Background: an optimization exercise with open tools, aiming at small area. Do not read the settings as production practice. Only simulation tests tie the RTL to the original design; equivalence was not proved. Some runs may be left out. An edit can pass the tests and still lose a function that they never use.

$ cat flow/design.v
`timescale 1ns / 1ps
module CordicMachine(
	input clk,
	input [12:0] x_0,
	input [12:0] y_0,
	input [12:0] z_0,
	input [31:0] stage,
	output reg [12:0] x_N,
	output reg [12:0] y_N,
	output reg [12:0] z_N
);
	reg [12:0] arctan [12:0];
	initial begin
	arctan[0] = 13'b0101101000000;
	arctan[1] = 13'b0011010100100;
	arctan[2] = 13'b0001110000010;
	arctan[3] = 13'b0000111001000;
	arctan[4] = 13'b0000011100100;
	arctan[5] = 13'b0000001110010;
	arctan[6] = 13'b0000000111001;
	arctan[7] = 13'b0000000011100;
	arctan[8] = 13'b0000000001110;
	arctan[9] = 13'b0000000000111;
	arctan[10] = 13'b0000000000011;
	arctan[11] = 13'b0000000000001;
	arctan[12] = 13'b0000000000000;
	end
	wire signed [12:0] x_s = x_0;
	wire signed [12:0] y_s = y_0;
	wire [12:0] x_sh = x_s >>> stage;
	wire [12:0] y_sh = y_s >>> stage;
	always @(posedge clk) begin
		if (stage != 10) begin
			x_N <= z_0[12] ? x_0 + y_sh : x_0 - y_sh;
			y_N <= z_0[12] ? y_0 - x_sh : y_0 + x_sh;
			z_N <= z_0[12] ? z_0 + arctan[stage] : z_0 - arctan[stage];
		end
	end
endmodule
`timescale 1ns / 1ps
module Cordic(
	input clk, 
	input [12:0] x_0,
	input [12:0] y_0,
	input [12:0] z_0,
	output [12:0] x_N,
	output [12:0] y_N,
	output [12:0] z_N
);
	wire [12:0] x0, y0, z0;
	wire [12:0] x1, y1, z1;
	wire [12:0] x2, y2, z2;
	wire [12:0] x3, y3, z3;
	wire [12:0] x4, y4, z4;
	wire [12:0] x5, y5, z5;
	wire [12:0] x6, y6, z6;
	wire [12:0] x7, y7, z7;
	wire [12:0] x8, y8, z8;
	wire [12:0] x9, y9, z9;
	CordicMachine C1 (.clk(clk), .x_0(x_0), .y_0(y_0), .z_0(z_0), .stage(0), .x_N(x0), .y_N(y0), .z_N(z0));
	CordicMachine C2 (.clk(clk), .x_0(x0), .y_0(y0), .z_0(z0), .stage(1), .x_N(x1), .y_N(y1), .z_N(z1));
	CordicMachine C3 (.clk(clk), .x_0(x1), .y_0(y1), .z_0(z1), .stage(2), .x_N(x2), .y_N(y2), .z_N(z2));
	CordicMachine C4 (.clk(clk), .x_0(x2), .y_0(y2), .z_0(z2), .stage(3), .x_N(x3), .y_N(y3), .z_N(z3));
	CordicMachine C5 (.clk(clk), .x_0(x3), .y_0(y3), .z_0(z3), .stage(4), .x_N(x4), .y_N(y4), .z_N(z4));
	CordicMachine C6 (.clk(clk), .x_0(x4), .y_0(y4), .z_0(z4), .stage(5), .x_N(x5), .y_N(y5), .z_N(z5));
	CordicMachine C7 (.clk(clk), .x_0(x5), .y_0(y5), .z_0(z5), .stage(6), .x_N(x6), .y_N(y6), .z_N(z6));
	CordicMachine C8 (.clk(clk), .x_0(x6), .y_0(y6), .z_0(z6), .stage(7), .x_N(x7), .y_N(y7), .z_N(z7));
	CordicMachine C9 (.clk(clk), .x_0(x7), .y_0(y7), .z_0(z7), .stage(8), .x_N(x8), .y_N(y8), .z_N(z8));
	CordicMachine C10 (.clk(clk), .x_0(x8), .y_0(y8), .z_0(z8), .stage(9), .x_N(x9), .y_N(y9), .z_N(z9));
	assign x_N = x9;
	assign y_N = y9;
	assign z_N = z9;
endmodule
$ cat flow/run.sh
#!/bin/bash
# synth_recipe.tcl (not shown) runs the flow's synth.tcl, then flattens the netlist and writes it again
# the make line also repeats each setting of config.mk as NAME=value (left out here)
make -C /OpenROAD-flow-scripts/flow DESIGN_CONFIG=/design/flow/config.mk WORK_HOME=/design/flow/orfs CLKGATE_MAP_FILE= SYNTH_SCRIPT=/design/flow/synth_recipe.tcl finish
$ cat flow/config.mk
export PLATFORM = sky130hd
export DESIGN_NAME = Cordic
export DESIGN_NICKNAME = Cordic
export VERILOG_FILES = /design/flow/design.v
export SDC_FILE = /design/flow/constraint.sdc
export NUM_CORES = 4
export LEC_CHECK = 0
export CAP_MARGIN = 20
export CORE_MARGIN = 2
export CORE_UTILIZATION = 40
export SLEW_MARGIN = 20
$ cat flow/constraint.sdc
create_clock -name core_clock -period 3.2 [get_ports {clk}]
set_input_delay 0.6400 -clock core_clock [delete_from_list [all_inputs] [get_ports {clk}]]
set_output_delay 0.6400 -clock core_clock [all_outputs]
set_load 0.01 [all_outputs]
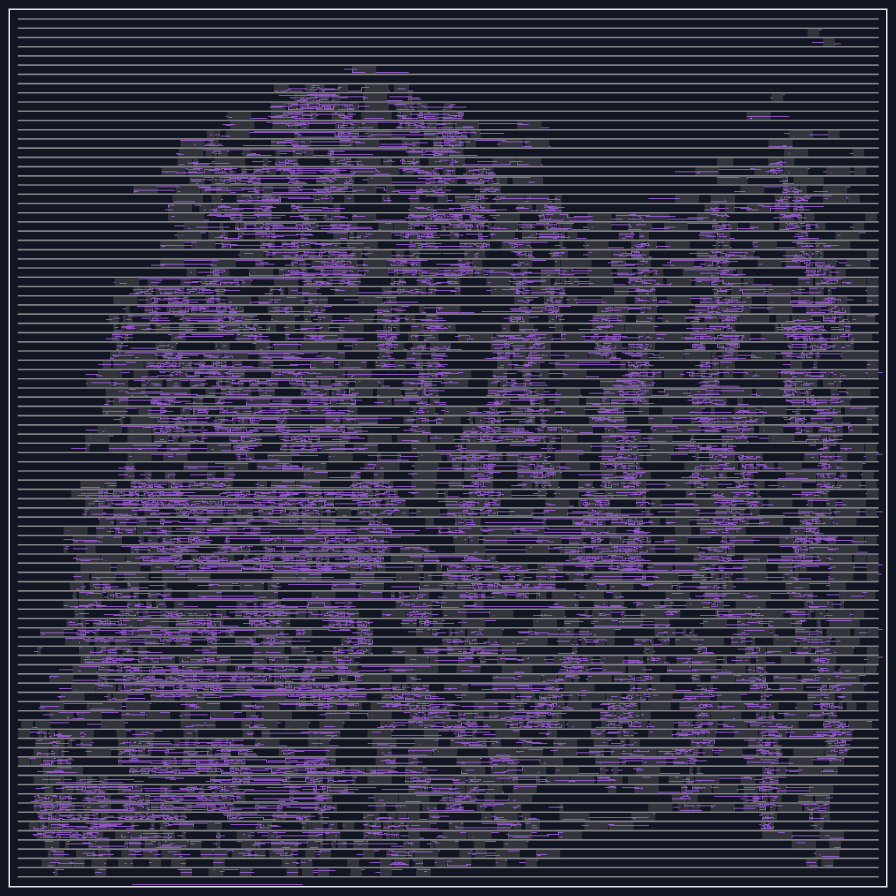
(run_1/met1.png)
Supply wires on this layer in gray.
share of all routed wire	42%
nets with wire on the layer	3300
main direction	horizontal
wire length on this layer	24.1 mm
grt met1 use: 0.1874
WL final: 56930 um
vias: 20350

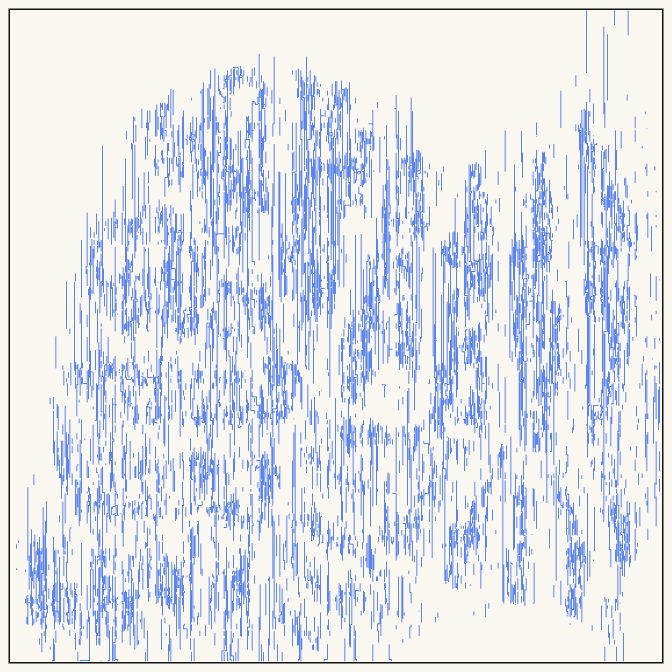
(run_1/met2.png)
nets with wire on the layer	2967
wire length on this layer	29.4 mm
share of all routed wire	52%
main direction	vertical
GR Util met2: 0.3274

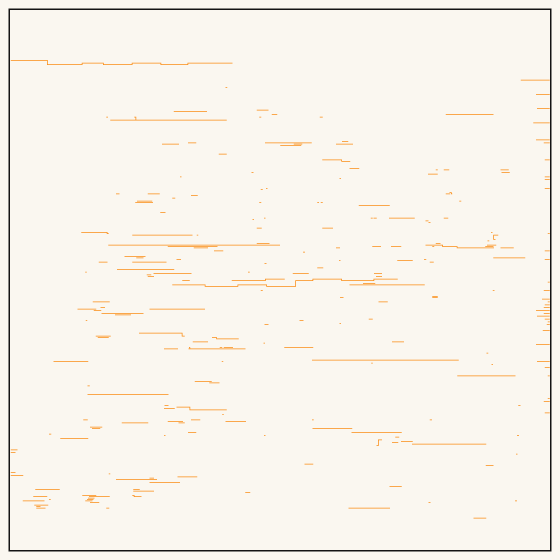
(run_1/met3.png)
nets with wire on the layer	160
wire length on this layer	1780 um
longest straight run	81.9 um
met3 Track Usage GR: 0.02162

==> flow_metrics.py, run 1 <==
metrics = {
    "status": {
        "outcome": "finished clean",
    },
    "finish": {
        "final_common_cell": "dfxtp_1",
        "multi_input_area_share": 0.5790,
        "utilization": 0.4607,
        "clock_area_frac": 0.05210,
        "seq_cell_count": 389,
        "final_cell_mix": "387 x dfxtp_1, 375 x ha_1, 274 x xnor2_1, 267 x a21oi_1, 233 x nor2_1",
        "drive_above_1_share": 0.07166,
        "nClkBuffers": 65,
        "nMultiInputCombCells": 2225,
        "n_all_buffers": 138,
        "layout.nonclk_buf_frac": 0.04161,
        "sh_seq_area": 0.2633,
        "inverters": 220,
        "fin_cells": 3911,
        "final_cell_area_sq_mm": 0.02959,
        "largest_cell_class": "multi-input gates",
        "syn2layout_area_growth_pct": 14.35,
    },
    "synth": {
        "yosysMostFrequentCell": "dfxtp_1",
        "synth_fa_ha_area_frac": 0.2058,
        "avgSynthCellArea_sq_um": 9.000,
        "synthTopCellsByCount": "389 x dfxtp_1, 376 x ha_1, 274 x xnor2_1",
        "synth_top_cell_area_share": 0.3010,
        "syn_area_sq_mm": 0.02588,
        "ys_seq_elements": 389,
        "synth-edff-count": 0,
        "synth.distinct_cells": 79,
        "yosysWarnings": 1,
        "synth_top_family_by_area": "adder cells",
        "synth-compound-area-share": 0.1794,
        "async_flop_share": 0,
        "synth-xor-area-share": 0.1340,
        "synth_ff_type": "dfxtp_1",
        "yosys.area_share.simple": 0.1250,
        "synthCells": 2875,
        "synth_top_area_cell": "dfxtp_1",
        "yosys-top-cells-area": "dfxtp_1 30%, ha_1 18%, xnor2_1 9.3%",
        "synth.mux.area_fraction": 0.01620,
    },
    "global_route": {
        "grt_overflow": 0,
        "grt_pass1_wl_um": 95290,
        "grt_busiest_layer": "met2",
        "grt_start_max_net_pins": 33,
        "grt_usage": 0.1694,
        "grt_pass1_vias": 20510,
    },
    "drt": {
        "m1WireLength_um": 24060,
        "wl_met2_um": 29370,
        "wl_met3_um": 1784,
        "avgViaCountPerCell": 5.203,
        "drt_iter0_drc": 875,
        "drtPass1Iterations": 5,
        "postRouteAntennaNets": 0,
        "highest_layer": "met4",
    },
    "timing": {
        "tightest_slew_ps": 596.8,
        "drv_slew": 0,
        "clock_skew_ps": 16.62,
        "period_minus_slack_ps": 3100,
        "max_slew_margin": 0.6016,
        "timing.fmax_mhz": 322.6,
        "worst_slack_ps": 100.2,
        "rsz0062_at_grt": "no",
        "fin_tns_setup_ps": 0,
        "setup_violations": 0,
        "hold_viol": 0,
        "final.period_utilization": 0.9687,
    },
    "setup_path": {
        "arrival_ps": 3580,
        "crit_chain": "mux2_2 > ha_1 > a21oi_1 > o211ai_1 > a41oi_2 > nor2b_1 > o21a_1 > o41a_1 > xor2_1",
        "rr_endpoint": "C6.x_N[11]$_DFF_P_",
        "reg2reg_depth": 9,
        "path_delay_family": "compound AO/OA/AOI/OAI gates",
        "r2r_slack_ps": 100,
        "slowest_stage": "dfxtp_1",
        "max_stage_delay_ps": 700,
        "worstSetupStartpoint": "C5.z_N[12]$_DFF_P_",
        "end_kind": "flop",
    },
    "clocking": {
        "insertion_delay_ps": 600,
        "cts_max_level": 2,
        "cts_hold_buffers": 0,
        "clock_path_buffers": 3,
        "cts_made_buffers": 46,
        "postCtsSetupBuffers": 0,
        "cts-root-buf": "clkbuf_16",
        "cts.sinks": 389,
        "tritoncts": "done",
    },
    "worst_hold_path": {
        "worstHoldEndpoint": "C4.z_N[0]$_DFF_P_",
        "min_from": "C3.z_N[0]$_DFF_P_",
        "hold_depth": 0,
        "hold_class": "flop to flop",
    },
    "placed_design": {
        "placed_cell_area_sq_mm": 0.02800,
        "dp.cells": 3827,
        "gp_congestion": 0.8654,
        "numPortBuffers": 78,
        "dp.final_hpwl_um": 45780,
        "place_ws_ps": -63.38,
    },
    "floorplanning": {
        "dieHeight_um": 258.3,
        "core_area_sq_mm": 0.06423,
        "row_count": 93,
        "die-area_sq_mm": 0.06674,
        "io_pins": 79,
    },
    "run": {
        "maxCapViolCount": 0,
    },
}
==> run_1/met4.png <==
Bar = 100 um. Supply wires on this layer in gray.
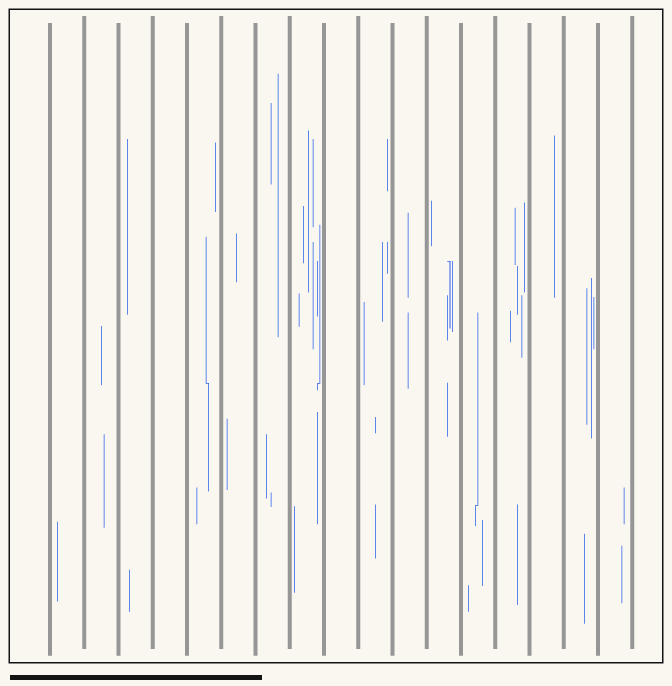

## Run 2: files that changed since run 1, shown whole
==> flow/design.v <==
module CordicMachine #(parameter SH = 0) (
	input [12:0] a,
	input [12:0] b,
	input inv,
	output [12:0] s
);
	wire signed [12:0] bs = b;
	wire [12:0] bsh = bs >>> SH;
	wire [12:0] bx = bsh ^ {13{inv}};
	assign s = a + bx + inv;
endmodule
module Cordic(
	input clk,
	input [12:0] x_0,
	input [12:0] y_0,
	input [12:0] z_0,
	output [12:0] x_N,
	output [12:0] y_N,
	output [12:0] z_N
);
	wire [12:0] xs0 = x_0, ys0 = y_0;
	wire [12:0] zs0 = z_0;
	wire d0 = zs0[12];   
	wire [12:0] xn0, yn0;
	wire [12:0] zf0;
	CordicMachine #(.SH(0)) ax0 (.a(xs0), .b(ys0), .inv(~d0), .s(xn0));
	CordicMachine #(.SH(0)) ay0 (.a(ys0), .b(xs0), .inv(d0), .s(yn0));
	assign zf0 = d0 ? zs0 + 13'd2880 : zs0 - 13'd2880;
	reg [12:0] xr1; reg [12:1] yr1; reg [12:0] zr1;
	always @(posedge clk) begin xr1 <= xn0; yr1 <= yn0[12:1]; zr1 <= zf0[12:0]; end
	wire [12:0] xs1 = xr1, ys1 = {yr1, xr1[0]};   
	wire [12:0] zs1 = zr1;
	wire d1 = zs1[12];   
	wire [12:0] xn1, yn1;
	wire [12:0] zf1;
	CordicMachine #(.SH(1)) ax1 (.a(xs1), .b(ys1), .inv(~d1), .s(xn1));
	CordicMachine #(.SH(1)) ay1 (.a(ys1), .b(xs1), .inv(d1), .s(yn1));
	assign zf1 = d1 ? zs1 + 13'd1700 : zs1 - 13'd1700;
	reg [12:0] xr2, yr2; reg [11:0] zr2;
	always @(posedge clk) begin xr2 <= xn1; yr2 <= yn1; zr2 <= zf1[11:0]; end
	wire [12:0] xs2 = xr2, ys2 = yr2;
	wire [11:0] zs2 = zr2;
	wire d2 = zs2[11];   
	wire [12:0] xn2, yn2;
	wire [11:0] zf2;
	CordicMachine #(.SH(2)) ax2 (.a(xs2), .b(ys2), .inv(~d2), .s(xn2));
	CordicMachine #(.SH(2)) ay2 (.a(ys2), .b(xs2), .inv(d2), .s(yn2));
	assign zf2 = d2 ? zs2 + 12'd898 : zs2 - 12'd898;
	reg [12:0] xr3, yr3; reg [10:0] zr3;
	always @(posedge clk) begin xr3 <= xn2; yr3 <= yn2; zr3 <= zf2[10:0]; end
	wire [12:0] xs3 = xr3, ys3 = yr3;
	wire [10:0] zs3 = zr3;
	wire d3 = zs3[10];   
	wire [12:0] xn3, yn3;
	wire [10:0] zf3;
	CordicMachine #(.SH(3)) ax3 (.a(xs3), .b(ys3), .inv(~d3), .s(xn3));
	CordicMachine #(.SH(3)) ay3 (.a(ys3), .b(xs3), .inv(d3), .s(yn3));
	assign zf3 = d3 ? zs3 + 11'd456 : zs3 - 11'd456;
	reg [12:0] xr4, yr4; reg [9:0] zr4;
	always @(posedge clk) begin xr4 <= xn3; yr4 <= yn3; zr4 <= zf3[9:0]; end
	wire [12:0] xs4 = xr4, ys4 = yr4;
	wire [9:0] zs4 = zr4;
	wire d4 = zs4[9];   
	wire [12:0] xn4, yn4;
	wire [9:0] zf4;
	CordicMachine #(.SH(4)) ax4 (.a(xs4), .b(ys4), .inv(~d4), .s(xn4));
	CordicMachine #(.SH(4)) ay4 (.a(ys4), .b(xs4), .inv(d4), .s(yn4));
	assign zf4 = d4 ? zs4 + 10'd228 : zs4 - 10'd228;
	reg [12:0] xr5, yr5; reg [8:0] zr5;
	always @(posedge clk) begin xr5 <= xn4; yr5 <= yn4; zr5 <= zf4[8:0]; end
	wire [12:0] xs5 = xr5, ys5 = yr5;
	wire [8:0] zs5 = zr5;
	wire d5 = zs5[8];   
	wire [12:0] xn5, yn5;
	wire [8:0] zf5;
	CordicMachine #(.SH(5)) ax5 (.a(xs5), .b(ys5), .inv(~d5), .s(xn5));
	CordicMachine #(.SH(5)) ay5 (.a(ys5), .b(xs5), .inv(d5), .s(yn5));
	assign zf5 = d5 ? zs5 + 9'd114 : zs5 - 9'd114;
	reg [12:0] xr6, yr6; reg [7:0] zr6;
	always @(posedge clk) begin xr6 <= xn5; yr6 <= yn5; zr6 <= zf5[7:0]; end
	wire [12:0] xs6 = xr6, ys6 = yr6;
	wire [7:0] zs6 = zr6;
	wire d6 = zs6[7];   
	wire [12:0] xn6, yn6;
	wire [7:0] zf6;
	CordicMachine #(.SH(6)) ax6 (.a(xs6), .b(ys6), .inv(~d6), .s(xn6));
	CordicMachine #(.SH(6)) ay6 (.a(ys6), .b(xs6), .inv(d6), .s(yn6));
	assign zf6 = d6 ? zs6 + 8'd57 : zs6 - 8'd57;
	reg [12:0] xr7, yr7; reg [6:0] zr7;
	always @(posedge clk) begin xr7 <= xn6; yr7 <= yn6; zr7 <= zf6[6:0]; end
	wire [12:0] xs7 = xr7, ys7 = yr7;
	wire [6:0] zs7 = zr7;
	wire d7 = zs7[6];   
	wire [12:0] xn7, yn7;
	wire [6:0] zf7;
	CordicMachine #(.SH(7)) ax7 (.a(xs7), .b(ys7), .inv(~d7), .s(xn7));
	CordicMachine #(.SH(7)) ay7 (.a(ys7), .b(xs7), .inv(d7), .s(yn7));
	assign zf7 = d7 ? zs7 + 7'd28 : zs7 - 7'd28;
	reg [12:0] xr8, yr8; reg [5:0] zr8;
	always @(posedge clk) begin xr8 <= xn7; yr8 <= yn7; zr8 <= zf7[5:0]; end
	wire [12:0] xs8 = xr8, ys8 = yr8;
	wire [5:0] zs8 = zr8;
	wire d8 = zs8[5];   
	wire [12:0] xn8, yn8;
	wire [5:0] zf8;
	CordicMachine #(.SH(8)) ax8 (.a(xs8), .b(ys8), .inv(~d8), .s(xn8));
	CordicMachine #(.SH(8)) ay8 (.a(ys8), .b(xs8), .inv(d8), .s(yn8));
	assign zf8 = d8 ? zs8 + 6'd14 : zs8 - 6'd14;
	reg [12:0] xr9, yr9; reg [4:0] zr9;
	always @(posedge clk) begin xr9 <= xn8; yr9 <= yn8; zr9 <= zf8[4:0]; end
	wire [12:0] xs9 = xr9, ys9 = yr9;
	wire [4:0] zs9 = zr9;
	wire d9 = zs9[4];   
	wire [12:0] xn9, yn9;
	wire [4:0] zf9;
	CordicMachine #(.SH(9)) ax9 (.a(xs9), .b(ys9), .inv(~d9), .s(xn9));
	CordicMachine #(.SH(9)) ay9 (.a(ys9), .b(xs9), .inv(d9), .s(yn9));
	assign zf9 = d9 ? zs9 + 5'd7 : zs9 - 5'd7;
	reg [12:0] xr10, yr10; reg [3:0] zr10;
	always @(posedge clk) begin xr10 <= xn9; yr10 <= yn9; zr10 <= zf9[3:0]; end
	wire [12:0] xs10 = xr10, ys10 = yr10;
	wire [3:0] zs10 = zr10;
	assign x_N = xs10;
	assign y_N = ys10;
	assign z_N = {{9{zs10[3]}}, zs10};
endmodule
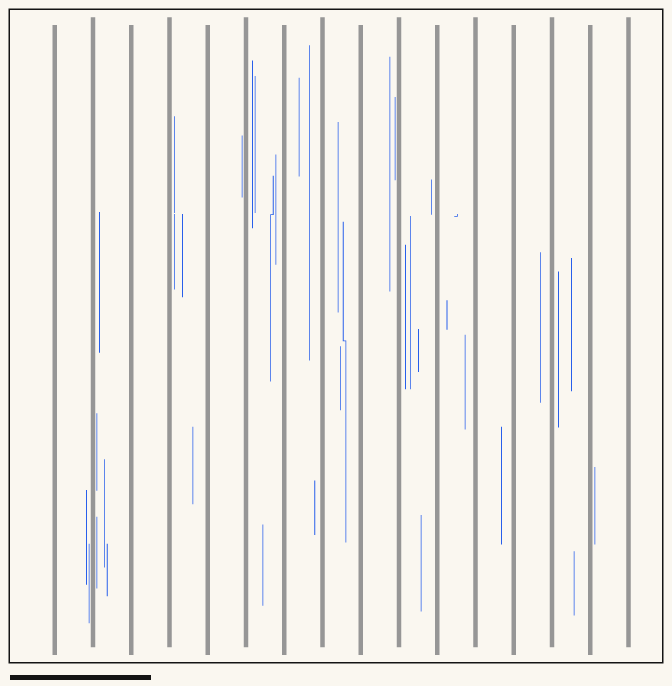
(run_2/met4.png)
Bar = 50 um. Supply wires on this layer in gray.
nets with wire on the layer	23
longest straight run	112 um
vias: 14760
WL final: 40400 um

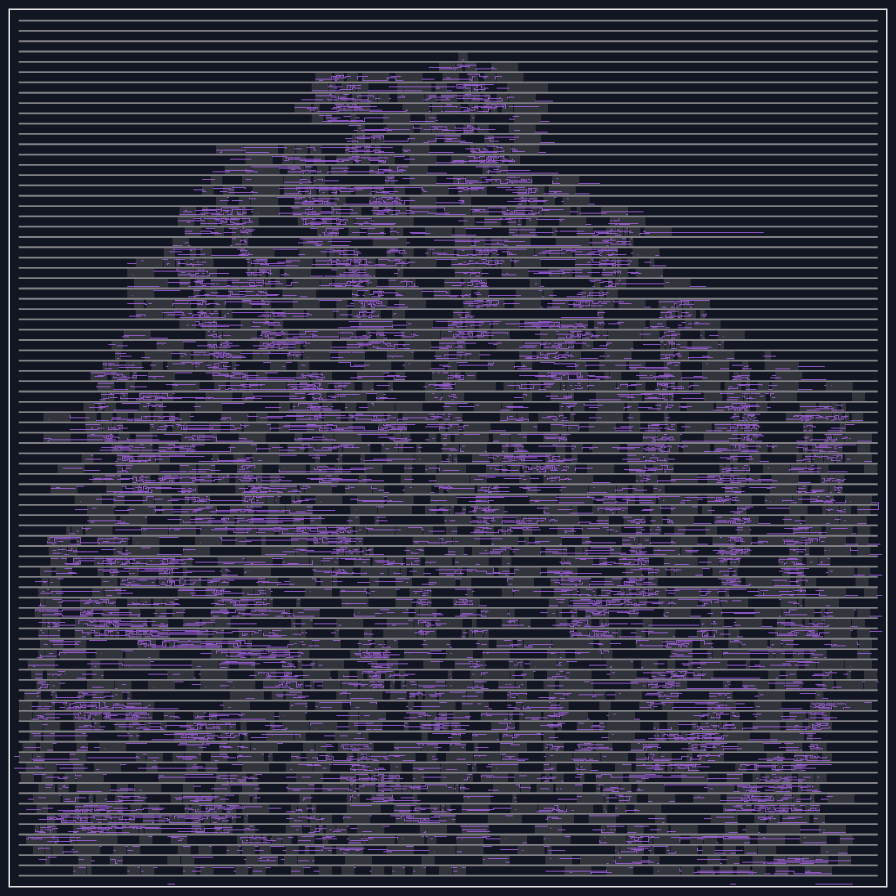
(run_2/met1.png)
Supply wires on this layer in gray.
nets with wire on the layer	2498
main direction	horizontal
grt met1 use: 0.1600

==> run 2 against run 1 <==
Compared with the run above:
- via count down 27%
- clock skew about the same
- non-clock buffer count down 27
- synthesized cell count down 26%
==> flow_metrics.py, run 2 <==
metrics = {
    "worst_hold_path": {
        "hold_class": "flop to flop",
        "worstHoldEndpoint": "zr8[1]$_DFF_P_",
        "hold_depth": 0,
        "min_from": "zr7[1]$_DFF_P_",
    },
    "timing": {
        "tightest_slew_ps": 727.4,
        "hold_viol": 0,
        "timing.fmax_mhz": 365.3,
        "drv_slew": 0,
        "setup_violations": 0,
        "max_slew_margin": 0.5144,
    },
    "global_route": {
        "met2_usage": 0.3071,
        "grt_overflow": 0,
        "grt_busiest_layer": "met2",
        "grt_start_max_net_pins": 15,
        "grt_pass1_wl_um": 69060,
    },
    "clocking": {
        "cts_hold_buffers": 0,
        "tritoncts": "done",
        "clock_path_buffers": 3,
        "cts_max_level": 2,
    },
    "finish": {
        "nClkBuffers": 53,
        "largest_cell_class": "multi-input gates",
        "fin_cells": 2969,
        "inverters": 149,
        "multi_input_area_share": 0.5491,
        "sh_seq_area": 0.2904,
        "nMultiInputCombCells": 1616,
        "clock_area_frac": 0.05763,
    },
    "floorplanning": {
        "row_count": 83,
        "io_pins": 79,
        "dieHeight_um": 231.3,
    },
    "setup_path": {
        "crit_chain": "nor2b_1 > or2_2 > fa_1 > nand2b_1 > a21oi_1 > nor4_1 > o31ai_1 > a21oi_1 > xnor2_1",
        "end_kind": "flop",
        "rr_endpoint": "xr5[12]$_DFF_P_",
        "reg2reg_depth": 9,
        "path_delay_family": "simple AND/OR/NAND/NOR gates",
        "arrival_ps": 3170,
    },
    "run": {
        "maxCapViolCount": 0,
    },
    "placed_design": {
        "gp_congestion": 0.8356,
        "dp.final_hpwl_um": 32730,
    },
    "synth": {
        "synth-edff-count": 0,
        "yosys.area_share.simple": 0.07030,
        "synth.mux.area_fraction": 0.006116,
        "async_flop_share": 0,
        "synth-xor-area-share": 0.1903,
        "synth_top_area_cell": "dfxtp_1",
        "ys_seq_elements": 344,
        "synth.distinct_cells": 55,
        "avgSynthCellArea_sq_um": 9.660,
        "synth_top_family_by_area": "adder cells",
        "yosysWarnings": 1,
    },
    "drt": {
        "drt_iter0_drc": 551,
        "wl_met2_um": 21760,
        "m1WireLength_um": 16030,
    },
    "status": {
        "outcome": "finished clean",
    },
}
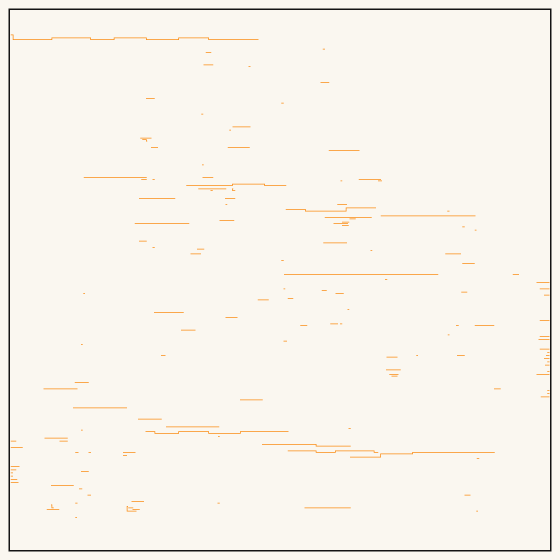
(run_2/met3.png)
wire length on this layer	1060 um
nets with wire on the layer	87
main direction	horizontal
longest straight run	65.8 um
met3 Track Usage GR: 0.02387

==> run_2/met2.png <==
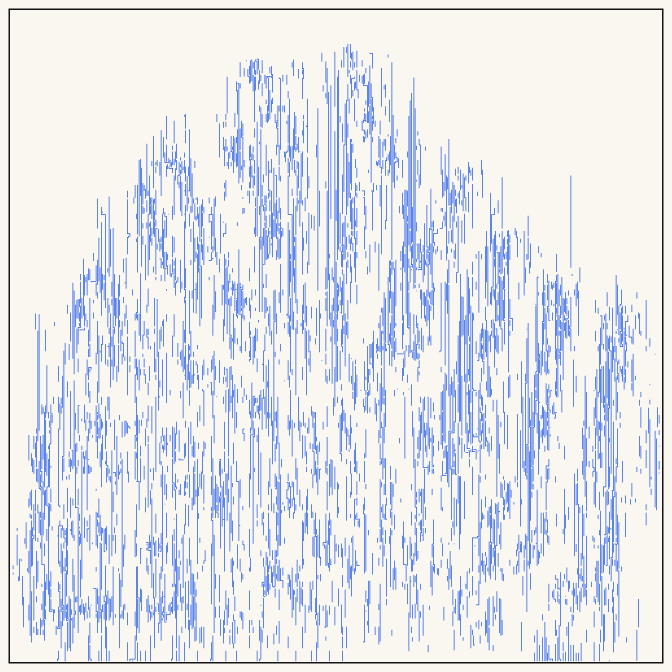

--- run 3 (changed files replaced; the others as in run 2) ---
==> flow/design.v <==
module CordicMachine #(parameter N = 4, parameter FIRST = 0) (
	input [N-1:0] a,
	input [N-1:0] b,
	input ci,
	output [N-1:0] s,
	output co
);
	wire [N:0] c;
	wire [N-1:0] ls;
	assign c[0] = FIRST ? ci : 1'b0;
	genvar j;
	generate for (j = 0; j < N; j = j + 1) begin : bit_
		assign ls[j] = a[j] ^ b[j] ^ c[j];
		assign c[j+1] = (a[j] & b[j]) | (c[j] & (a[j] ^ b[j]));
	end endgenerate
	generate if (FIRST) begin : rip
		assign s = ls;
		assign co = c[N];
	end else begin : inc
		wire [N:0] p;   
		assign p[0] = 1'b1;
		for (j = 0; j < N; j = j + 1) begin : pre
			assign p[j+1] = p[j] & ls[j];
			assign s[j] = ls[j] ^ (ci & p[j]);
		end
		assign co = c[N] | (ci & p[N]);
	end endgenerate
endmodule
module Cordic(
	input clk,
	input [12:0] x_0,
	input [12:0] y_0,
	input [12:0] z_0,
	output [12:0] x_N,
	output [12:0] y_N,
	output [12:0] z_N
);
	wire [12:0] xs0 = x_0, ys0 = y_0;
	wire [12:0] zs0 = z_0;
	wire d0 = zs0[12];   
	wire signed [12:0] xss0 = xs0, yss0 = ys0;
	wire [12:0] xsh0 = xss0 >>> 0, ysh0 = yss0 >>> 0;
	wire [12:0] bx0 = ysh0 ^ {13{~d0}}, by0 = xsh0 ^ {13{d0}};
	wire [12:0] xn0, yn0;
	wire cx0_3;
	CordicMachine #(.N(3), .FIRST(1)) ax0_0 (.a(xs0[2:0]), .b(bx0[2:0]), .ci(~d0), .s(xn0[2:0]), .co(cx0_3));
	wire cx0_6;
	CordicMachine #(.N(3), .FIRST(0)) ax0_1 (.a(xs0[5:3]), .b(bx0[5:3]), .ci(cx0_3), .s(xn0[5:3]), .co(cx0_6));
	wire cx0_9;
	CordicMachine #(.N(3), .FIRST(0)) ax0_2 (.a(xs0[8:6]), .b(bx0[8:6]), .ci(cx0_6), .s(xn0[8:6]), .co(cx0_9));
	wire cx0_13;
	CordicMachine #(.N(4), .FIRST(0)) ax0_3 (.a(xs0[12:9]), .b(bx0[12:9]), .ci(cx0_9), .s(xn0[12:9]), .co(cx0_13));
	wire cy0_3;
	CordicMachine #(.N(3), .FIRST(1)) ay0_0 (.a(ys0[2:0]), .b(by0[2:0]), .ci(d0), .s(yn0[2:0]), .co(cy0_3));
	wire cy0_6;
	CordicMachine #(.N(3), .FIRST(0)) ay0_1 (.a(ys0[5:3]), .b(by0[5:3]), .ci(cy0_3), .s(yn0[5:3]), .co(cy0_6));
	wire cy0_9;
	CordicMachine #(.N(3), .FIRST(0)) ay0_2 (.a(ys0[8:6]), .b(by0[8:6]), .ci(cy0_6), .s(yn0[8:6]), .co(cy0_9));
	wire cy0_13;
	CordicMachine #(.N(4), .FIRST(0)) ay0_3 (.a(ys0[12:9]), .b(by0[12:9]), .ci(cy0_9), .s(yn0[12:9]), .co(cy0_13));
	wire [12:0] zf0 = d0 ? zs0 + 13'd2880 : zs0 - 13'd2880;
	reg [12:0] xr1; reg [12:1] yr1; reg [12:0] zr1;
	always @(posedge clk) begin xr1 <= xn0; yr1 <= yn0[12:1]; zr1 <= zf0[12:0]; end
	wire [12:0] xs1 = xr1, ys1 = {yr1, xr1[0]};   
	wire [12:0] zs1 = zr1;
	wire d1 = zs1[12];   
	wire signed [12:0] xss1 = xs1, yss1 = ys1;
	wire [12:0] xsh1 = xss1 >>> 1, ysh1 = yss1 >>> 1;
	wire [12:0] bx1 = ysh1 ^ {13{~d1}}, by1 = xsh1 ^ {13{d1}};
	wire [12:0] xn1, yn1;
	wire cx1_3;
	CordicMachine #(.N(3), .FIRST(1)) ax1_0 (.a(xs1[2:0]), .b(bx1[2:0]), .ci(~d1), .s(xn1[2:0]), .co(cx1_3));
	wire cx1_6;
	CordicMachine #(.N(3), .FIRST(0)) ax1_1 (.a(xs1[5:3]), .b(bx1[5:3]), .ci(cx1_3), .s(xn1[5:3]), .co(cx1_6));
	wire cx1_9;
	CordicMachine #(.N(3), .FIRST(0)) ax1_2 (.a(xs1[8:6]), .b(bx1[8:6]), .ci(cx1_6), .s(xn1[8:6]), .co(cx1_9));
	wire cx1_13;
	CordicMachine #(.N(4), .FIRST(0)) ax1_3 (.a(xs1[12:9]), .b(bx1[12:9]), .ci(cx1_9), .s(xn1[12:9]), .co(cx1_13));
	wire cy1_3;
	CordicMachine #(.N(3), .FIRST(1)) ay1_0 (.a(ys1[2:0]), .b(by1[2:0]), .ci(d1), .s(yn1[2:0]), .co(cy1_3));
	wire cy1_6;
	CordicMachine #(.N(3), .FIRST(0)) ay1_1 (.a(ys1[5:3]), .b(by1[5:3]), .ci(cy1_3), .s(yn1[5:3]), .co(cy1_6));
	wire cy1_9;
	CordicMachine #(.N(3), .FIRST(0)) ay1_2 (.a(ys1[8:6]), .b(by1[8:6]), .ci(cy1_6), .s(yn1[8:6]), .co(cy1_9));
	wire cy1_13;
	CordicMachine #(.N(4), .FIRST(0)) ay1_3 (.a(ys1[12:9]), .b(by1[12:9]), .ci(cy1_9), .s(yn1[12:9]), .co(cy1_13));
	wire [12:0] zf1 = d1 ? zs1 + 13'd1700 : zs1 - 13'd1700;
	reg [12:0] xr2, yr2; reg [11:0] zr2;
	always @(posedge clk) begin xr2 <= xn1; yr2 <= yn1; zr2 <= zf1[11:0]; end
	wire [12:0] xs2 = xr2, ys2 = yr2;
	wire [11:0] zs2 = zr2;
	wire d2 = zs2[11];   
	wire signed [12:0] xss2 = xs2, yss2 = ys2;
	wire [12:0] xsh2 = xss2 >>> 2, ysh2 = yss2 >>> 2;
	wire [12:0] bx2 = ysh2 ^ {13{~d2}}, by2 = xsh2 ^ {13{d2}};
	wire [12:0] xn2, yn2;
	wire cx2_3;
	CordicMachine #(.N(3), .FIRST(1)) ax2_0 (.a(xs2[2:0]), .b(bx2[2:0]), .ci(~d2), .s(xn2[2:0]), .co(cx2_3));
	wire cx2_6;
	CordicMachine #(.N(3), .FIRST(0)) ax2_1 (.a(xs2[5:3]), .b(bx2[5:3]), .ci(cx2_3), .s(xn2[5:3]), .co(cx2_6));
	wire cx2_9;
	CordicMachine #(.N(3), .FIRST(0)) ax2_2 (.a(xs2[8:6]), .b(bx2[8:6]), .ci(cx2_6), .s(xn2[8:6]), .co(cx2_9));
	wire cx2_13;
	CordicMachine #(.N(4), .FIRST(0)) ax2_3 (.a(xs2[12:9]), .b(bx2[12:9]), .ci(cx2_9), .s(xn2[12:9]), .co(cx2_13));
	wire cy2_3;
	CordicMachine #(.N(3), .FIRST(1)) ay2_0 (.a(ys2[2:0]), .b(by2[2:0]), .ci(d2), .s(yn2[2:0]), .co(cy2_3));
	wire cy2_6;
	CordicMachine #(.N(3), .FIRST(0)) ay2_1 (.a(ys2[5:3]), .b(by2[5:3]), .ci(cy2_3), .s(yn2[5:3]), .co(cy2_6));
	wire cy2_9;
	CordicMachine #(.N(3), .FIRST(0)) ay2_2 (.a(ys2[8:6]), .b(by2[8:6]), .ci(cy2_6), .s(yn2[8:6]), .co(cy2_9));
	wire cy2_13;
	CordicMachine #(.N(4), .FIRST(0)) ay2_3 (.a(ys2[12:9]), .b(by2[12:9]), .ci(cy2_9), .s(yn2[12:9]), .co(cy2_13));
	wire [11:0] zf2 = d2 ? zs2 + 12'd898 : zs2 - 12'd898;
	reg [12:0] xr3, yr3; reg [10:0] zr3;
	always @(posedge clk) begin xr3 <= xn2; yr3 <= yn2; zr3 <= zf2[10:0]; end
	wire [12:0] xs3 = xr3, ys3 = yr3;
	wire [10:0] zs3 = zr3;
	wire d3 = zs3[10];   
	wire signed [12:0] xss3 = xs3, yss3 = ys3;
	wire [12:0] xsh3 = xss3 >>> 3, ysh3 = yss3 >>> 3;
	wire [12:0] bx3 = ysh3 ^ {13{~d3}}, by3 = xsh3 ^ {13{d3}};
	wire [12:0] xn3, yn3;
	wire cx3_3;
	CordicMachine #(.N(3), .FIRST(1)) ax3_0 (.a(xs3[2:0]), .b(bx3[2:0]), .ci(~d3), .s(xn3[2:0]), .co(cx3_3));
	wire cx3_6;
	CordicMachine #(.N(3), .FIRST(0)) ax3_1 (.a(xs3[5:3]), .b(bx3[5:3]), .ci(cx3_3), .s(xn3[5:3]), .co(cx3_6));
	wire cx3_9;
	CordicMachine #(.N(3), .FIRST(0)) ax3_2 (.a(xs3[8:6]), .b(bx3[8:6]), .ci(cx3_6), .s(xn3[8:6]), .co(cx3_9));
	wire cx3_13;
	CordicMachine #(.N(4), .FIRST(0)) ax3_3 (.a(xs3[12:9]), .b(bx3[12:9]), .ci(cx3_9), .s(xn3[12:9]), .co(cx3_13));
	wire cy3_3;
	CordicMachine #(.N(3), .FIRST(1)) ay3_0 (.a(ys3[2:0]), .b(by3[2:0]), .ci(d3), .s(yn3[2:0]), .co(cy3_3));
	wire cy3_6;
	CordicMachine #(.N(3), .FIRST(0)) ay3_1 (.a(ys3[5:3]), .b(by3[5:3]), .ci(cy3_3), .s(yn3[5:3]), .co(cy3_6));
	wire cy3_9;
	CordicMachine #(.N(3), .FIRST(0)) ay3_2 (.a(ys3[8:6]), .b(by3[8:6]), .ci(cy3_6), .s(yn3[8:6]), .co(cy3_9));
	wire cy3_13;
	CordicMachine #(.N(4), .FIRST(0)) ay3_3 (.a(ys3[12:9]), .b(by3[12:9]), .ci(cy3_9), .s(yn3[12:9]), .co(cy3_13));
	wire [10:0] zf3 = d3 ? zs3 + 11'd456 : zs3 - 11'd456;
	reg [12:0] xr4, yr4; reg [9:0] zr4;
	always @(posedge clk) begin xr4 <= xn3; yr4 <= yn3; zr4 <= zf3[9:0]; end
	wire [12:0] xs4 = xr4, ys4 = yr4;
	wire [9:0] zs4 = zr4;
	wire d4 = zs4[9];   
	wire signed [12:0] xss4 = xs4, yss4 = ys4;
	wire [12:0] xsh4 = xss4 >>> 4, ysh4 = yss4 >>> 4;
	wire [12:0] bx4 = ysh4 ^ {13{~d4}}, by4 = xsh4 ^ {13{d4}};
	wire [12:0] xn4, yn4;
	wire cx4_3;
	CordicMachine #(.N(3), .FIRST(1)) ax4_0 (.a(xs4[2:0]), .b(bx4[2:0]), .ci(~d4), .s(xn4[2:0]), .co(cx4_3));
	wire cx4_6;
	CordicMachine #(.N(3), .FIRST(0)) ax4_1 (.a(xs4[5:3]), .b(bx4[5:3]), .ci(cx4_3), .s(xn4[5:3]), .co(cx4_6));
	wire cx4_9;
	CordicMachine #(.N(3), .FIRST(0)) ax4_2 (.a(xs4[8:6]), .b(bx4[8:6]), .ci(cx4_6), .s(xn4[8:6]), .co(cx4_9));
	wire cx4_13;
	CordicMachine #(.N(4), .FIRST(0)) ax4_3 (.a(xs4[12:9]), .b(bx4[12:9]), .ci(cx4_9), .s(xn4[12:9]), .co(cx4_13));
	wire cy4_3;
	CordicMachine #(.N(3), .FIRST(1)) ay4_0 (.a(ys4[2:0]), .b(by4[2:0]), .ci(d4), .s(yn4[2:0]), .co(cy4_3));
	wire cy4_6;
	CordicMachine #(.N(3), .FIRST(0)) ay4_1 (.a(ys4[5:3]), .b(by4[5:3]), .ci(cy4_3), .s(yn4[5:3]), .co(cy4_6));
	wire cy4_9;
	CordicMachine #(.N(3), .FIRST(0)) ay4_2 (.a(ys4[8:6]), .b(by4[8:6]), .ci(cy4_6), .s(yn4[8:6]), .co(cy4_9));
	wire cy4_13;
	CordicMachine #(.N(4), .FIRST(0)) ay4_3 (.a(ys4[12:9]), .b(by4[12:9]), .ci(cy4_9), .s(yn4[12:9]), .co(cy4_13));
	wire [9:0] zf4 = d4 ? zs4 + 10'd228 : zs4 - 10'd228;
	reg [12:0] xr5, yr5; reg [8:0] zr5;
	always @(posedge clk) begin xr5 <= xn4; yr5 <= yn4; zr5 <= zf4[8:0]; end
	wire [12:0] xs5 = xr5, ys5 = yr5;
	wire [8:0] zs5 = zr5;
	wire d5 = zs5[8];   
	wire signed [12:0] xss5 = xs5, yss5 = ys5;
	wire [12:0] xsh5 = xss5 >>> 5, ysh5 = yss5 >>> 5;
	wire [12:0] bx5 = ysh5 ^ {13{~d5}}, by5 = xsh5 ^ {13{d5}};
	wire [12:0] xn5, yn5;
	wire cx5_3;
	CordicMachine #(.N(3), .FIRST(1)) ax5_0 (.a(xs5[2:0]), .b(bx5[2:0]), .ci(~d5), .s(xn5[2:0]), .co(cx5_3));
	wire cx5_6;
	CordicMachine #(.N(3), .FIRST(0)) ax5_1 (.a(xs5[5:3]), .b(bx5[5:3]), .ci(cx5_3), .s(xn5[5:3]), .co(cx5_6));
	wire cx5_9;
	CordicMachine #(.N(3), .FIRST(0)) ax5_2 (.a(xs5[8:6]), .b(bx5[8:6]), .ci(cx5_6), .s(xn5[8:6]), .co(cx5_9));
	wire cx5_13;
	CordicMachine #(.N(4), .FIRST(0)) ax5_3 (.a(xs5[12:9]), .b(bx5[12:9]), .ci(cx5_9), .s(xn5[12:9]), .co(cx5_13));
	wire cy5_3;
	CordicMachine #(.N(3), .FIRST(1)) ay5_0 (.a(ys5[2:0]), .b(by5[2:0]), .ci(d5), .s(yn5[2:0]), .co(cy5_3));
	wire cy5_6;
	CordicMachine #(.N(3), .FIRST(0)) ay5_1 (.a(ys5[5:3]), .b(by5[5:3]), .ci(cy5_3), .s(yn5[5:3]), .co(cy5_6));
	wire cy5_9;
	CordicMachine #(.N(3), .FIRST(0)) ay5_2 (.a(ys5[8:6]), .b(by5[8:6]), .ci(cy5_6), .s(yn5[8:6]), .co(cy5_9));
	wire cy5_13;
	CordicMachine #(.N(4), .FIRST(0)) ay5_3 (.a(ys5[12:9]), .b(by5[12:9]), .ci(cy5_9), .s(yn5[12:9]), .co(cy5_13));
	wire [8:0] zf5 = d5 ? zs5 + 9'd114 : zs5 - 9'd114;
	reg [12:0] xr6, yr6; reg [7:0] zr6;
	always @(posedge clk) begin xr6 <= xn5; yr6 <= yn5; zr6 <= zf5[7:0]; end
	wire [12:0] xs6 = xr6, ys6 = yr6;
	wire [7:0] zs6 = zr6;
	wire d6 = zs6[7];   
	wire signed [12:0] xss6 = xs6, yss6 = ys6;
	wire [12:0] xsh6 = xss6 >>> 6, ysh6 = yss6 >>> 6;
	wire [12:0] bx6 = ysh6 ^ {13{~d6}}, by6 = xsh6 ^ {13{d6}};
	wire [12:0] xn6, yn6;
	wire cx6_3;
	CordicMachine #(.N(3), .FIRST(1)) ax6_0 (.a(xs6[2:0]), .b(bx6[2:0]), .ci(~d6), .s(xn6[2:0]), .co(cx6_3));
	wire cx6_6;
	CordicMachine #(.N(3), .FIRST(0)) ax6_1 (.a(xs6[5:3]), .b(bx6[5:3]), .ci(cx6_3), .s(xn6[5:3]), .co(cx6_6));
	wire cx6_9;
	CordicMachine #(.N(3), .FIRST(0)) ax6_2 (.a(xs6[8:6]), .b(bx6[8:6]), .ci(cx6_6), .s(xn6[8:6]), .co(cx6_9));
	wire cx6_13;
	CordicMachine #(.N(4), .FIRST(0)) ax6_3 (.a(xs6[12:9]), .b(bx6[12:9]), .ci(cx6_9), .s(xn6[12:9]), .co(cx6_13));
	wire cy6_3;
	CordicMachine #(.N(3), .FIRST(1)) ay6_0 (.a(ys6[2:0]), .b(by6[2:0]), .ci(d6), .s(yn6[2:0]), .co(cy6_3));
	wire cy6_6;
	CordicMachine #(.N(3), .FIRST(0)) ay6_1 (.a(ys6[5:3]), .b(by6[5:3]), .ci(cy6_3), .s(yn6[5:3]), .co(cy6_6));
	wire cy6_9;
	CordicMachine #(.N(3), .FIRST(0)) ay6_2 (.a(ys6[8:6]), .b(by6[8:6]), .ci(cy6_6), .s(yn6[8:6]), .co(cy6_9));
	wire cy6_13;
	CordicMachine #(.N(4), .FIRST(0)) ay6_3 (.a(ys6[12:9]), .b(by6[12:9]), .ci(cy6_9), .s(yn6[12:9]), .co(cy6_13));
	wire [7:0] zf6 = d6 ? zs6 + 8'd57 : zs6 - 8'd57;
	reg [12:0] xr7, yr7; reg [6:0] zr7;
	always @(posedge clk) begin xr7 <= xn6; yr7 <= yn6; zr7 <= zf6[6:0]; end
	wire [12:0] xs7 = xr7, ys7 = yr7;
	wire [6:0] zs7 = zr7;
	wire d7 = zs7[6];   
	wire signed [12:0] xss7 = xs7, yss7 = ys7;
	wire [12:0] xsh7 = xss7 >>> 7, ysh7 = yss7 >>> 7;
	wire [12:0] bx7 = ysh7 ^ {13{~d7}}, by7 = xsh7 ^ {13{d7}};
	wire [12:0] xn7, yn7;
	wire cx7_3;
	CordicMachine #(.N(3), .FIRST(1)) ax7_0 (.a(xs7[2:0]), .b(bx7[2:0]), .ci(~d7), .s(xn7[2:0]), .co(cx7_3));
	wire cx7_6;
	CordicMachine #(.N(3), .FIRST(0)) ax7_1 (.a(xs7[5:3]), .b(bx7[5:3]), .ci(cx7_3), .s(xn7[5:3]), .co(cx7_6));
	wire cx7_9;
	CordicMachine #(.N(3), .FIRST(0)) ax7_2 (.a(xs7[8:6]), .b(bx7[8:6]), .ci(cx7_6), .s(xn7[8:6]), .co(cx7_9));
	wire cx7_13;
	CordicMachine #(.N(4), .FIRST(0)) ax7_3 (.a(xs7[12:9]), .b(bx7[12:9]), .ci(cx7_9), .s(xn7[12:9]), .co(cx7_13));
	wire cy7_3;
	CordicMachine #(.N(3), .FIRST(1)) ay7_0 (.a(ys7[2:0]), .b(by7[2:0]), .ci(d7), .s(yn7[2:0]), .co(cy7_3));
	wire cy7_6;
	CordicMachine #(.N(3), .FIRST(0)) ay7_1 (.a(ys7[5:3]), .b(by7[5:3]), .ci(cy7_3), .s(yn7[5:3]), .co(cy7_6));
	wire cy7_9;
	CordicMachine #(.N(3), .FIRST(0)) ay7_2 (.a(ys7[8:6]), .b(by7[8:6]), .ci(cy7_6), .s(yn7[8:6]), .co(cy7_9));
	wire cy7_13;
	CordicMachine #(.N(4), .FIRST(0)) ay7_3 (.a(ys7[12:9]), .b(by7[12:9]), .ci(cy7_9), .s(yn7[12:9]), .co(cy7_13));
	wire [6:0] zf7 = d7 ? zs7 + 7'd28 : zs7 - 7'd28;
	reg [12:0] xr8, yr8; reg [5:0] zr8;
	always @(posedge clk) begin xr8 <= xn7; yr8 <= yn7; zr8 <= zf7[5:0]; end
	wire [12:0] xs8 = xr8, ys8 = yr8;
	wire [5:0] zs8 = zr8;
	wire d8 = zs8[5];   
	wire signed [12:0] xss8 = xs8, yss8 = ys8;
	wire [12:0] xsh8 = xss8 >>> 8, ysh8 = yss8 >>> 8;
	wire [12:0] bx8 = ysh8 ^ {13{~d8}}, by8 = xsh8 ^ {13{d8}};
	wire [12:0] xn8, yn8;
	wire cx8_3;
	CordicMachine #(.N(3), .FIRST(1)) ax8_0 (.a(xs8[2:0]), .b(bx8[2:0]), .ci(~d8), .s(xn8[2:0]), .co(cx8_3));
	wire cx8_6;
	CordicMachine #(.N(3), .FIRST(0)) ax8_1 (.a(xs8[5:3]), .b(bx8[5:3]), .ci(cx8_3), .s(xn8[5:3]), .co(cx8_6));
	wire cx8_9;
	CordicMachine #(.N(3), .FIRST(0)) ax8_2 (.a(xs8[8:6]), .b(bx8[8:6]), .ci(cx8_6), .s(xn8[8:6]), .co(cx8_9));
	wire cx8_13;
	CordicMachine #(.N(4), .FIRST(0)) ax8_3 (.a(xs8[12:9]), .b(bx8[12:9]), .ci(cx8_9), .s(xn8[12:9]), .co(cx8_13));
	wire cy8_3;
	CordicMachine #(.N(3), .FIRST(1)) ay8_0 (.a(ys8[2:0]), .b(by8[2:0]), .ci(d8), .s(yn8[2:0]), .co(cy8_3));
	wire cy8_6;
	CordicMachine #(.N(3), .FIRST(0)) ay8_1 (.a(ys8[5:3]), .b(by8[5:3]), .ci(cy8_3), .s(yn8[5:3]), .co(cy8_6));
	wire cy8_9;
	CordicMachine #(.N(3), .FIRST(0)) ay8_2 (.a(ys8[8:6]), .b(by8[8:6]), .ci(cy8_6), .s(yn8[8:6]), .co(cy8_9));
	wire cy8_13;
	CordicMachine #(.N(4), .FIRST(0)) ay8_3 (.a(ys8[12:9]), .b(by8[12:9]), .ci(cy8_9), .s(yn8[12:9]), .co(cy8_13));
	wire [5:0] zf8 = d8 ? zs8 + 6'd14 : zs8 - 6'd14;
	reg [12:0] xr9, yr9; reg [4:0] zr9;
	always @(posedge clk) begin xr9 <= xn8; yr9 <= yn8; zr9 <= zf8[4:0]; end
	wire [12:0] xs9 = xr9, ys9 = yr9;
	wire [4:0] zs9 = zr9;
	wire d9 = zs9[4];   
	wire signed [12:0] xss9 = xs9, yss9 = ys9;
	wire [12:0] xsh9 = xss9 >>> 9, ysh9 = yss9 >>> 9;
	wire [12:0] bx9 = ysh9 ^ {13{~d9}}, by9 = xsh9 ^ {13{d9}};
	wire [12:0] xn9, yn9;
	wire cx9_3;
	CordicMachine #(.N(3), .FIRST(1)) ax9_0 (.a(xs9[2:0]), .b(bx9[2:0]), .ci(~d9), .s(xn9[2:0]), .co(cx9_3));
	wire cx9_6;
	CordicMachine #(.N(3), .FIRST(0)) ax9_1 (.a(xs9[5:3]), .b(bx9[5:3]), .ci(cx9_3), .s(xn9[5:3]), .co(cx9_6));
	wire cx9_9;
	CordicMachine #(.N(3), .FIRST(0)) ax9_2 (.a(xs9[8:6]), .b(bx9[8:6]), .ci(cx9_6), .s(xn9[8:6]), .co(cx9_9));
	wire cx9_13;
	CordicMachine #(.N(4), .FIRST(0)) ax9_3 (.a(xs9[12:9]), .b(bx9[12:9]), .ci(cx9_9), .s(xn9[12:9]), .co(cx9_13));
	wire cy9_3;
	CordicMachine #(.N(3), .FIRST(1)) ay9_0 (.a(ys9[2:0]), .b(by9[2:0]), .ci(d9), .s(yn9[2:0]), .co(cy9_3));
	wire cy9_6;
	CordicMachine #(.N(3), .FIRST(0)) ay9_1 (.a(ys9[5:3]), .b(by9[5:3]), .ci(cy9_3), .s(yn9[5:3]), .co(cy9_6));
	wire cy9_9;
	CordicMachine #(.N(3), .FIRST(0)) ay9_2 (.a(ys9[8:6]), .b(by9[8:6]), .ci(cy9_6), .s(yn9[8:6]), .co(cy9_9));
	wire cy9_13;
	CordicMachine #(.N(4), .FIRST(0)) ay9_3 (.a(ys9[12:9]), .b(by9[12:9]), .ci(cy9_9), .s(yn9[12:9]), .co(cy9_13));
	wire [4:0] zf9 = d9 ? zs9 + 5'd7 : zs9 - 5'd7;
	reg [12:0] xr10, yr10; reg [3:0] zr10;
	always @(posedge clk) begin xr10 <= xn9; yr10 <= yn9; zr10 <= zf9[3:0]; end
	wire [12:0] xs10 = xr10, ys10 = yr10;
	wire [3:0] zs10 = zr10;
	assign x_N = xs10;
	assign y_N = ys10;
	assign z_N = {{9{zs10[3]}}, zs10};
endmodule
==> flow/config.mk <==
export PLATFORM = sky130hd
export DESIGN_NAME = Cordic
export DESIGN_NICKNAME = Cordic
export VERILOG_FILES = /design/flow/design.v
export SDC_FILE = /design/flow/constraint.sdc
export NUM_CORES = 4
export LEC_CHECK = 0
export CAP_MARGIN = 20
export CORE_MARGIN = 2
export CORE_UTILIZATION = 40
export CTS_BUF_LIST = sky130_fd_sc_hd__clkbuf_4
export SLEW_MARGIN = 20
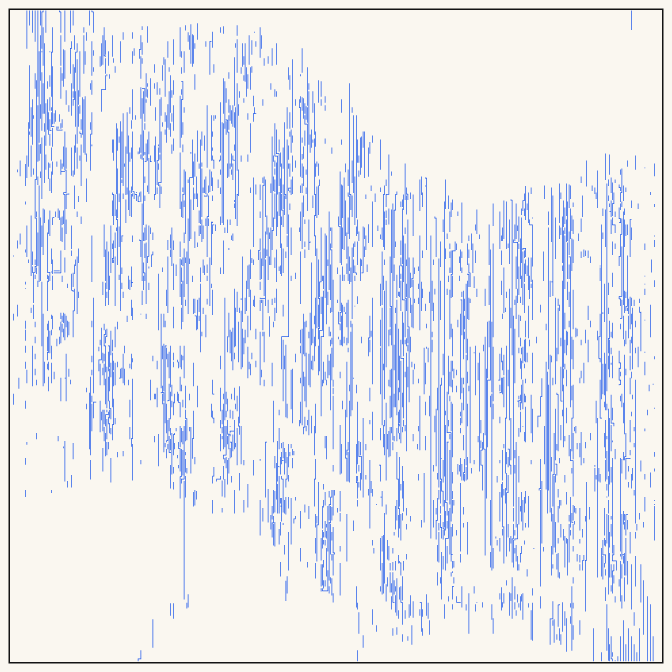
(run_3/met2.png)
longest straight run	103 um
main direction	vertical
nets with wire on the layer	1805
wire length on this layer	17500 um
share of all routed wire	58%
vias: 11290
GR Util met2: 0.2598

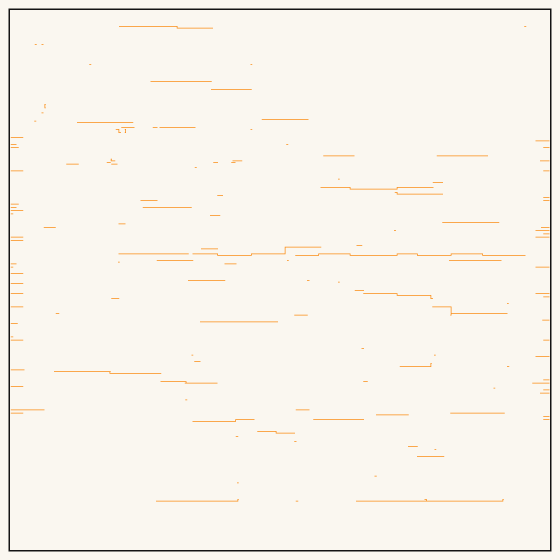
(run_3/met3.png)
main direction	horizontal
wire length on this layer	1170 um
share of all routed wire	3.9%
longest straight run	60.0 um
WL final: 30280 um
met3 Track Usage GR: 0.03147

==> run 3 against run 2 <==
Compared with the run above:
- final cell count down 17%
- synthesized area down 8.6%
- count of clock-buffer cells in the layout up 90
- still clean
- core utilization up 0.85 points
- critical path type unchanged
- synthesized cell count down 26%
- clock skew up 74 ps
==> flow_metrics.py, run 3 <==
metrics = {
    "status": {
        "outcome": "finished clean",
    },
    "setup_path": {
        "max_stage_delay_ps": 690,
        "worstSetupStartpoint": "zr8[5]$_DFF_P_",
        "arrival_ps": 3730,
        "slowest_stage": "dfxtp_1",
        "r2r_slack_ps": 170,
        "crit_chain": "xnor2_2 > ha_1 > fa_1 > fa_1 > a41oi_1 > o21ai_0 > buf_4 > ha_1 > xor2_1",
        "reg2reg_depth": 9,
        "path_depth": 9,
        "end_kind": "flop",
        "rr_endpoint": "xr9[10]$_DFF_P_",
    },
    "clocking": {
        "insertion_delay_ps": 830,
        "cts_made_buffers": 94,
        "cts-root-buf": "clkbuf_4",
        "postCtsSetupBuffers": 0,
        "clock_path_buffers": 3,
        "cts.sinks": 344,
        "cts_hold_buffers": 0,
        "tritoncts": "done",
        "cts_max_level": 3,
    },
    "synth": {
        "synth_top_area_cell": "dfxtp_1",
        "synthCells": 1582,
        "synth_ff_type": "dfxtp_1",
        "ys_seq_elements": 344,
        "synth-compound-area-share": 0.05339,
        "synth-edff-count": 0,
        "yosys-top-cells-area": "dfxtp_1 36%, fa_1 18%, ha_1 11%",
        "synth-xor-area-share": 0.1893,
        "synth.mux.area_fraction": 0.005299,
        "yosys.area_share.simple": 0.05558,
        "syn_area_sq_mm": 0.01889,
        "synth_top_cell_area_share": 0.3646,
        "yosysMostFrequentCell": "dfxtp_1",
        "async_flop_share": 0,
        "avgSynthCellArea_sq_um": 11.94,
        "synth_top_family_by_area": "adder cells",
        "yosysWarnings": 1,
    },
    "placed_design": {
        "numPortBuffers": 78,
        "place_ws_ps": -379.8,
        "placed_cell_area_sq_mm": 0.02071,
        "dp.final_hpwl_um": 24600,
        "gp_congestion": 0.7831,
    },
    "finish": {
        "seq_cell_count": 344,
        "inverters": 146,
        "nMultiInputCombCells": 1061,
        "sh_seq_area": 0.3137,
        "largest_cell_class": "multi-input gates",
        "nClkBuffers": 143,
        "fin_cells": 2476,
        "n_all_buffers": 143,
        "clock_area_frac": 0.05653,
        "multi_input_area_share": 0.5117,
        "final_cell_area_sq_mm": 0.02195,
        "final_cell_mix": "343 x dfxtp_1, 189 x xnor2_1, 174 x xor2_1, 170 x fa_1, 167 x ha_1",
        "drive_above_1_share": 0.1290,
        "syn2layout_area_growth_pct": 16.24,
        "final_common_cell": "dfxtp_1",
    },
    "global_route": {
        "grt_overflow": 0,
        "grt_usage": 0.1287,
        "grt_busiest_layer": "met2",
        "grtUsageMet1": 0.1158,
        "grt_pass1_wl_um": 52280,
        "grt_pass1_vias": 12120,
        "grt_start_max_net_pins": 18,
    },
    "drt": {
        "avgViaCountPerCell": 4.560,
        "postRouteAntennaNets": 0,
        "wl_per_cell_um": 12.23,
        "wl_met3_um": 1170,
        "highest_layer": "met4",
        "drt_iter0_drc": 241,
        "m1WireLength_um": 10640,
        "wl_met2_um": 17510,
        "drtPass1Iterations": 4,
    },
    "floorplanning": {
        "dieHeight_um": 221.3,
        "die-area_sq_mm": 0.04897,
        "row_count": 79,
        "io_pins": 79,
    },
    "timing": {
        "hold_viol": 0,
        "rsz0062_at_grt": "no",
        "worst_slack_ps": 172.7,
        "period_minus_slack_ps": 3027,
        "drv_slew": 0,
        "tightest_slew_ps": 578.8,
        "max_slew_margin": 0.6136,
        "clock_skew_ps": 90.61,
        "final.period_utilization": 0.9460,
    },
    "worst_hold_path": {
        "hold_depth": 1,
        "hold_class": "primary input to flop",
        "worstHoldEndpoint": "zr1[5]$_DFF_P_",
    },
    "run": {
        "maxCapViolCount": 0,
    },
}
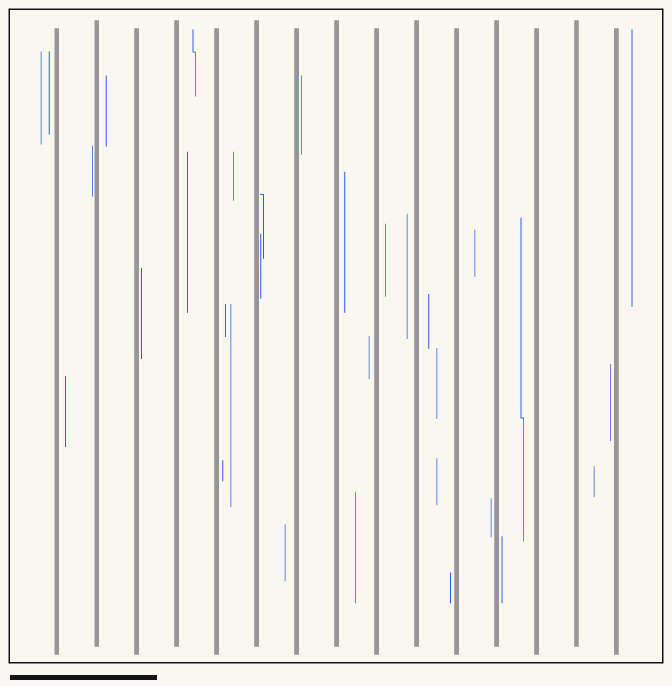
(run_3/met4.png)
Bar = 50 um. Supply wires on this layer in gray.
nets with wire on the layer	16
main direction	vertical
share of all routed wire	3.1%
wire length on this layer	950 um
longest straight run	93.8 um

==> run_3/met1.png <==
Supply wires on this layer in gray.
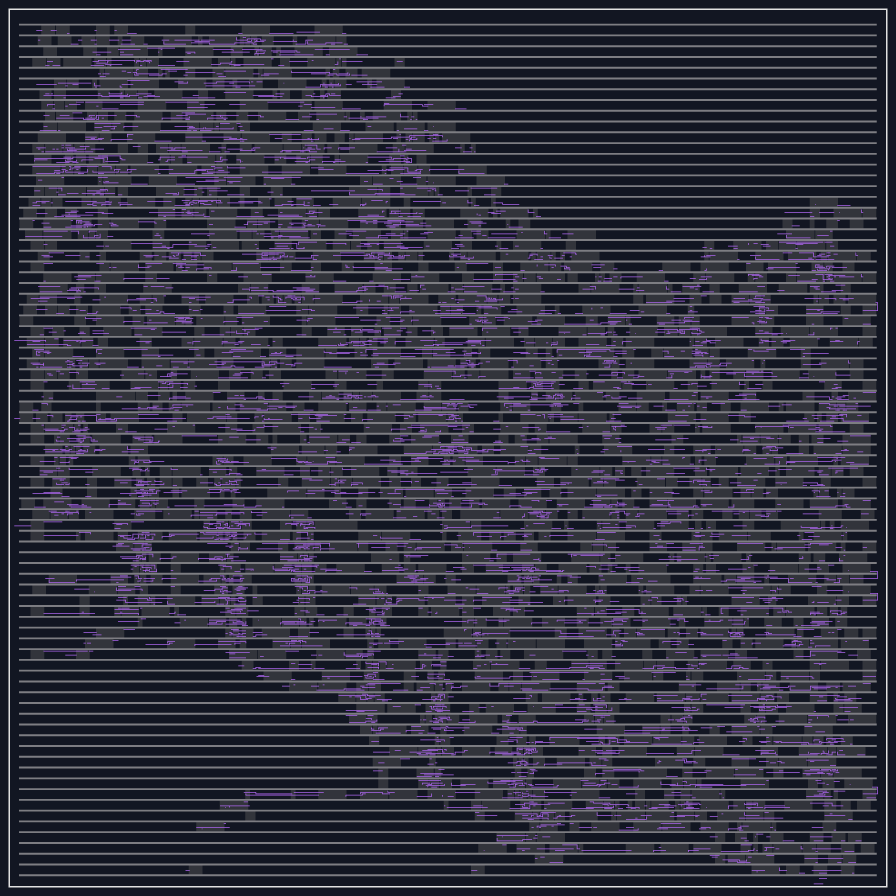

==> run 3 -> run 4 <==
--- a/flow/config.mk
+++ b/flow/config.mk
@@ -9,4 +9,3 @@
 export CORE_MARGIN = 2
 export CORE_UTILIZATION = 40
-export CTS_BUF_LIST = sky130_fd_sc_hd__clkbuf_4
 export SLEW_MARGIN = 20
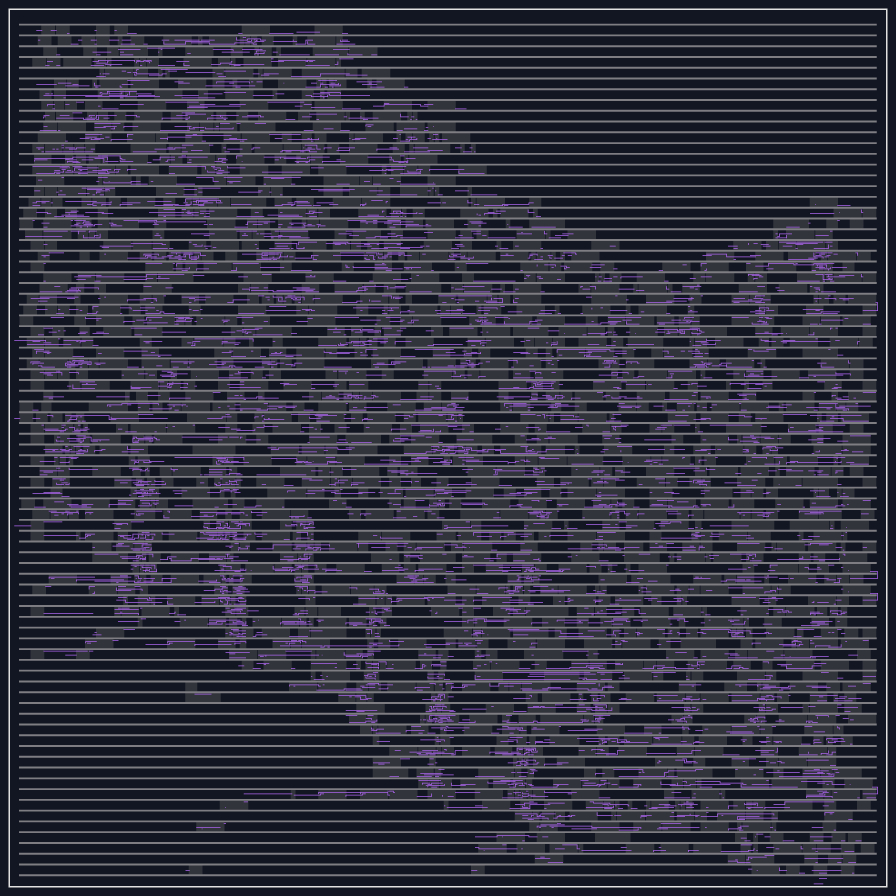
(run_4/met1.png)
Supply wires on this layer in gray.
share of all routed wire	36%
main direction	horizontal
wire length on this layer	10800 um
nets with wire on the layer	1958
grt met1 use: 0.1199
WL final: 30030 um
vias: 10910

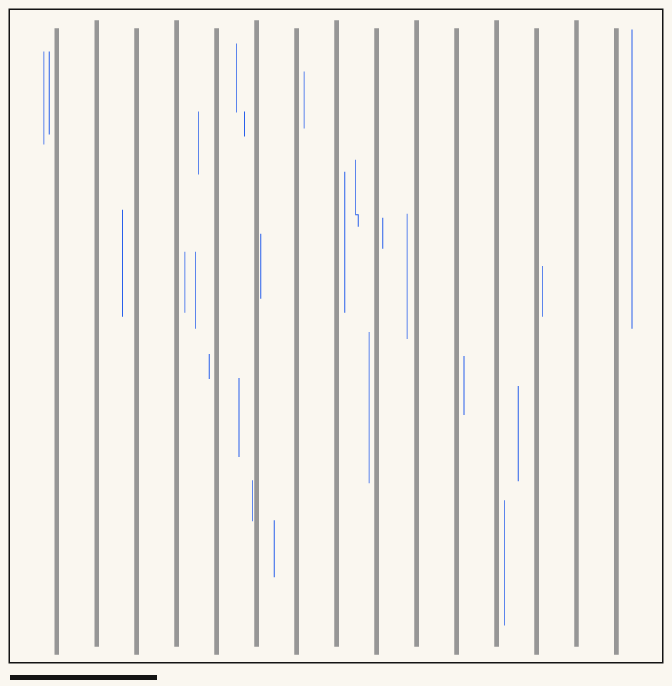
(run_4/met4.png)
Bar = 50 um. Supply wires on this layer in gray.
main direction	vertical
longest straight run	101 um

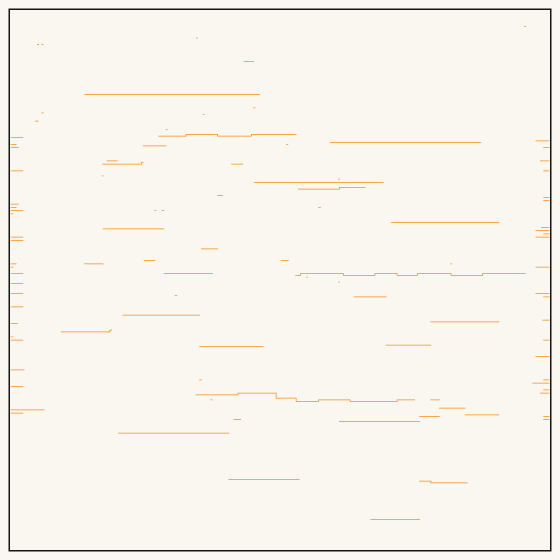
(run_4/met3.png)
nets with wire on the layer	61
wire length on this layer	1120 um
main direction	horizontal
share of all routed wire	3.7%
longest straight run	71.8 um
met3 Track Usage GR: 0.02855

==> run 4 against run 3 <==
Compared with the run above:
- final cell count is 4.1% lower
- maximum frequency fell by 0.28%
- die area unchanged
- count of clock-buffer cells in the layout is 85 lower
- first-iteration DRC count shrank 3.7%
- clock skew fell by 71 ps
- non-clock buffer count stayed put
- largest cell class unchanged
- synthesized area is the same
- synthesized cell count unchanged
- critical path type unchanged
- design area grew 0.81%
- sequential share of layout area shrank 0.25 points
==> flow_metrics.py, run 4 <==
metrics = {
    "setup_path": {
        "path_delay_family": "adder cells",
        "arrival_ps": 3470,
        "r2r_slack_ps": 160,
        "crit_chain": "xnor2_2 > ha_1 > fa_1 > fa_1 > a41oi_1 > o21ai_0 > buf_4 > ha_1 > xor2_1",
        "max_stage_delay_ps": 670,
        "rr_endpoint": "xr9[10]$_DFF_P_",
        "slowest_stage": "dfxtp_1",
        "end_kind": "flop",
        "path_depth": 9,
    },
    "finish": {
        "nMultiInputCombCells": 1061,
        "fin_cells": 2375,
        "inverters": 146,
        "syn2layout_area_growth_pct": 17.18,
        "utilization": 0.4754,
        "layout.nonclk_buf_frac": 0.05789,
        "final_cell_area_sq_mm": 0.02213,
        "n_all_buffers": 143,
        "final_cell_mix": "343 x dfxtp_1, 189 x xnor2_1, 174 x xor2_1, 170 x fa_1, 167 x ha_1",
        "clock_area_frac": 0.06422,
        "largest_cell_class": "multi-input gates",
    },
    "synth": {
        "yosys-top-cells-area": "dfxtp_1 36%, fa_1 18%, ha_1 11%",
        "synth-edff-count": 0,
        "synth.distinct_cells": 43,
        "yosysWarnings": 1,
        "synth_top_cell_area_share": 0.3646,
        "yosys.area_share.simple": 0.05558,
    },
    "timing": {
        "rsz0062_at_grt": "no",
        "worst_slack_ps": 164.1,
        "final.period_utilization": 0.9487,
        "hold_viol": 0,
        "tightest_slew_ps": 564.3,
    },
    "global_route": {
        "grt_busiest_layer": "met2",
        "met2_usage": 0.2618,
        "grt_usage": 0.1268,
        "grt_pass1_vias": 11590,
        "grt_overflow": 0,
        "grt_start_max_net_pins": 18,
    },
    "status": {
        "outcome": "finished clean",
    },
    "worst_hold_path": {
        "min_from": "zr3[0]$_DFF_P_",
        "hold_depth": 0,
        "hold_class": "flop to flop",
    },
    "clocking": {
        "postCtsSetupBuffers": 0,
        "cts.sinks": 344,
        "cts-root-buf": "clkbuf_16",
        "cts_made_buffers": 40,
        "clock_path_buffers": 3,
    },
    "drt": {
        "wl_met3_um": 1120,
        "drt_iter0_drc": 232,
        "wl_per_cell_um": 12.64,
        "drtPass1Iterations": 4,
        "avgViaCountPerCell": 4.594,
    },
    "placed_design": {
        "numPortBuffers": 78,
        "dp.cells": 2301,
        "placed_cell_area_sq_mm": 0.02071,
        "place_ws_ps": -379.8,
    },
    "floorplanning": {
        "io_pins": 79,
        "die-area_sq_mm": 0.04897,
        "core_area_sq_mm": 0.04656,
    },
}
==> run_4/final_clocks.png <==
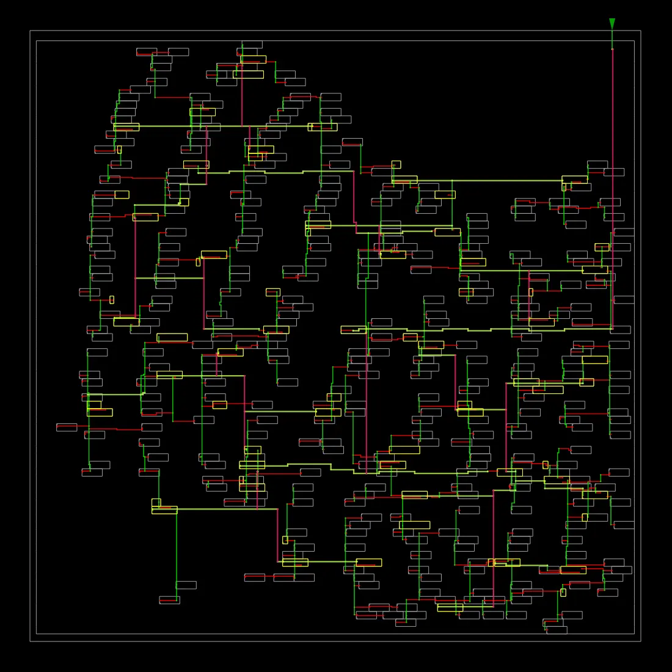

==> run 4 -> run 5 <==
--- a/flow/config.mk
+++ b/flow/config.mk
@@ -9,3 +9,6 @@
 export CORE_MARGIN = 2
 export CORE_UTILIZATION = 40
+export CTS_BUF_LIST = sky130_fd_sc_hd__clkbuf_8
+export CTS_CLUSTER_DIAMETER = 60
+export CTS_CLUSTER_SIZE = 16
 export SLEW_MARGIN = 20
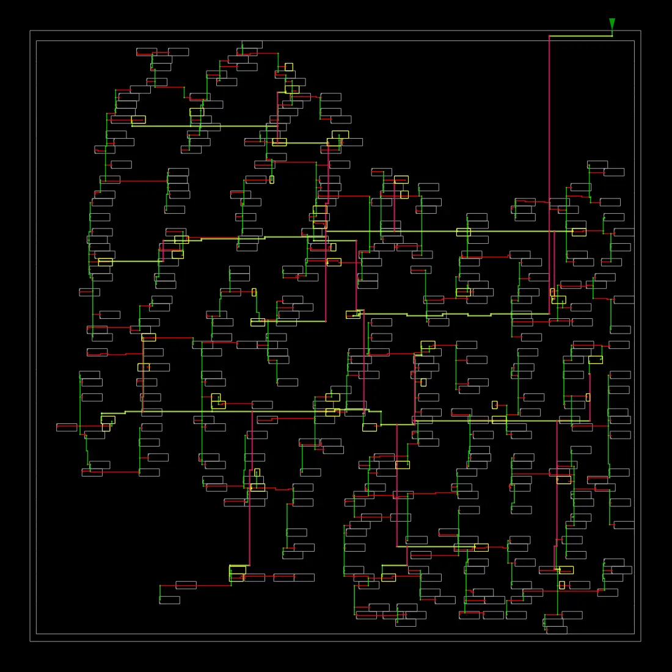
(run_5/final_clocks.png)
FFs & Latches: 344
CTS Buf Count: 30
skew final: 38.61 ps
CLK BUF: 33

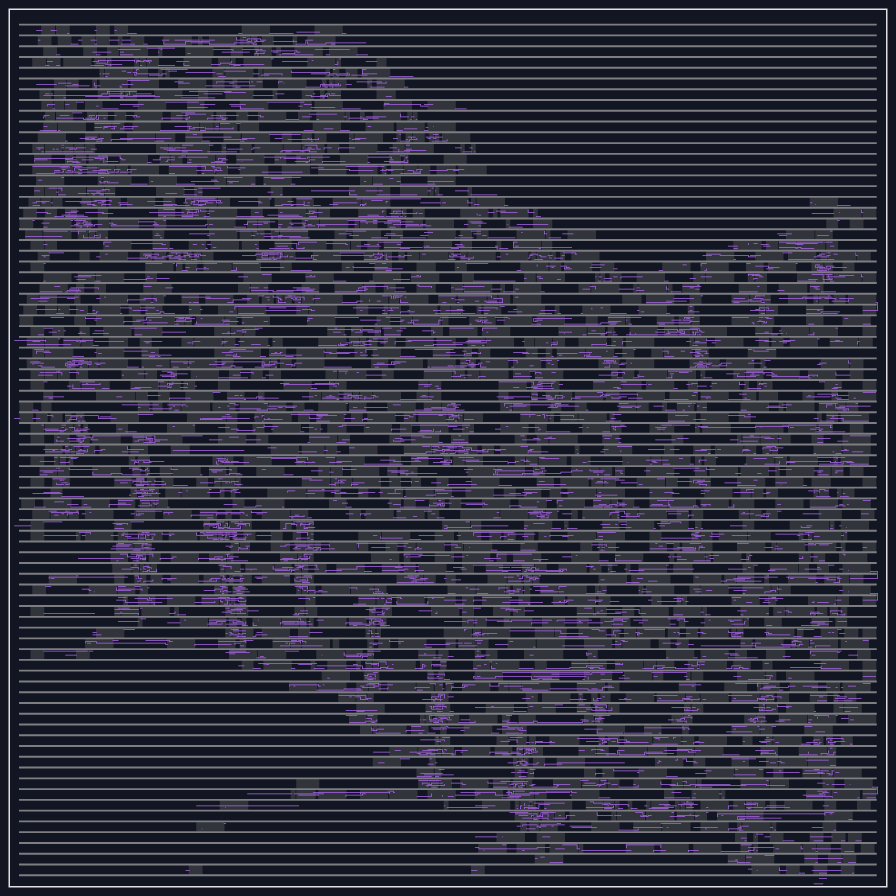
(run_5/met1.png)
Supply wires on this layer in gray.
main direction	horizontal
share of all routed wire	36%
longest straight run	27.1 um
vias: 10820
WL final: 29340 um

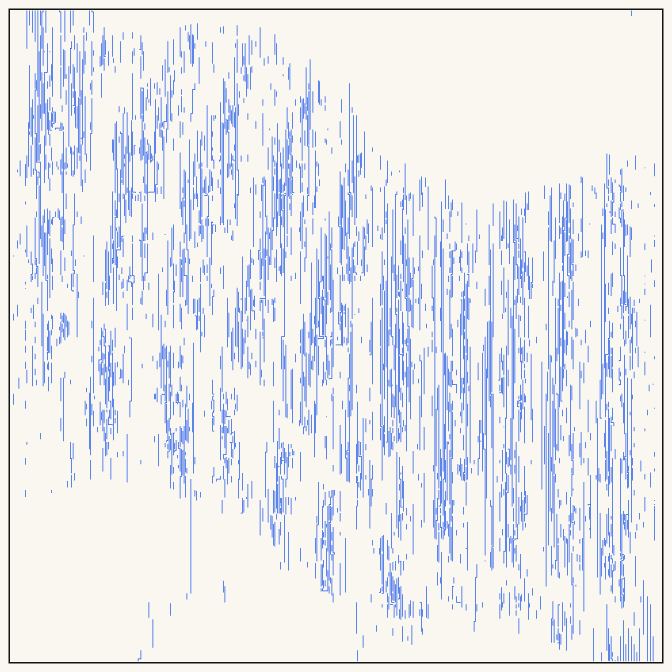
(run_5/met2.png)
wire length on this layer	17100 um
share of all routed wire	58%
main direction	vertical
GR Util met2: 0.2571

==> run 5 against run 4 <==
Compared with the run above:
- maximum frequency is 0.47% higher
- sequential share of layout area is 1.2 points higher
- synthesized cell count stayed put
- critical path depth stayed put
- largest cell class unchanged
==> flow_metrics.py, run 5 <==
metrics = {
    "status": {
        "outcome": "finished clean",
    },
    "synth": {
        "yosys.area_share.simple": 0.05558,
        "synth-edff-count": 0,
        "synth-compound-area-share": 0.05339,
        "synth-xor-area-share": 0.1893,
        "synth.distinct_cells": 43,
        "synth_top_cell_area_share": 0.3646,
        "yosysWarnings": 1,
        "avgSynthCellArea_sq_um": 11.94,
        "syn_area_sq_mm": 0.01889,
        "synth.mux.area_fraction": 0.005299,
        "synth_fa_ha_area_frac": 0.2908,
        "yosysMostFrequentCell": "dfxtp_1",
        "synth_top_area_cell": "dfxtp_1",
    },
    "drt": {
        "postRouteAntennaNets": 0,
        "wl_met3_um": 824,
        "wl_per_cell_um": 12.48,
        "drtPass1Iterations": 4,
        "drt_iter0_drc": 248,
        "avgViaCountPerCell": 4.601,
    },
    "placed_design": {
        "place_ws_ps": -379.8,
        "dp.cells": 2301,
        "gp_congestion": 0.7831,
        "dp.final_hpwl_um": 24600,
        "placed_cell_area_sq_mm": 0.02071,
    },
    "worst_hold_path": {
        "worstHoldEndpoint": "zr5[1]$_DFF_P_",
        "hold_depth": 0,
    },
    "setup_path": {
        "reg2reg_depth": 9,
        "max_stage_delay_ps": 680,
        "slowest_stage": "dfxtp_1",
        "end_kind": "flop",
        "crit_chain": "xnor2_2 > ha_1 > fa_1 > fa_1 > a41oi_1 > o21ai_0 > buf_4 > ha_1 > xor2_1",
        "worstSetupStartpoint": "zr8[5]$_DFF_P_",
        "rr_endpoint": "xr9[10]$_DFF_P_",
        "path_delay_family": "adder cells",
        "r2r_slack_ps": 180,
    },
    "global_route": {
        "grt_usage": 0.1219,
        "grt_pass1_vias": 11350,
        "grt_util_met3": 0.01686,
        "grt_start_max_net_pins": 18,
        "grt_busiest_layer": "met2",
        "grt_overflow": 0,
        "grt_pass1_wl_um": 50450,
    },
    "floorplanning": {
        "dieHeight_um": 221.3,
        "die-area_sq_mm": 0.04897,
        "row_count": 79,
    },
    "finish": {
        "drive_above_1_share": 0.07626,
        "syn2layout_area_growth_pct": 12.73,
        "nMultiInputCombCells": 1061,
        "inverters": 146,
        "utilization": 0.4573,
        "n_all_buffers": 143,
        "largest_cell_class": "multi-input gates",
        "sh_seq_area": 0.3235,
        "final_common_cell": "dfxtp_1",
        "clock_area_frac": 0.02727,
        "layout.nonclk_buf_frac": 0.06018,
        "fin_cells": 2351,
        "final_cell_mix": "343 x dfxtp_1, 189 x xnor2_1, 174 x xor2_1, 170 x fa_1, 167 x ha_1",
    },
    "timing": {
        "final.period_utilization": 0.9443,
        "worst_slack_ps": 178.3,
        "fin_tns_setup_ps": 0,
        "hold_viol": 0,
        "max_slew_margin": 0.6263,
        "drv_slew": 0,
        "setup_violations": 0,
        "timing.fmax_mhz": 330.9,
    },
    "clocking": {
        "postCtsSetupBuffers": 0,
        "cts_hold_buffers": 0,
        "insertion_delay_ps": 620,
        "cts-root-buf": "clkbuf_8",
        "tritoncts": "done",
        "cts_max_level": 1,
    },
    "run": {
        "maxCapViolCount": 0,
    },
}
==> run_5/met3.png <==
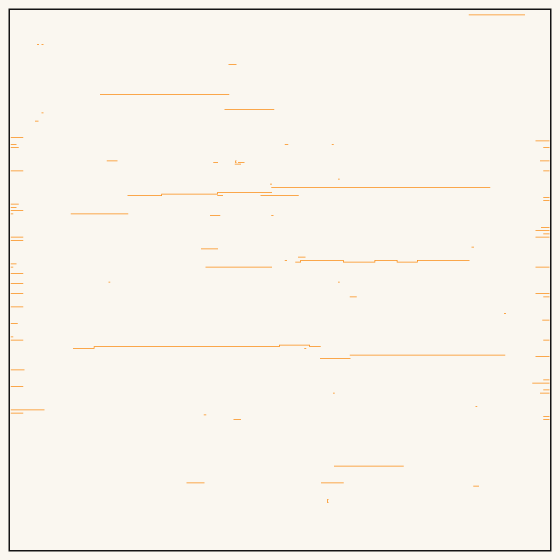

==> run 5 -> run 6 <==
--- a/flow/config.mk
+++ b/flow/config.mk
@@ -9,6 +9,6 @@
 export CORE_MARGIN = 2
 export CORE_UTILIZATION = 40
-export CTS_BUF_LIST = sky130_fd_sc_hd__clkbuf_8
-export CTS_CLUSTER_DIAMETER = 60
-export CTS_CLUSTER_SIZE = 16
+export CTS_BUF_LIST = sky130_fd_sc_hd__clkbuf_16
+export CTS_CLUSTER_DIAMETER = 100
+export CTS_CLUSTER_SIZE = 24
 export SLEW_MARGIN = 20
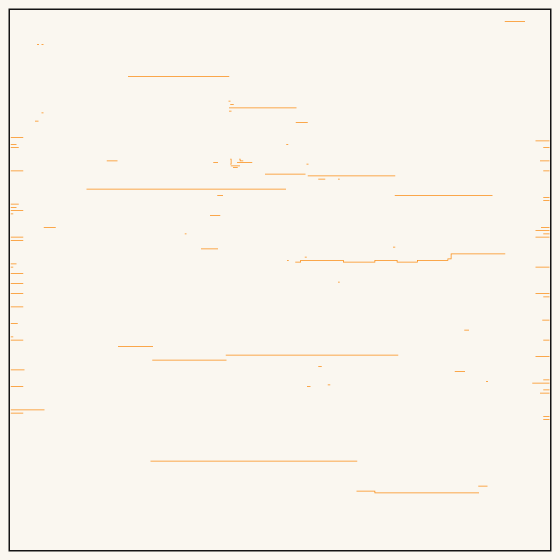
(run_6/met3.png)
share of all routed wire	2.8%
wire length on this layer	824 um
longest straight run	84.4 um
nets with wire on the layer	64
main direction	horizontal
WL final: 29430 um
met3 Track Usage GR: 0.01647

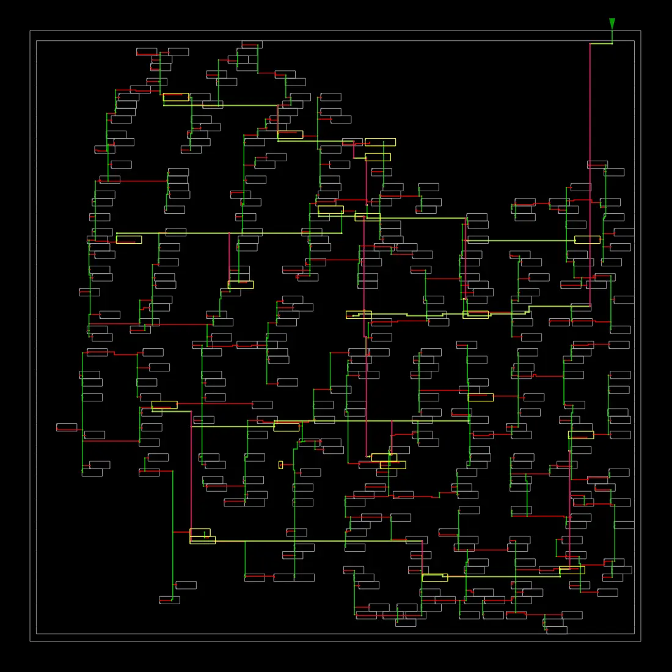
(run_6/final_clocks.png)
insertion delay to the later sink of the worst-skew pair: 530 ps
CTS Buf Count: 19
CTS sink count: 344

==> run 6 against run 5 <==
Compared with the run above:
- worst hold slack worse by 14 ps
- global-route usage about the same
- count of clock-buffer cells in the layout down 14
- via count down 0.70%
- critical path depth unchanged
- register-to-register slack about the same
- largest cell class unchanged
==> flow_metrics.py, run 6 <==
metrics = {
    "setup_path": {
        "worstSetupStartpoint": "zr8[5]$_DFF_P_",
        "path_delay_family": "adder cells",
        "r2r_slack_ps": 190,
        "arrival_ps": 3430,
        "end_kind": "flop",
        "rr_endpoint": "xr9[10]$_DFF_P_",
        "max_stage_delay_ps": 680,
        "reg2reg_depth": 9,
        "path_depth": 9,
        "slowest_stage": "dfxtp_1",
        "crit_chain": "xnor2_2 > ha_1 > fa_1 > fa_1 > a41oi_1 > o21ai_0 > buf_4 > ha_1 > xor2_1",
    },
    "timing": {
        "clock_skew_ps": 24.86,
        "worst_slack_ps": 192.0,
        "tightest_slew_ps": 557.2,
        "max_slew_margin": 0.6280,
        "drv_slew": 0,
    },
    "synth": {
        "synth_top_cell_area_share": 0.3646,
        "synthCells": 1582,
        "yosys.area_share.simple": 0.05558,
        "synth_top_area_cell": "dfxtp_1",
        "synth_fa_ha_area_frac": 0.2908,
        "synthTopCellsByCount": "344 x dfxtp_1, 189 x xnor2_1, 175 x xor2_1",
        "synth_top_family_by_area": "adder cells",
        "syn_area_sq_mm": 0.01889,
        "synth.mux.area_fraction": 0.005299,
        "ys_seq_elements": 344,
        "avgSynthCellArea_sq_um": 11.94,
    },
    "global_route": {
        "grt_usage": 0.1222,
        "grt_busiest_layer": "met2",
        "grt_pass1_vias": 11310,
        "grt_start_max_net_pins": 25,
        "grt_overflow": 0,
    },
    "floorplanning": {
        "io_pins": 79,
        "die-area_sq_mm": 0.04897,
        "core_area_sq_mm": 0.04656,
    },
    "clocking": {
        "cts_hold_buffers": 0,
        "postCtsSetupBuffers": 0,
        "clock_path_buffers": 3,
        "tritoncts": "done",
    },
    "worst_hold_path": {
        "hold_depth": 0,
        "min_from": "zr4[1]$_DFF_P_",
        "worstHoldEndpoint": "zr5[1]$_DFF_P_",
    },
    "finish": {
        "final_cell_mix": "343 x dfxtp_1, 189 x xnor2_1, 174 x xor2_1, 170 x fa_1, 167 x ha_1",
        "syn2layout_area_growth_pct": 12.45,
        "largest_cell_class": "multi-input gates",
        "n_all_buffers": 143,
        "sh_seq_area": 0.3243,
        "clock_area_frac": 0.02492,
        "drive_above_1_share": 0.06294,
        "final_common_cell": "dfxtp_1",
        "fin_cells": 2323,
    },
    "drt": {
        "drt_iter0_drc": 266,
        "avgViaCountPerCell": 4.624,
        "wl_met2_um": 17150,
        "postRouteAntennaNets": 0,
        "wl_met3_um": 824,
    },
    "status": {
        "outcome": "finished clean",
    },
    "placed_design": {
        "place_ws_ps": -379.8,
    },
}
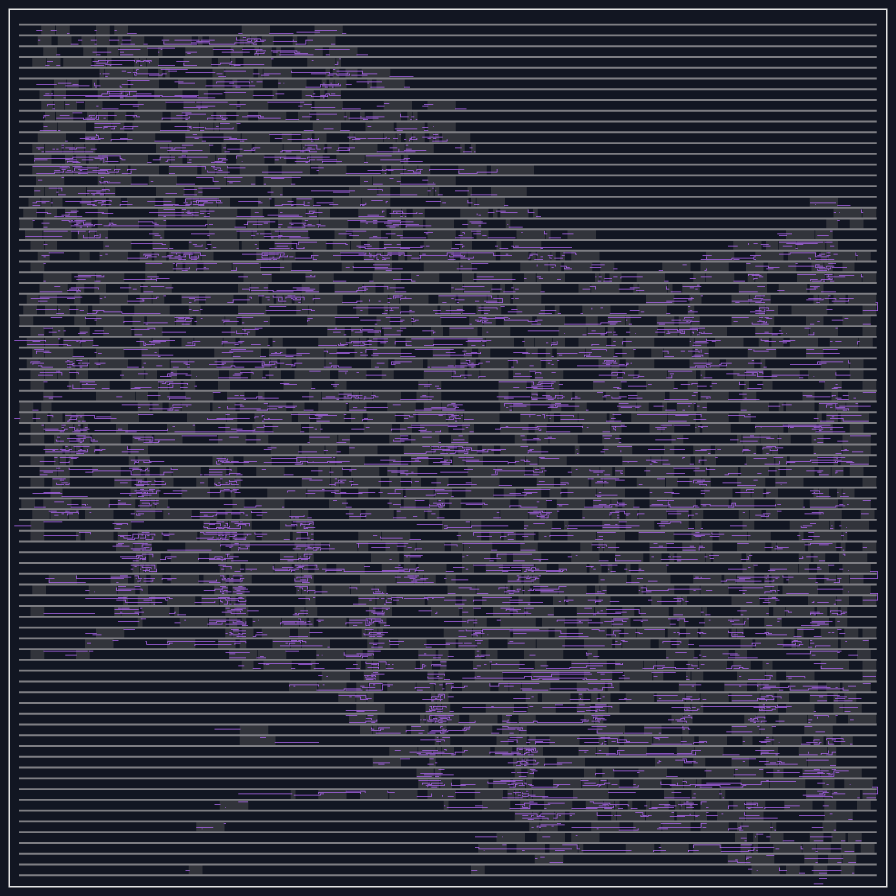
(run_6/met1.png)
Supply wires on this layer in gray.
longest straight run	27.6 um
share of all routed wire	37%
vias: 10740
grt met1 use: 0.1194

==> run_6/met4.png <==
Bar = 50 um. Supply wires on this layer in gray.
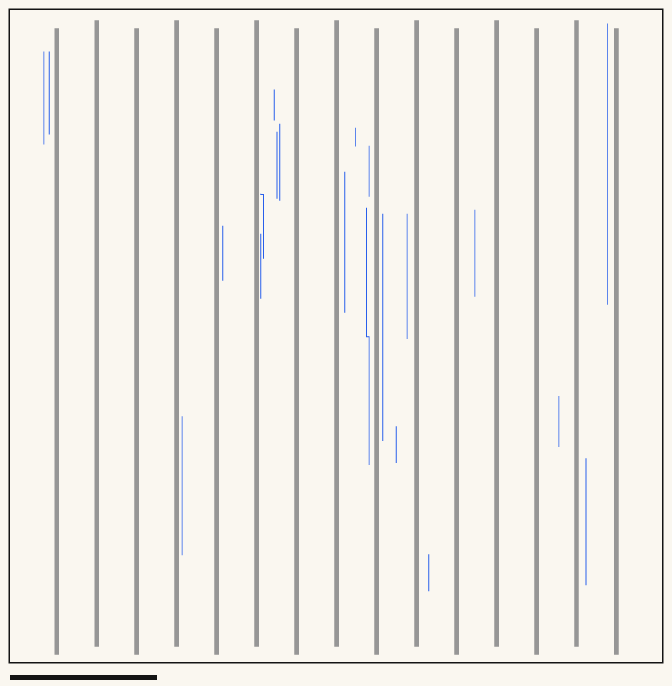

==> run 6 -> run 7 <==
--- a/flow/config.mk
+++ b/flow/config.mk
@@ -11,4 +11,4 @@
 export CTS_BUF_LIST = sky130_fd_sc_hd__clkbuf_16
 export CTS_CLUSTER_DIAMETER = 100
-export CTS_CLUSTER_SIZE = 24
+export CTS_CLUSTER_SIZE = 32
 export SLEW_MARGIN = 20
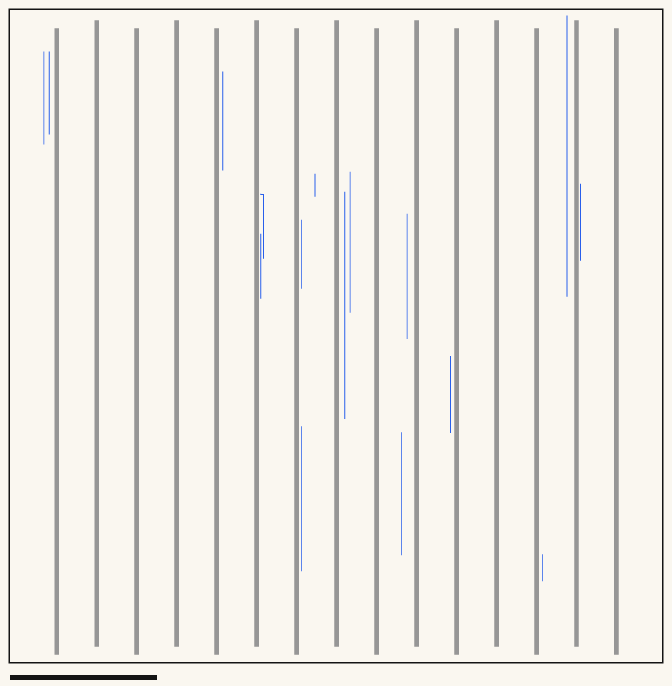
(run_7/met4.png)
Bar = 50 um. Supply wires on this layer in gray.
share of all routed wire	2.0%
main direction	vertical
WL final: 29210 um
vias: 10710

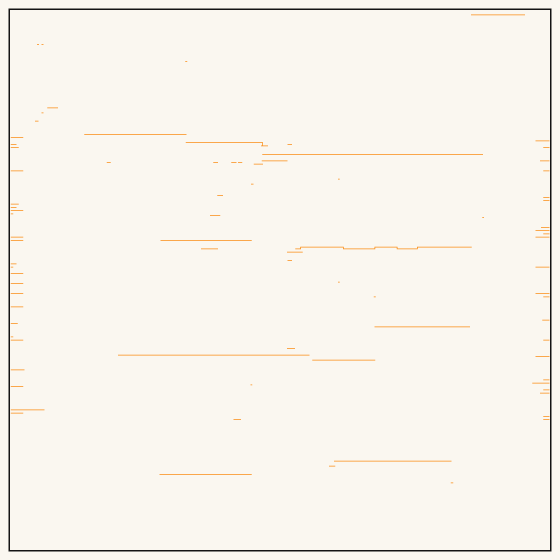
(run_7/met3.png)
share of all routed wire	2.6%
nets with wire on the layer	61
wire length on this layer	757 um
longest straight run	90.2 um
met3 Track Usage GR: 0.01580

==> run 7 against run 6 <==
Compared with the run above:
- still clean on timing, DRC and antenna
- design area about the same
- flip-flop and latch count unchanged
- clock skew increased by 3.1 ps
- routed wire length decreased by 0.74%
- synthesized cell count unchanged
- final cell count about the same
- global-route usage decreased by 0.060 points
- synthesized area unchanged
- highest routed layer unchanged
==> flow_metrics.py, run 7 <==
metrics = {
    "synth": {
        "synth_top_area_cell": "dfxtp_1",
        "async_flop_share": 0,
        "syn_area_sq_mm": 0.01889,
        "synthCells": 1582,
        "synth_top_family_by_area": "adder cells",
        "avgSynthCellArea_sq_um": 11.94,
        "synth-edff-count": 0,
        "synth-xor-area-share": 0.1893,
        "ys_seq_elements": 344,
        "synth_top_cell_area_share": 0.3646,
    },
    "timing": {
        "max_slew_margin": 0.6270,
        "final.period_utilization": 0.9463,
        "tightest_slew_ps": 558.7,
        "drv_slew": 0,
        "period_minus_slack_ps": 3028,
        "setup_violations": 0,
        "fin_tns_setup_ps": 0,
    },
    "drt": {
        "avgViaCountPerCell": 4.606,
        "highest_layer": "met4",
        "postRouteAntennaNets": 0,
        "drtPass1Iterations": 4,
        "drt_iter0_drc": 259,
        "m1WireLength_um": 10640,
        "wl_per_cell_um": 12.56,
    },
    "global_route": {
        "grt_pass1_vias": 11240,
        "grt_pass1_wl_um": 50280,
        "grt_start_max_net_pins": 33,
        "grtUsageMet1": 0.1184,
        "met2_usage": 0.2597,
    },
    "finish": {
        "final_common_cell": "dfxtp_1",
        "sh_seq_area": 0.3244,
        "nMultiInputCombCells": 1061,
        "clock_area_frac": 0.02446,
        "syn2layout_area_growth_pct": 12.40,
        "n_all_buffers": 143,
        "utilization": 0.4560,
    },
    "setup_path": {
        "max_stage_delay_ps": 690,
        "end_kind": "flop",
        "path_depth": 9,
        "reg2reg_depth": 9,
        "arrival_ps": 3460,
    },
    "run": {
        "maxCapViolCount": 0,
    },
    "floorplanning": {
        "io_pins": 79,
        "die-area_sq_mm": 0.04897,
    },
    "clocking": {
        "clock_path_buffers": 3,
        "insertion_delay_ps": 540,
        "cts-root-buf": "clkbuf_16",
        "postCtsSetupBuffers": 0,
        "cts.sinks": 344,
    },
    "status": {
        "outcome": "finished clean",
    },
    "placed_design": {
        "place_ws_ps": -379.8,
        "dp.final_hpwl_um": 24600,
        "numPortBuffers": 78,
    },
    "worst_hold_path": {
        "hold_class": "flop to flop",
    },
}
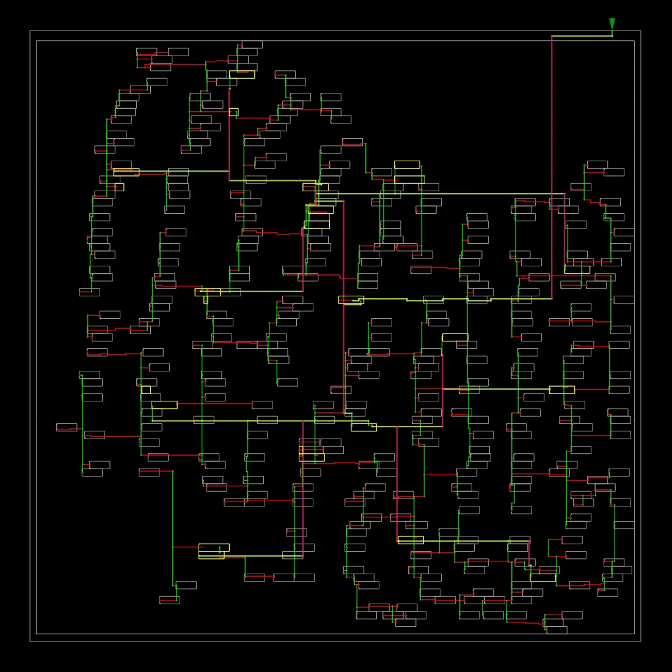
(run_7/final_clocks.png)
CTS Buf Count: 16
CLK BUF: 17
skew final: 27.98 ps

==> run_7/met2.png <==
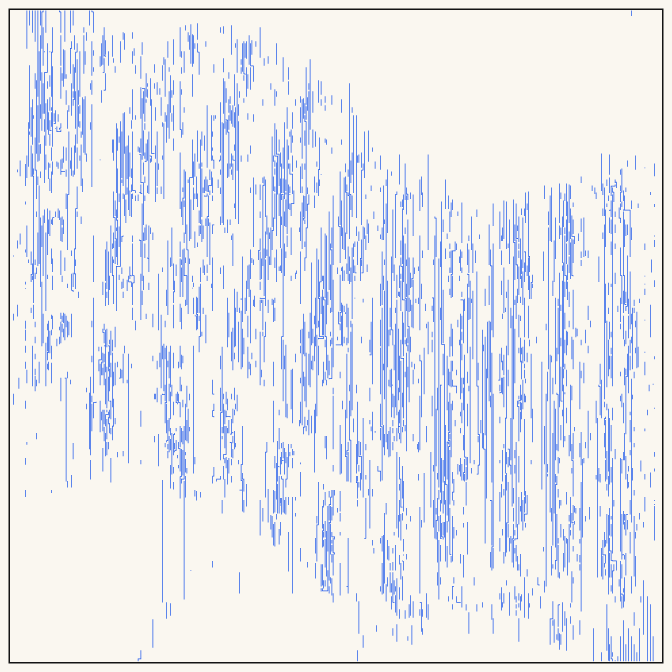

==> run 7 -> run 8 <==
--- a/flow/config.mk
+++ b/flow/config.mk
@@ -9,6 +9,6 @@
 export CORE_MARGIN = 2
 export CORE_UTILIZATION = 40
-export CTS_BUF_LIST = sky130_fd_sc_hd__clkbuf_16
+export CTS_BUF_LIST = sky130_fd_sc_hd__clkbuf_8
 export CTS_CLUSTER_DIAMETER = 100
-export CTS_CLUSTER_SIZE = 32
+export CTS_CLUSTER_SIZE = 18
 export SLEW_MARGIN = 20
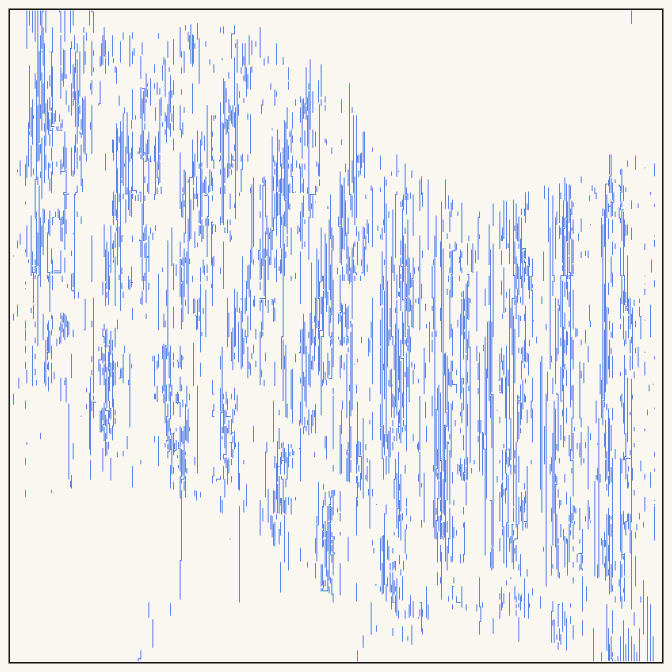
(run_8/met2.png)
main direction	vertical
nets with wire on the layer	1735
share of all routed wire	58%
WL final: 29430 um
vias: 10750

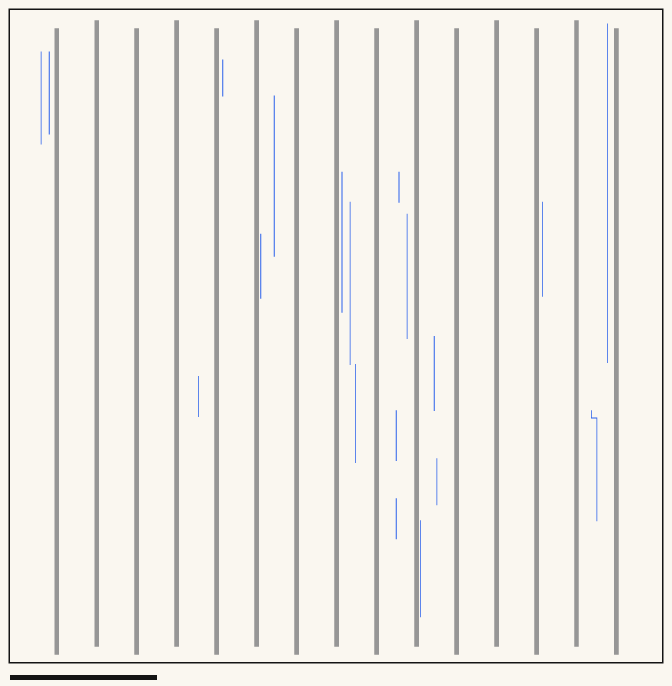
(run_8/met4.png)
Bar = 50 um. Supply wires on this layer in gray.
main direction	vertical
share of all routed wire	2.2%
longest straight run	115 um
wire length on this layer	640 um

==> run 8 against run 7 <==
Compared with the run above:
- worst hold slack improved by 31 ps
- register-to-register slack about the same
- flip-flop and latch count unchanged
- die area unchanged
- global-route usage increased by 0.14 points
- synthesized area unchanged
- critical path type unchanged
- highest routed layer unchanged
==> flow_metrics.py, run 8 <==
metrics = {
    "synth": {
        "synth-edff-count": 0,
        "synthTopCellsByCount": "344 x dfxtp_1, 189 x xnor2_1, 175 x xor2_1",
        "synth_fa_ha_area_frac": 0.2908,
        "synth_top_cell_area_share": 0.3646,
        "async_flop_share": 0,
        "avgSynthCellArea_sq_um": 11.94,
        "synth-xor-area-share": 0.1893,
        "synth-compound-area-share": 0.05339,
        "synth.mux.area_fraction": 0.005299,
        "ys_seq_elements": 344,
        "synth_top_area_cell": "dfxtp_1",
        "synthCells": 1582,
        "synth_ff_type": "dfxtp_1",
    },
    "timing": {
        "setup_violations": 0,
        "period_minus_slack_ps": 3024,
        "hold_viol": 0,
        "drv_slew": 0,
        "timing.fmax_mhz": 330.7,
        "fin_tns_setup_ps": 0,
        "max_slew_margin": 0.6261,
    },
    "global_route": {
        "grt_pass1_wl_um": 50720,
        "grt_usage": 0.1230,
        "met2_usage": 0.2591,
        "grt_busiest_layer": "met2",
        "grt_overflow": 0,
    },
    "finish": {
        "nMultiInputCombCells": 1061,
        "largest_cell_class": "multi-input gates",
        "layout.nonclk_buf_frac": 0.06084,
        "fin_cells": 2329,
        "utilization": 0.4523,
        "final_cell_area_sq_mm": 0.02106,
        "final_common_cell": "dfxtp_1",
        "n_all_buffers": 143,
        "clock_area_frac": 0.01640,
        "inverters": 146,
        "drive_above_1_share": 0.06566,
        "final_cell_mix": "343 x dfxtp_1, 189 x xnor2_1, 174 x xor2_1, 170 x fa_1, 167 x ha_1",
        "sh_seq_area": 0.3271,
        "syn2layout_area_growth_pct": 11.49,
    },
    "status": {
        "outcome": "finished clean",
    },
    "clocking": {
        "cts.sinks": 344,
        "clock_path_buffers": 3,
        "cts-root-buf": "clkbuf_8",
        "tritoncts": "done",
        "cts_hold_buffers": 0,
    },
    "drt": {
        "drtPass1Iterations": 5,
        "drt_iter0_drc": 210,
        "highest_layer": "met4",
        "m1WireLength_um": 10830,
    },
    "placed_design": {
        "gp_congestion": 0.7831,
        "placed_cell_area_sq_mm": 0.02071,
        "place_ws_ps": -379.8,
    },
    "setup_path": {
        "max_stage_delay_ps": 690,
        "crit_chain": "xnor2_2 > ha_1 > fa_1 > fa_1 > a41oi_1 > o21ai_0 > buf_4 > ha_1 > xor2_1",
        "arrival_ps": 3510,
        "r2r_slack_ps": 180,
        "slowest_stage": "dfxtp_1",
        "end_kind": "flop",
        "rr_endpoint": "xr9[10]$_DFF_P_",
    },
    "run": {
        "maxCapViolCount": 0,
    },
    "floorplanning": {
        "core_area_sq_mm": 0.04656,
        "dieHeight_um": 221.3,
    },
    "worst_hold_path": {
        "hold_class": "flop to flop",
        "hold_depth": 0,
        "worstHoldEndpoint": "zr8[0]$_DFF_P_",
    },
}
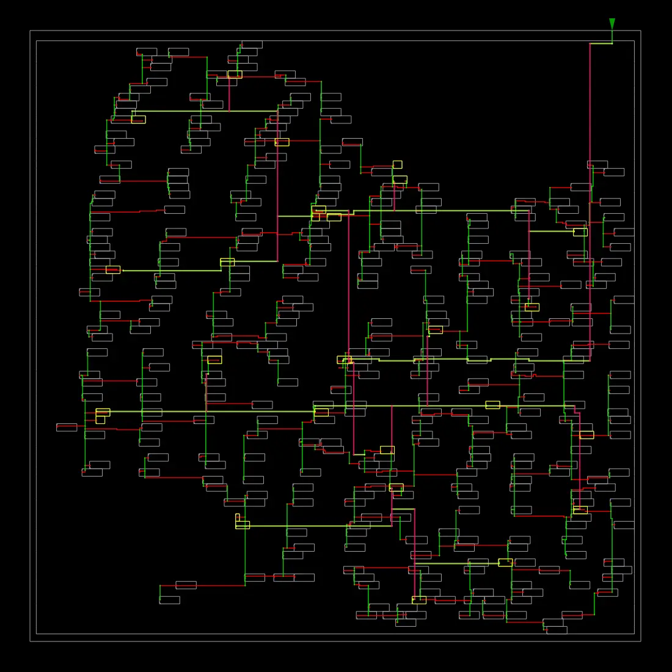
(run_8/final_clocks.png)
insertion delay to the later sink of the worst-skew pair: 600 ps
skew final: 28.00 ps
CLK BUF: 23
CTS Buf Count: 23

==> run_8/met3.png <==
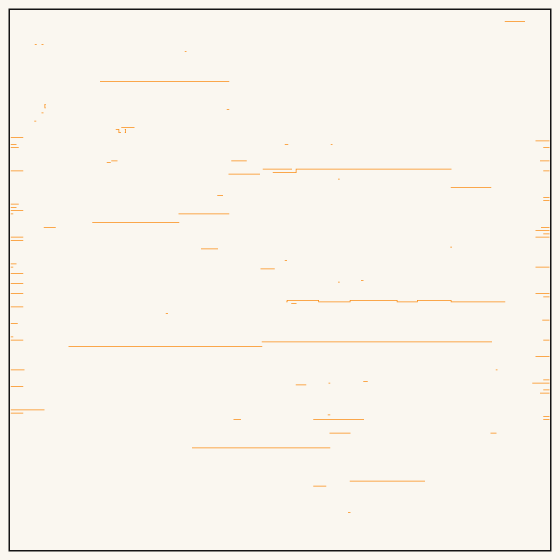

==> run 8 -> run 9 <==
--- a/flow/config.mk
+++ b/flow/config.mk
@@ -12,3 +12,4 @@
 export CTS_CLUSTER_DIAMETER = 100
 export CTS_CLUSTER_SIZE = 18
+export GPL_TIMING_DRIVEN = 0
 export SLEW_MARGIN = 20
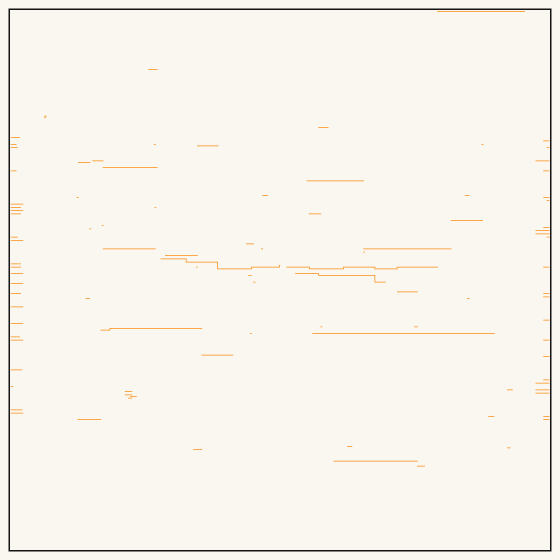
(run_9/met3.png)
nets with wire on the layer	64
longest straight run	74.5 um
wire length on this layer	725 um
share of all routed wire	2.5%
met3 Track Usage GR: 0.01686
vias: 10640
WL final: 29000 um

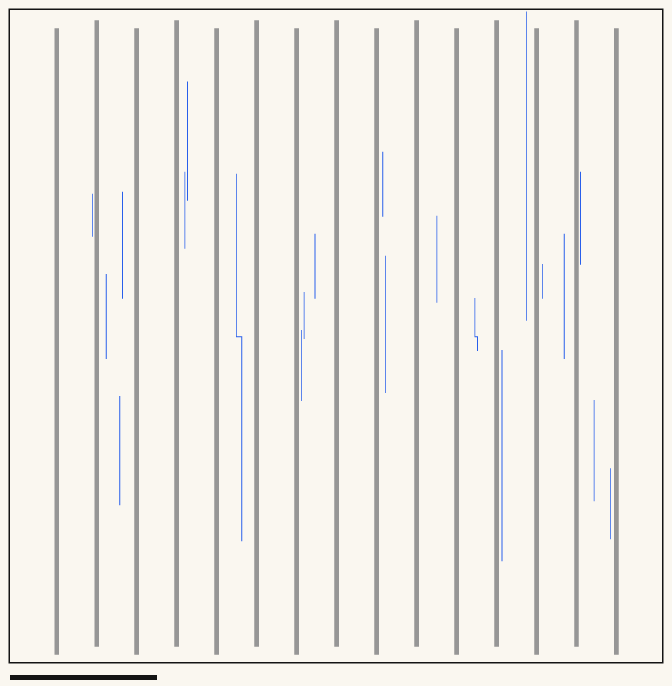
(run_9/met4.png)
Bar = 50 um. Supply wires on this layer in gray.
main direction	vertical
wire length on this layer	804 um

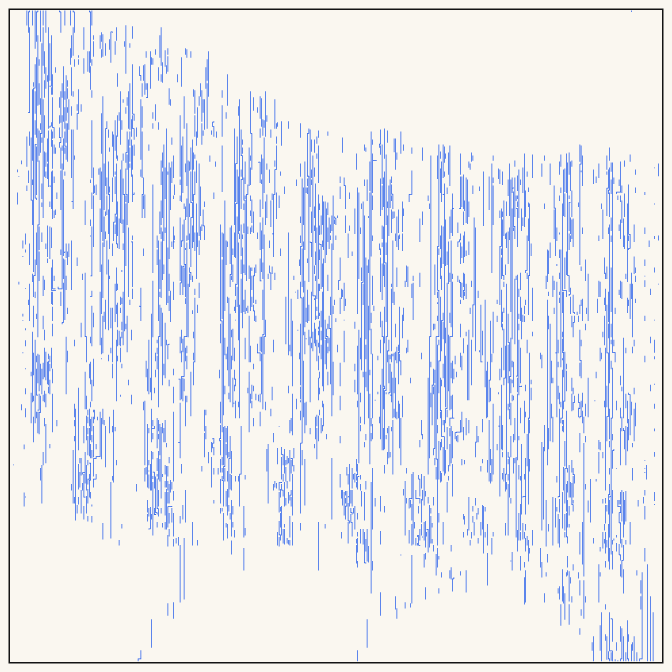
(run_9/met2.png)
longest straight run	70.7 um
share of all routed wire	59%
GR Util met2: 0.2635

==> run 9 against run 8 <==
Compared with the run above:
- still clean on timing, DRC and antenna
- non-clock buffer count shrank 36
- worst setup slack lost 74 ps
- core utilization shrank 0.38 points
- synthesized area is the same
- critical endpoint is now xr1[10]$_DFF_P_
==> flow_metrics.py, run 9 <==
metrics = {
    "floorplanning": {
        "core_area_sq_mm": 0.04656,
        "dieHeight_um": 221.3,
    },
    "setup_path": {
        "slowest_stage": "fa_1",
        "end_kind": "flop",
        "path_depth": 11,
        "rr_endpoint": "xr2[10]$_DFF_P_",
        "arrival_ps": 3630,
        "crit_chain": "clkdlybuf4s50_1 > buf_4 > buf_4 > xnor2_1 > ha_1 > fa_1 > fa_1 > nand4_1 > o21ai_2 > ha_1 > xor2_1",
        "path_delay_family": "adder cells",
    },
    "status": {
        "outcome": "finished clean",
    },
    "synth": {
        "synthTopCellsByCount": "344 x dfxtp_1, 189 x xnor2_1, 175 x xor2_1",
        "synth_top_family_by_area": "adder cells",
        "synth.distinct_cells": 43,
        "synth.mux.area_fraction": 0.005299,
        "synth_top_area_cell": "dfxtp_1",
        "synth-edff-count": 0,
    },
    "placed_design": {
        "gp_congestion": 0.8024,
        "dp.final_hpwl_um": 24260,
        "dp.cells": 2267,
    },
    "drt": {
        "highest_layer": "met4",
        "drt_iter0_drc": 265,
    },
    "timing": {
        "period_minus_slack_ps": 3098,
        "max_slew_margin": 0.4835,
        "final.period_utilization": 0.9681,
        "fin_tns_setup_ps": 0,
        "hold_viol": 0,
        "clock_skew_ps": 17.81,
    },
    "worst_hold_path": {
        "min_from": "zr4[1]$_DFF_P_",
    },
    "clocking": {
        "cts.sinks": 344,
        "cts_made_buffers": 23,
        "clock_path_buffers": 3,
    },
    "global_route": {
        "grt_usage": 0.1205,
        "grt_pass1_vias": 11210,
        "grt_overflow": 0,
    },
    "finish": {
        "layout.nonclk_buf_frac": 0.04895,
        "nClkBuffers": 24,
        "seq_cell_count": 344,
        "multi_input_area_share": 0.5414,
        "inverters": 146,
    },
}
==> run_9/met1.png <==
Supply wires on this layer in gray.
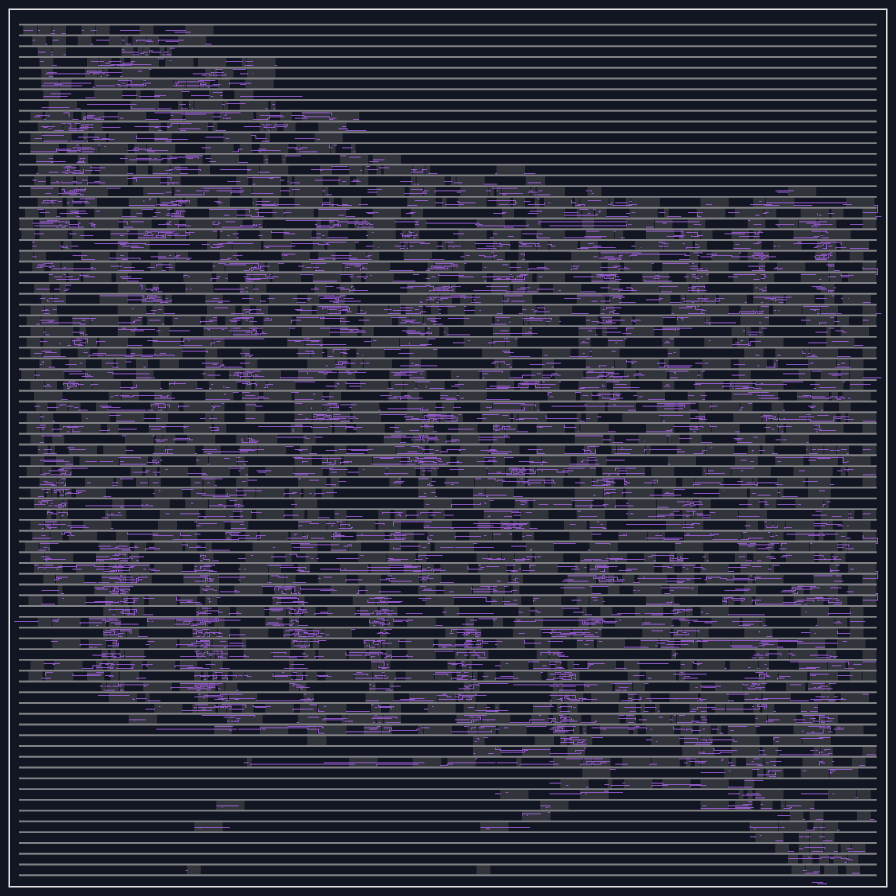

==> run 9 -> run 10 <==
--- a/flow/config.mk
+++ b/flow/config.mk
@@ -8,8 +8,9 @@
 export CAP_MARGIN = 20
 export CORE_MARGIN = 2
-export CORE_UTILIZATION = 40
+export CORE_UTILIZATION = 60
 export CTS_BUF_LIST = sky130_fd_sc_hd__clkbuf_8
 export CTS_CLUSTER_DIAMETER = 100
 export CTS_CLUSTER_SIZE = 18
 export GPL_TIMING_DRIVEN = 0
+export PLACE_DENSITY = 0.75
 export SLEW_MARGIN = 20
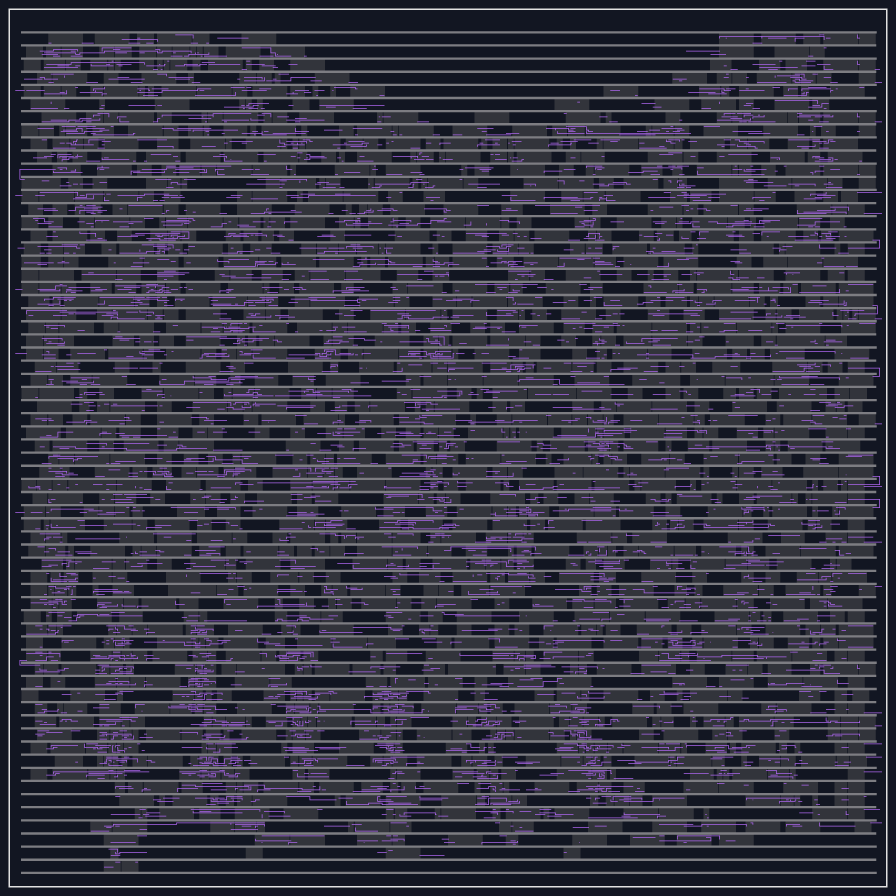
(run_10/met1.png)
Supply wires on this layer in gray.
main direction	horizontal
longest straight run	21.6 um
nets with wire on the layer	1896
WL final: 28720 um
vias: 10790
grt met1 use: 0.1619

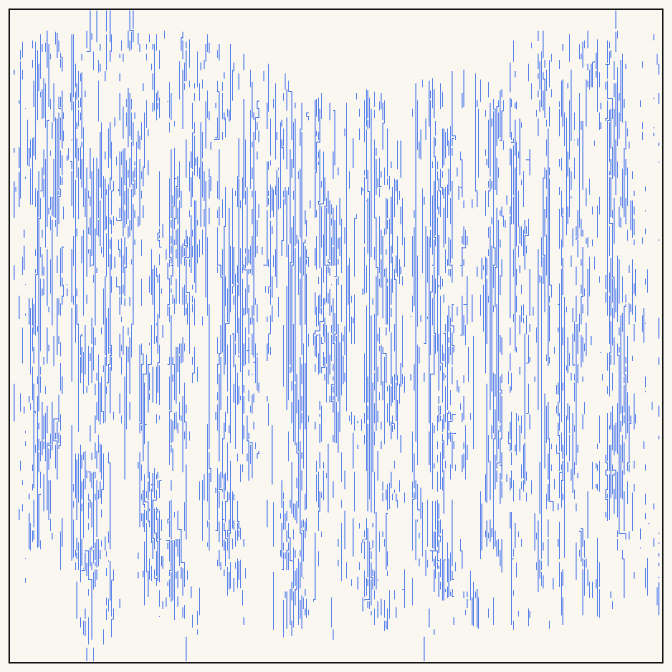
(run_10/met2.png)
wire length on this layer	17400 um
longest straight run	99.6 um
share of all routed wire	60%
main direction	vertical
GR Util met2: 0.4052

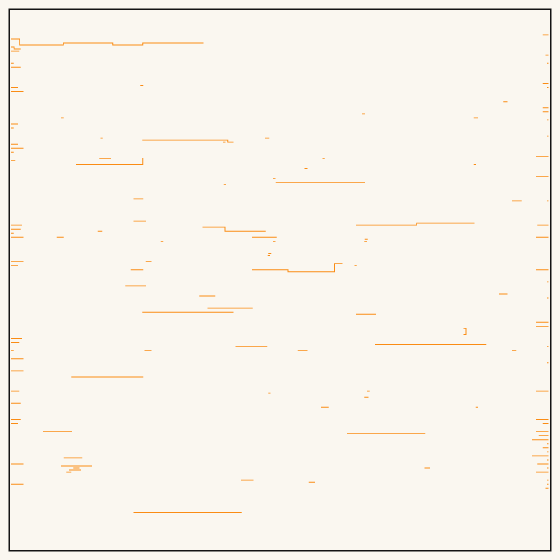
(run_10/met3.png)
longest straight run	37.0 um
share of all routed wire	2.4%
wire length on this layer	694 um
met3 Track Usage GR: 0.02206

==> run 10 against run 9 <==
Compared with the run above:
- worst hold slack better by 13 ps
- largest cell class unchanged
- non-clock buffer count down 2
- synthesized area unchanged
- routed wire length down 0.94%
==> flow_metrics.py, run 10 <==
metrics = {
    "clocking": {
        "cts_hold_buffers": 0,
        "insertion_delay_ps": 590,
        "cts.sinks": 344,
        "cts_made_buffers": 23,
        "cts_max_level": 1,
        "clock_path_buffers": 3,
        "tritoncts": "done",
    },
    "placed_design": {
        "gp_congestion": 0.8079,
        "place_ws_ps": -949.4,
        "numPortBuffers": 78,
        "dp.cells": 2056,
        "dp.final_hpwl_um": 24100,
    },
    "floorplanning": {
        "core_area_sq_mm": 0.03083,
        "dieHeight_um": 181.4,
        "row_count": 64,
    },
    "synth": {
        "synth-edff-count": 0,
        "yosysWarnings": 1,
        "yosysMostFrequentCell": "dfxtp_1",
        "yosys.area_share.simple": 0.05558,
        "syn_area_sq_mm": 0.01889,
        "synthCells": 1582,
        "synth-xor-area-share": 0.1893,
        "synth_top_cell_area_share": 0.3646,
        "synth.distinct_cells": 43,
        "async_flop_share": 0,
        "ys_seq_elements": 344,
        "synth-compound-area-share": 0.05339,
    },
    "timing": {
        "clock_skew_ps": 27.83,
        "max_slew_margin": 0.5020,
        "rsz0062_at_grt": "no",
        "setup_violations": 0,
        "period_minus_slack_ps": 3032,
        "tightest_slew_ps": 744.5,
        "final.period_utilization": 0.9476,
        "fin_tns_setup_ps": 0,
        "drv_slew": 0,
    },
    "global_route": {
        "grt_pass1_wl_um": 49820,
        "grt_start_max_net_pins": 20,
        "grt_overflow": 0,
        "grt_pass1_vias": 11500,
        "grt_busiest_layer": "met2",
    },
    "finish": {
        "final_cell_mix": "342 x dfxtp_1, 189 x xnor2_1, 171 x xor2_1, 169 x fa_1, 167 x ha_1",
        "final_cell_area_sq_mm": 0.02060,
        "syn2layout_area_growth_pct": 9.042,
        "largest_cell_class": "multi-input gates",
        "clock_area_frac": 0.01616,
        "n_all_buffers": 105,
        "nMultiInputCombCells": 1061,
        "inverters": 146,
        "fin_cells": 2076,
        "multi_input_area_share": 0.5494,
        "sh_seq_area": 0.3345,
        "nClkBuffers": 23,
        "layout.nonclk_buf_frac": 0.04927,
        "utilization": 0.6681,
        "seq_cell_count": 344,
    },
    "drt": {
        "m1WireLength_um": 9552,
        "wl_per_cell_um": 13.84,
        "wl_met2_um": 17370,
        "drtPass1Iterations": 7,
        "highest_layer": "met4",
        "avgViaCountPerCell": 5.197,
        "drt_iter0_drc": 261,
        "wl_met3_um": 694,
        "postRouteAntennaNets": 0,
    },
    "worst_hold_path": {
        "min_from": "zr3[0]$_DFF_P_",
        "worstHoldEndpoint": "zr4[0]$_DFF_P_",
    },
    "run": {
        "maxCapViolCount": 0,
    },
    "setup_path": {
        "max_stage_delay_ps": 590,
        "path_delay_family": "adder cells",
        "slowest_stage": "fa_1",
        "rr_endpoint": "yr2[12]$_DFF_P_",
        "worstSetupStartpoint": "zr1[12]$_DFF_P_",
        "crit_chain": "buf_6 > buf_4 > xor2_1 > ha_1 > fa_1 > fa_1 > nand4_1 > o21ai_1 > nand4_1 > xnor2_1",
        "path_depth": 10,
        "end_kind": "flop",
        "arrival_ps": 3540,
        "reg2reg_depth": 10,
    },
    "status": {
        "outcome": "finished clean",
    },
}

-- what the ideal ports hide --
The results above use ideal ports. As a check the final layouts listed here were re-extracted and re-timed, cells and wires unchanged. Step 1, drivers: a clkbuf_16 drives clk and a buf_2 each remaining input, both assumed. Step 2 moves the port delays by t, midway between the first and last clock arrival at a register: inputs arrive t later, outputs are due t later. That takes back most of the time a late clock gives input paths. a / b / c = ideal ports / drivers / drivers and shift; a / b = the first two.
run | t, ns | setup slack, ns | worst register clock-pin slew, ns
run 1 | 0.648 | 0.100 / 0.100 / -0.097 | 0.06 / 0.06
run 2 | 0.611 | 0.462 / 0.462 / -0.001 | 0.06 / 0.06
run 3 | 0.833 | 0.173 / 0.173 / -0.385 | 0.07 / 0.07
run 4 | 0.601 | 0.164 / 0.164 / -0.353 | 0.06 / 0.06
run 5 | 0.650 | 0.178 / 0.178 / -0.356 | 0.10 / 0.10
run 6 | 0.567 | 0.192 / 0.192 / -0.344 | 0.09 / 0.09
run 7 | 0.575 | 0.172 / 0.172 / -0.369 | 0.11 / 0.11
run 8 | 0.643 | 0.176 / 0.176 / -0.381 | 0.11 / 0.11
run 9 | 0.645 | 0.102 / 0.128 / -0.517 | 0.11 / 0.11
run 10 | 0.619 | 0.168 / 0.168 / -0.179 | 0.11 / 0.11
With both steps, setup timing fails in every run listed, where it was met with ideal ports. The setup slack of run 9, which loses most, moves by +0.026 ns with the drivers and by -0.619 ns with both steps.
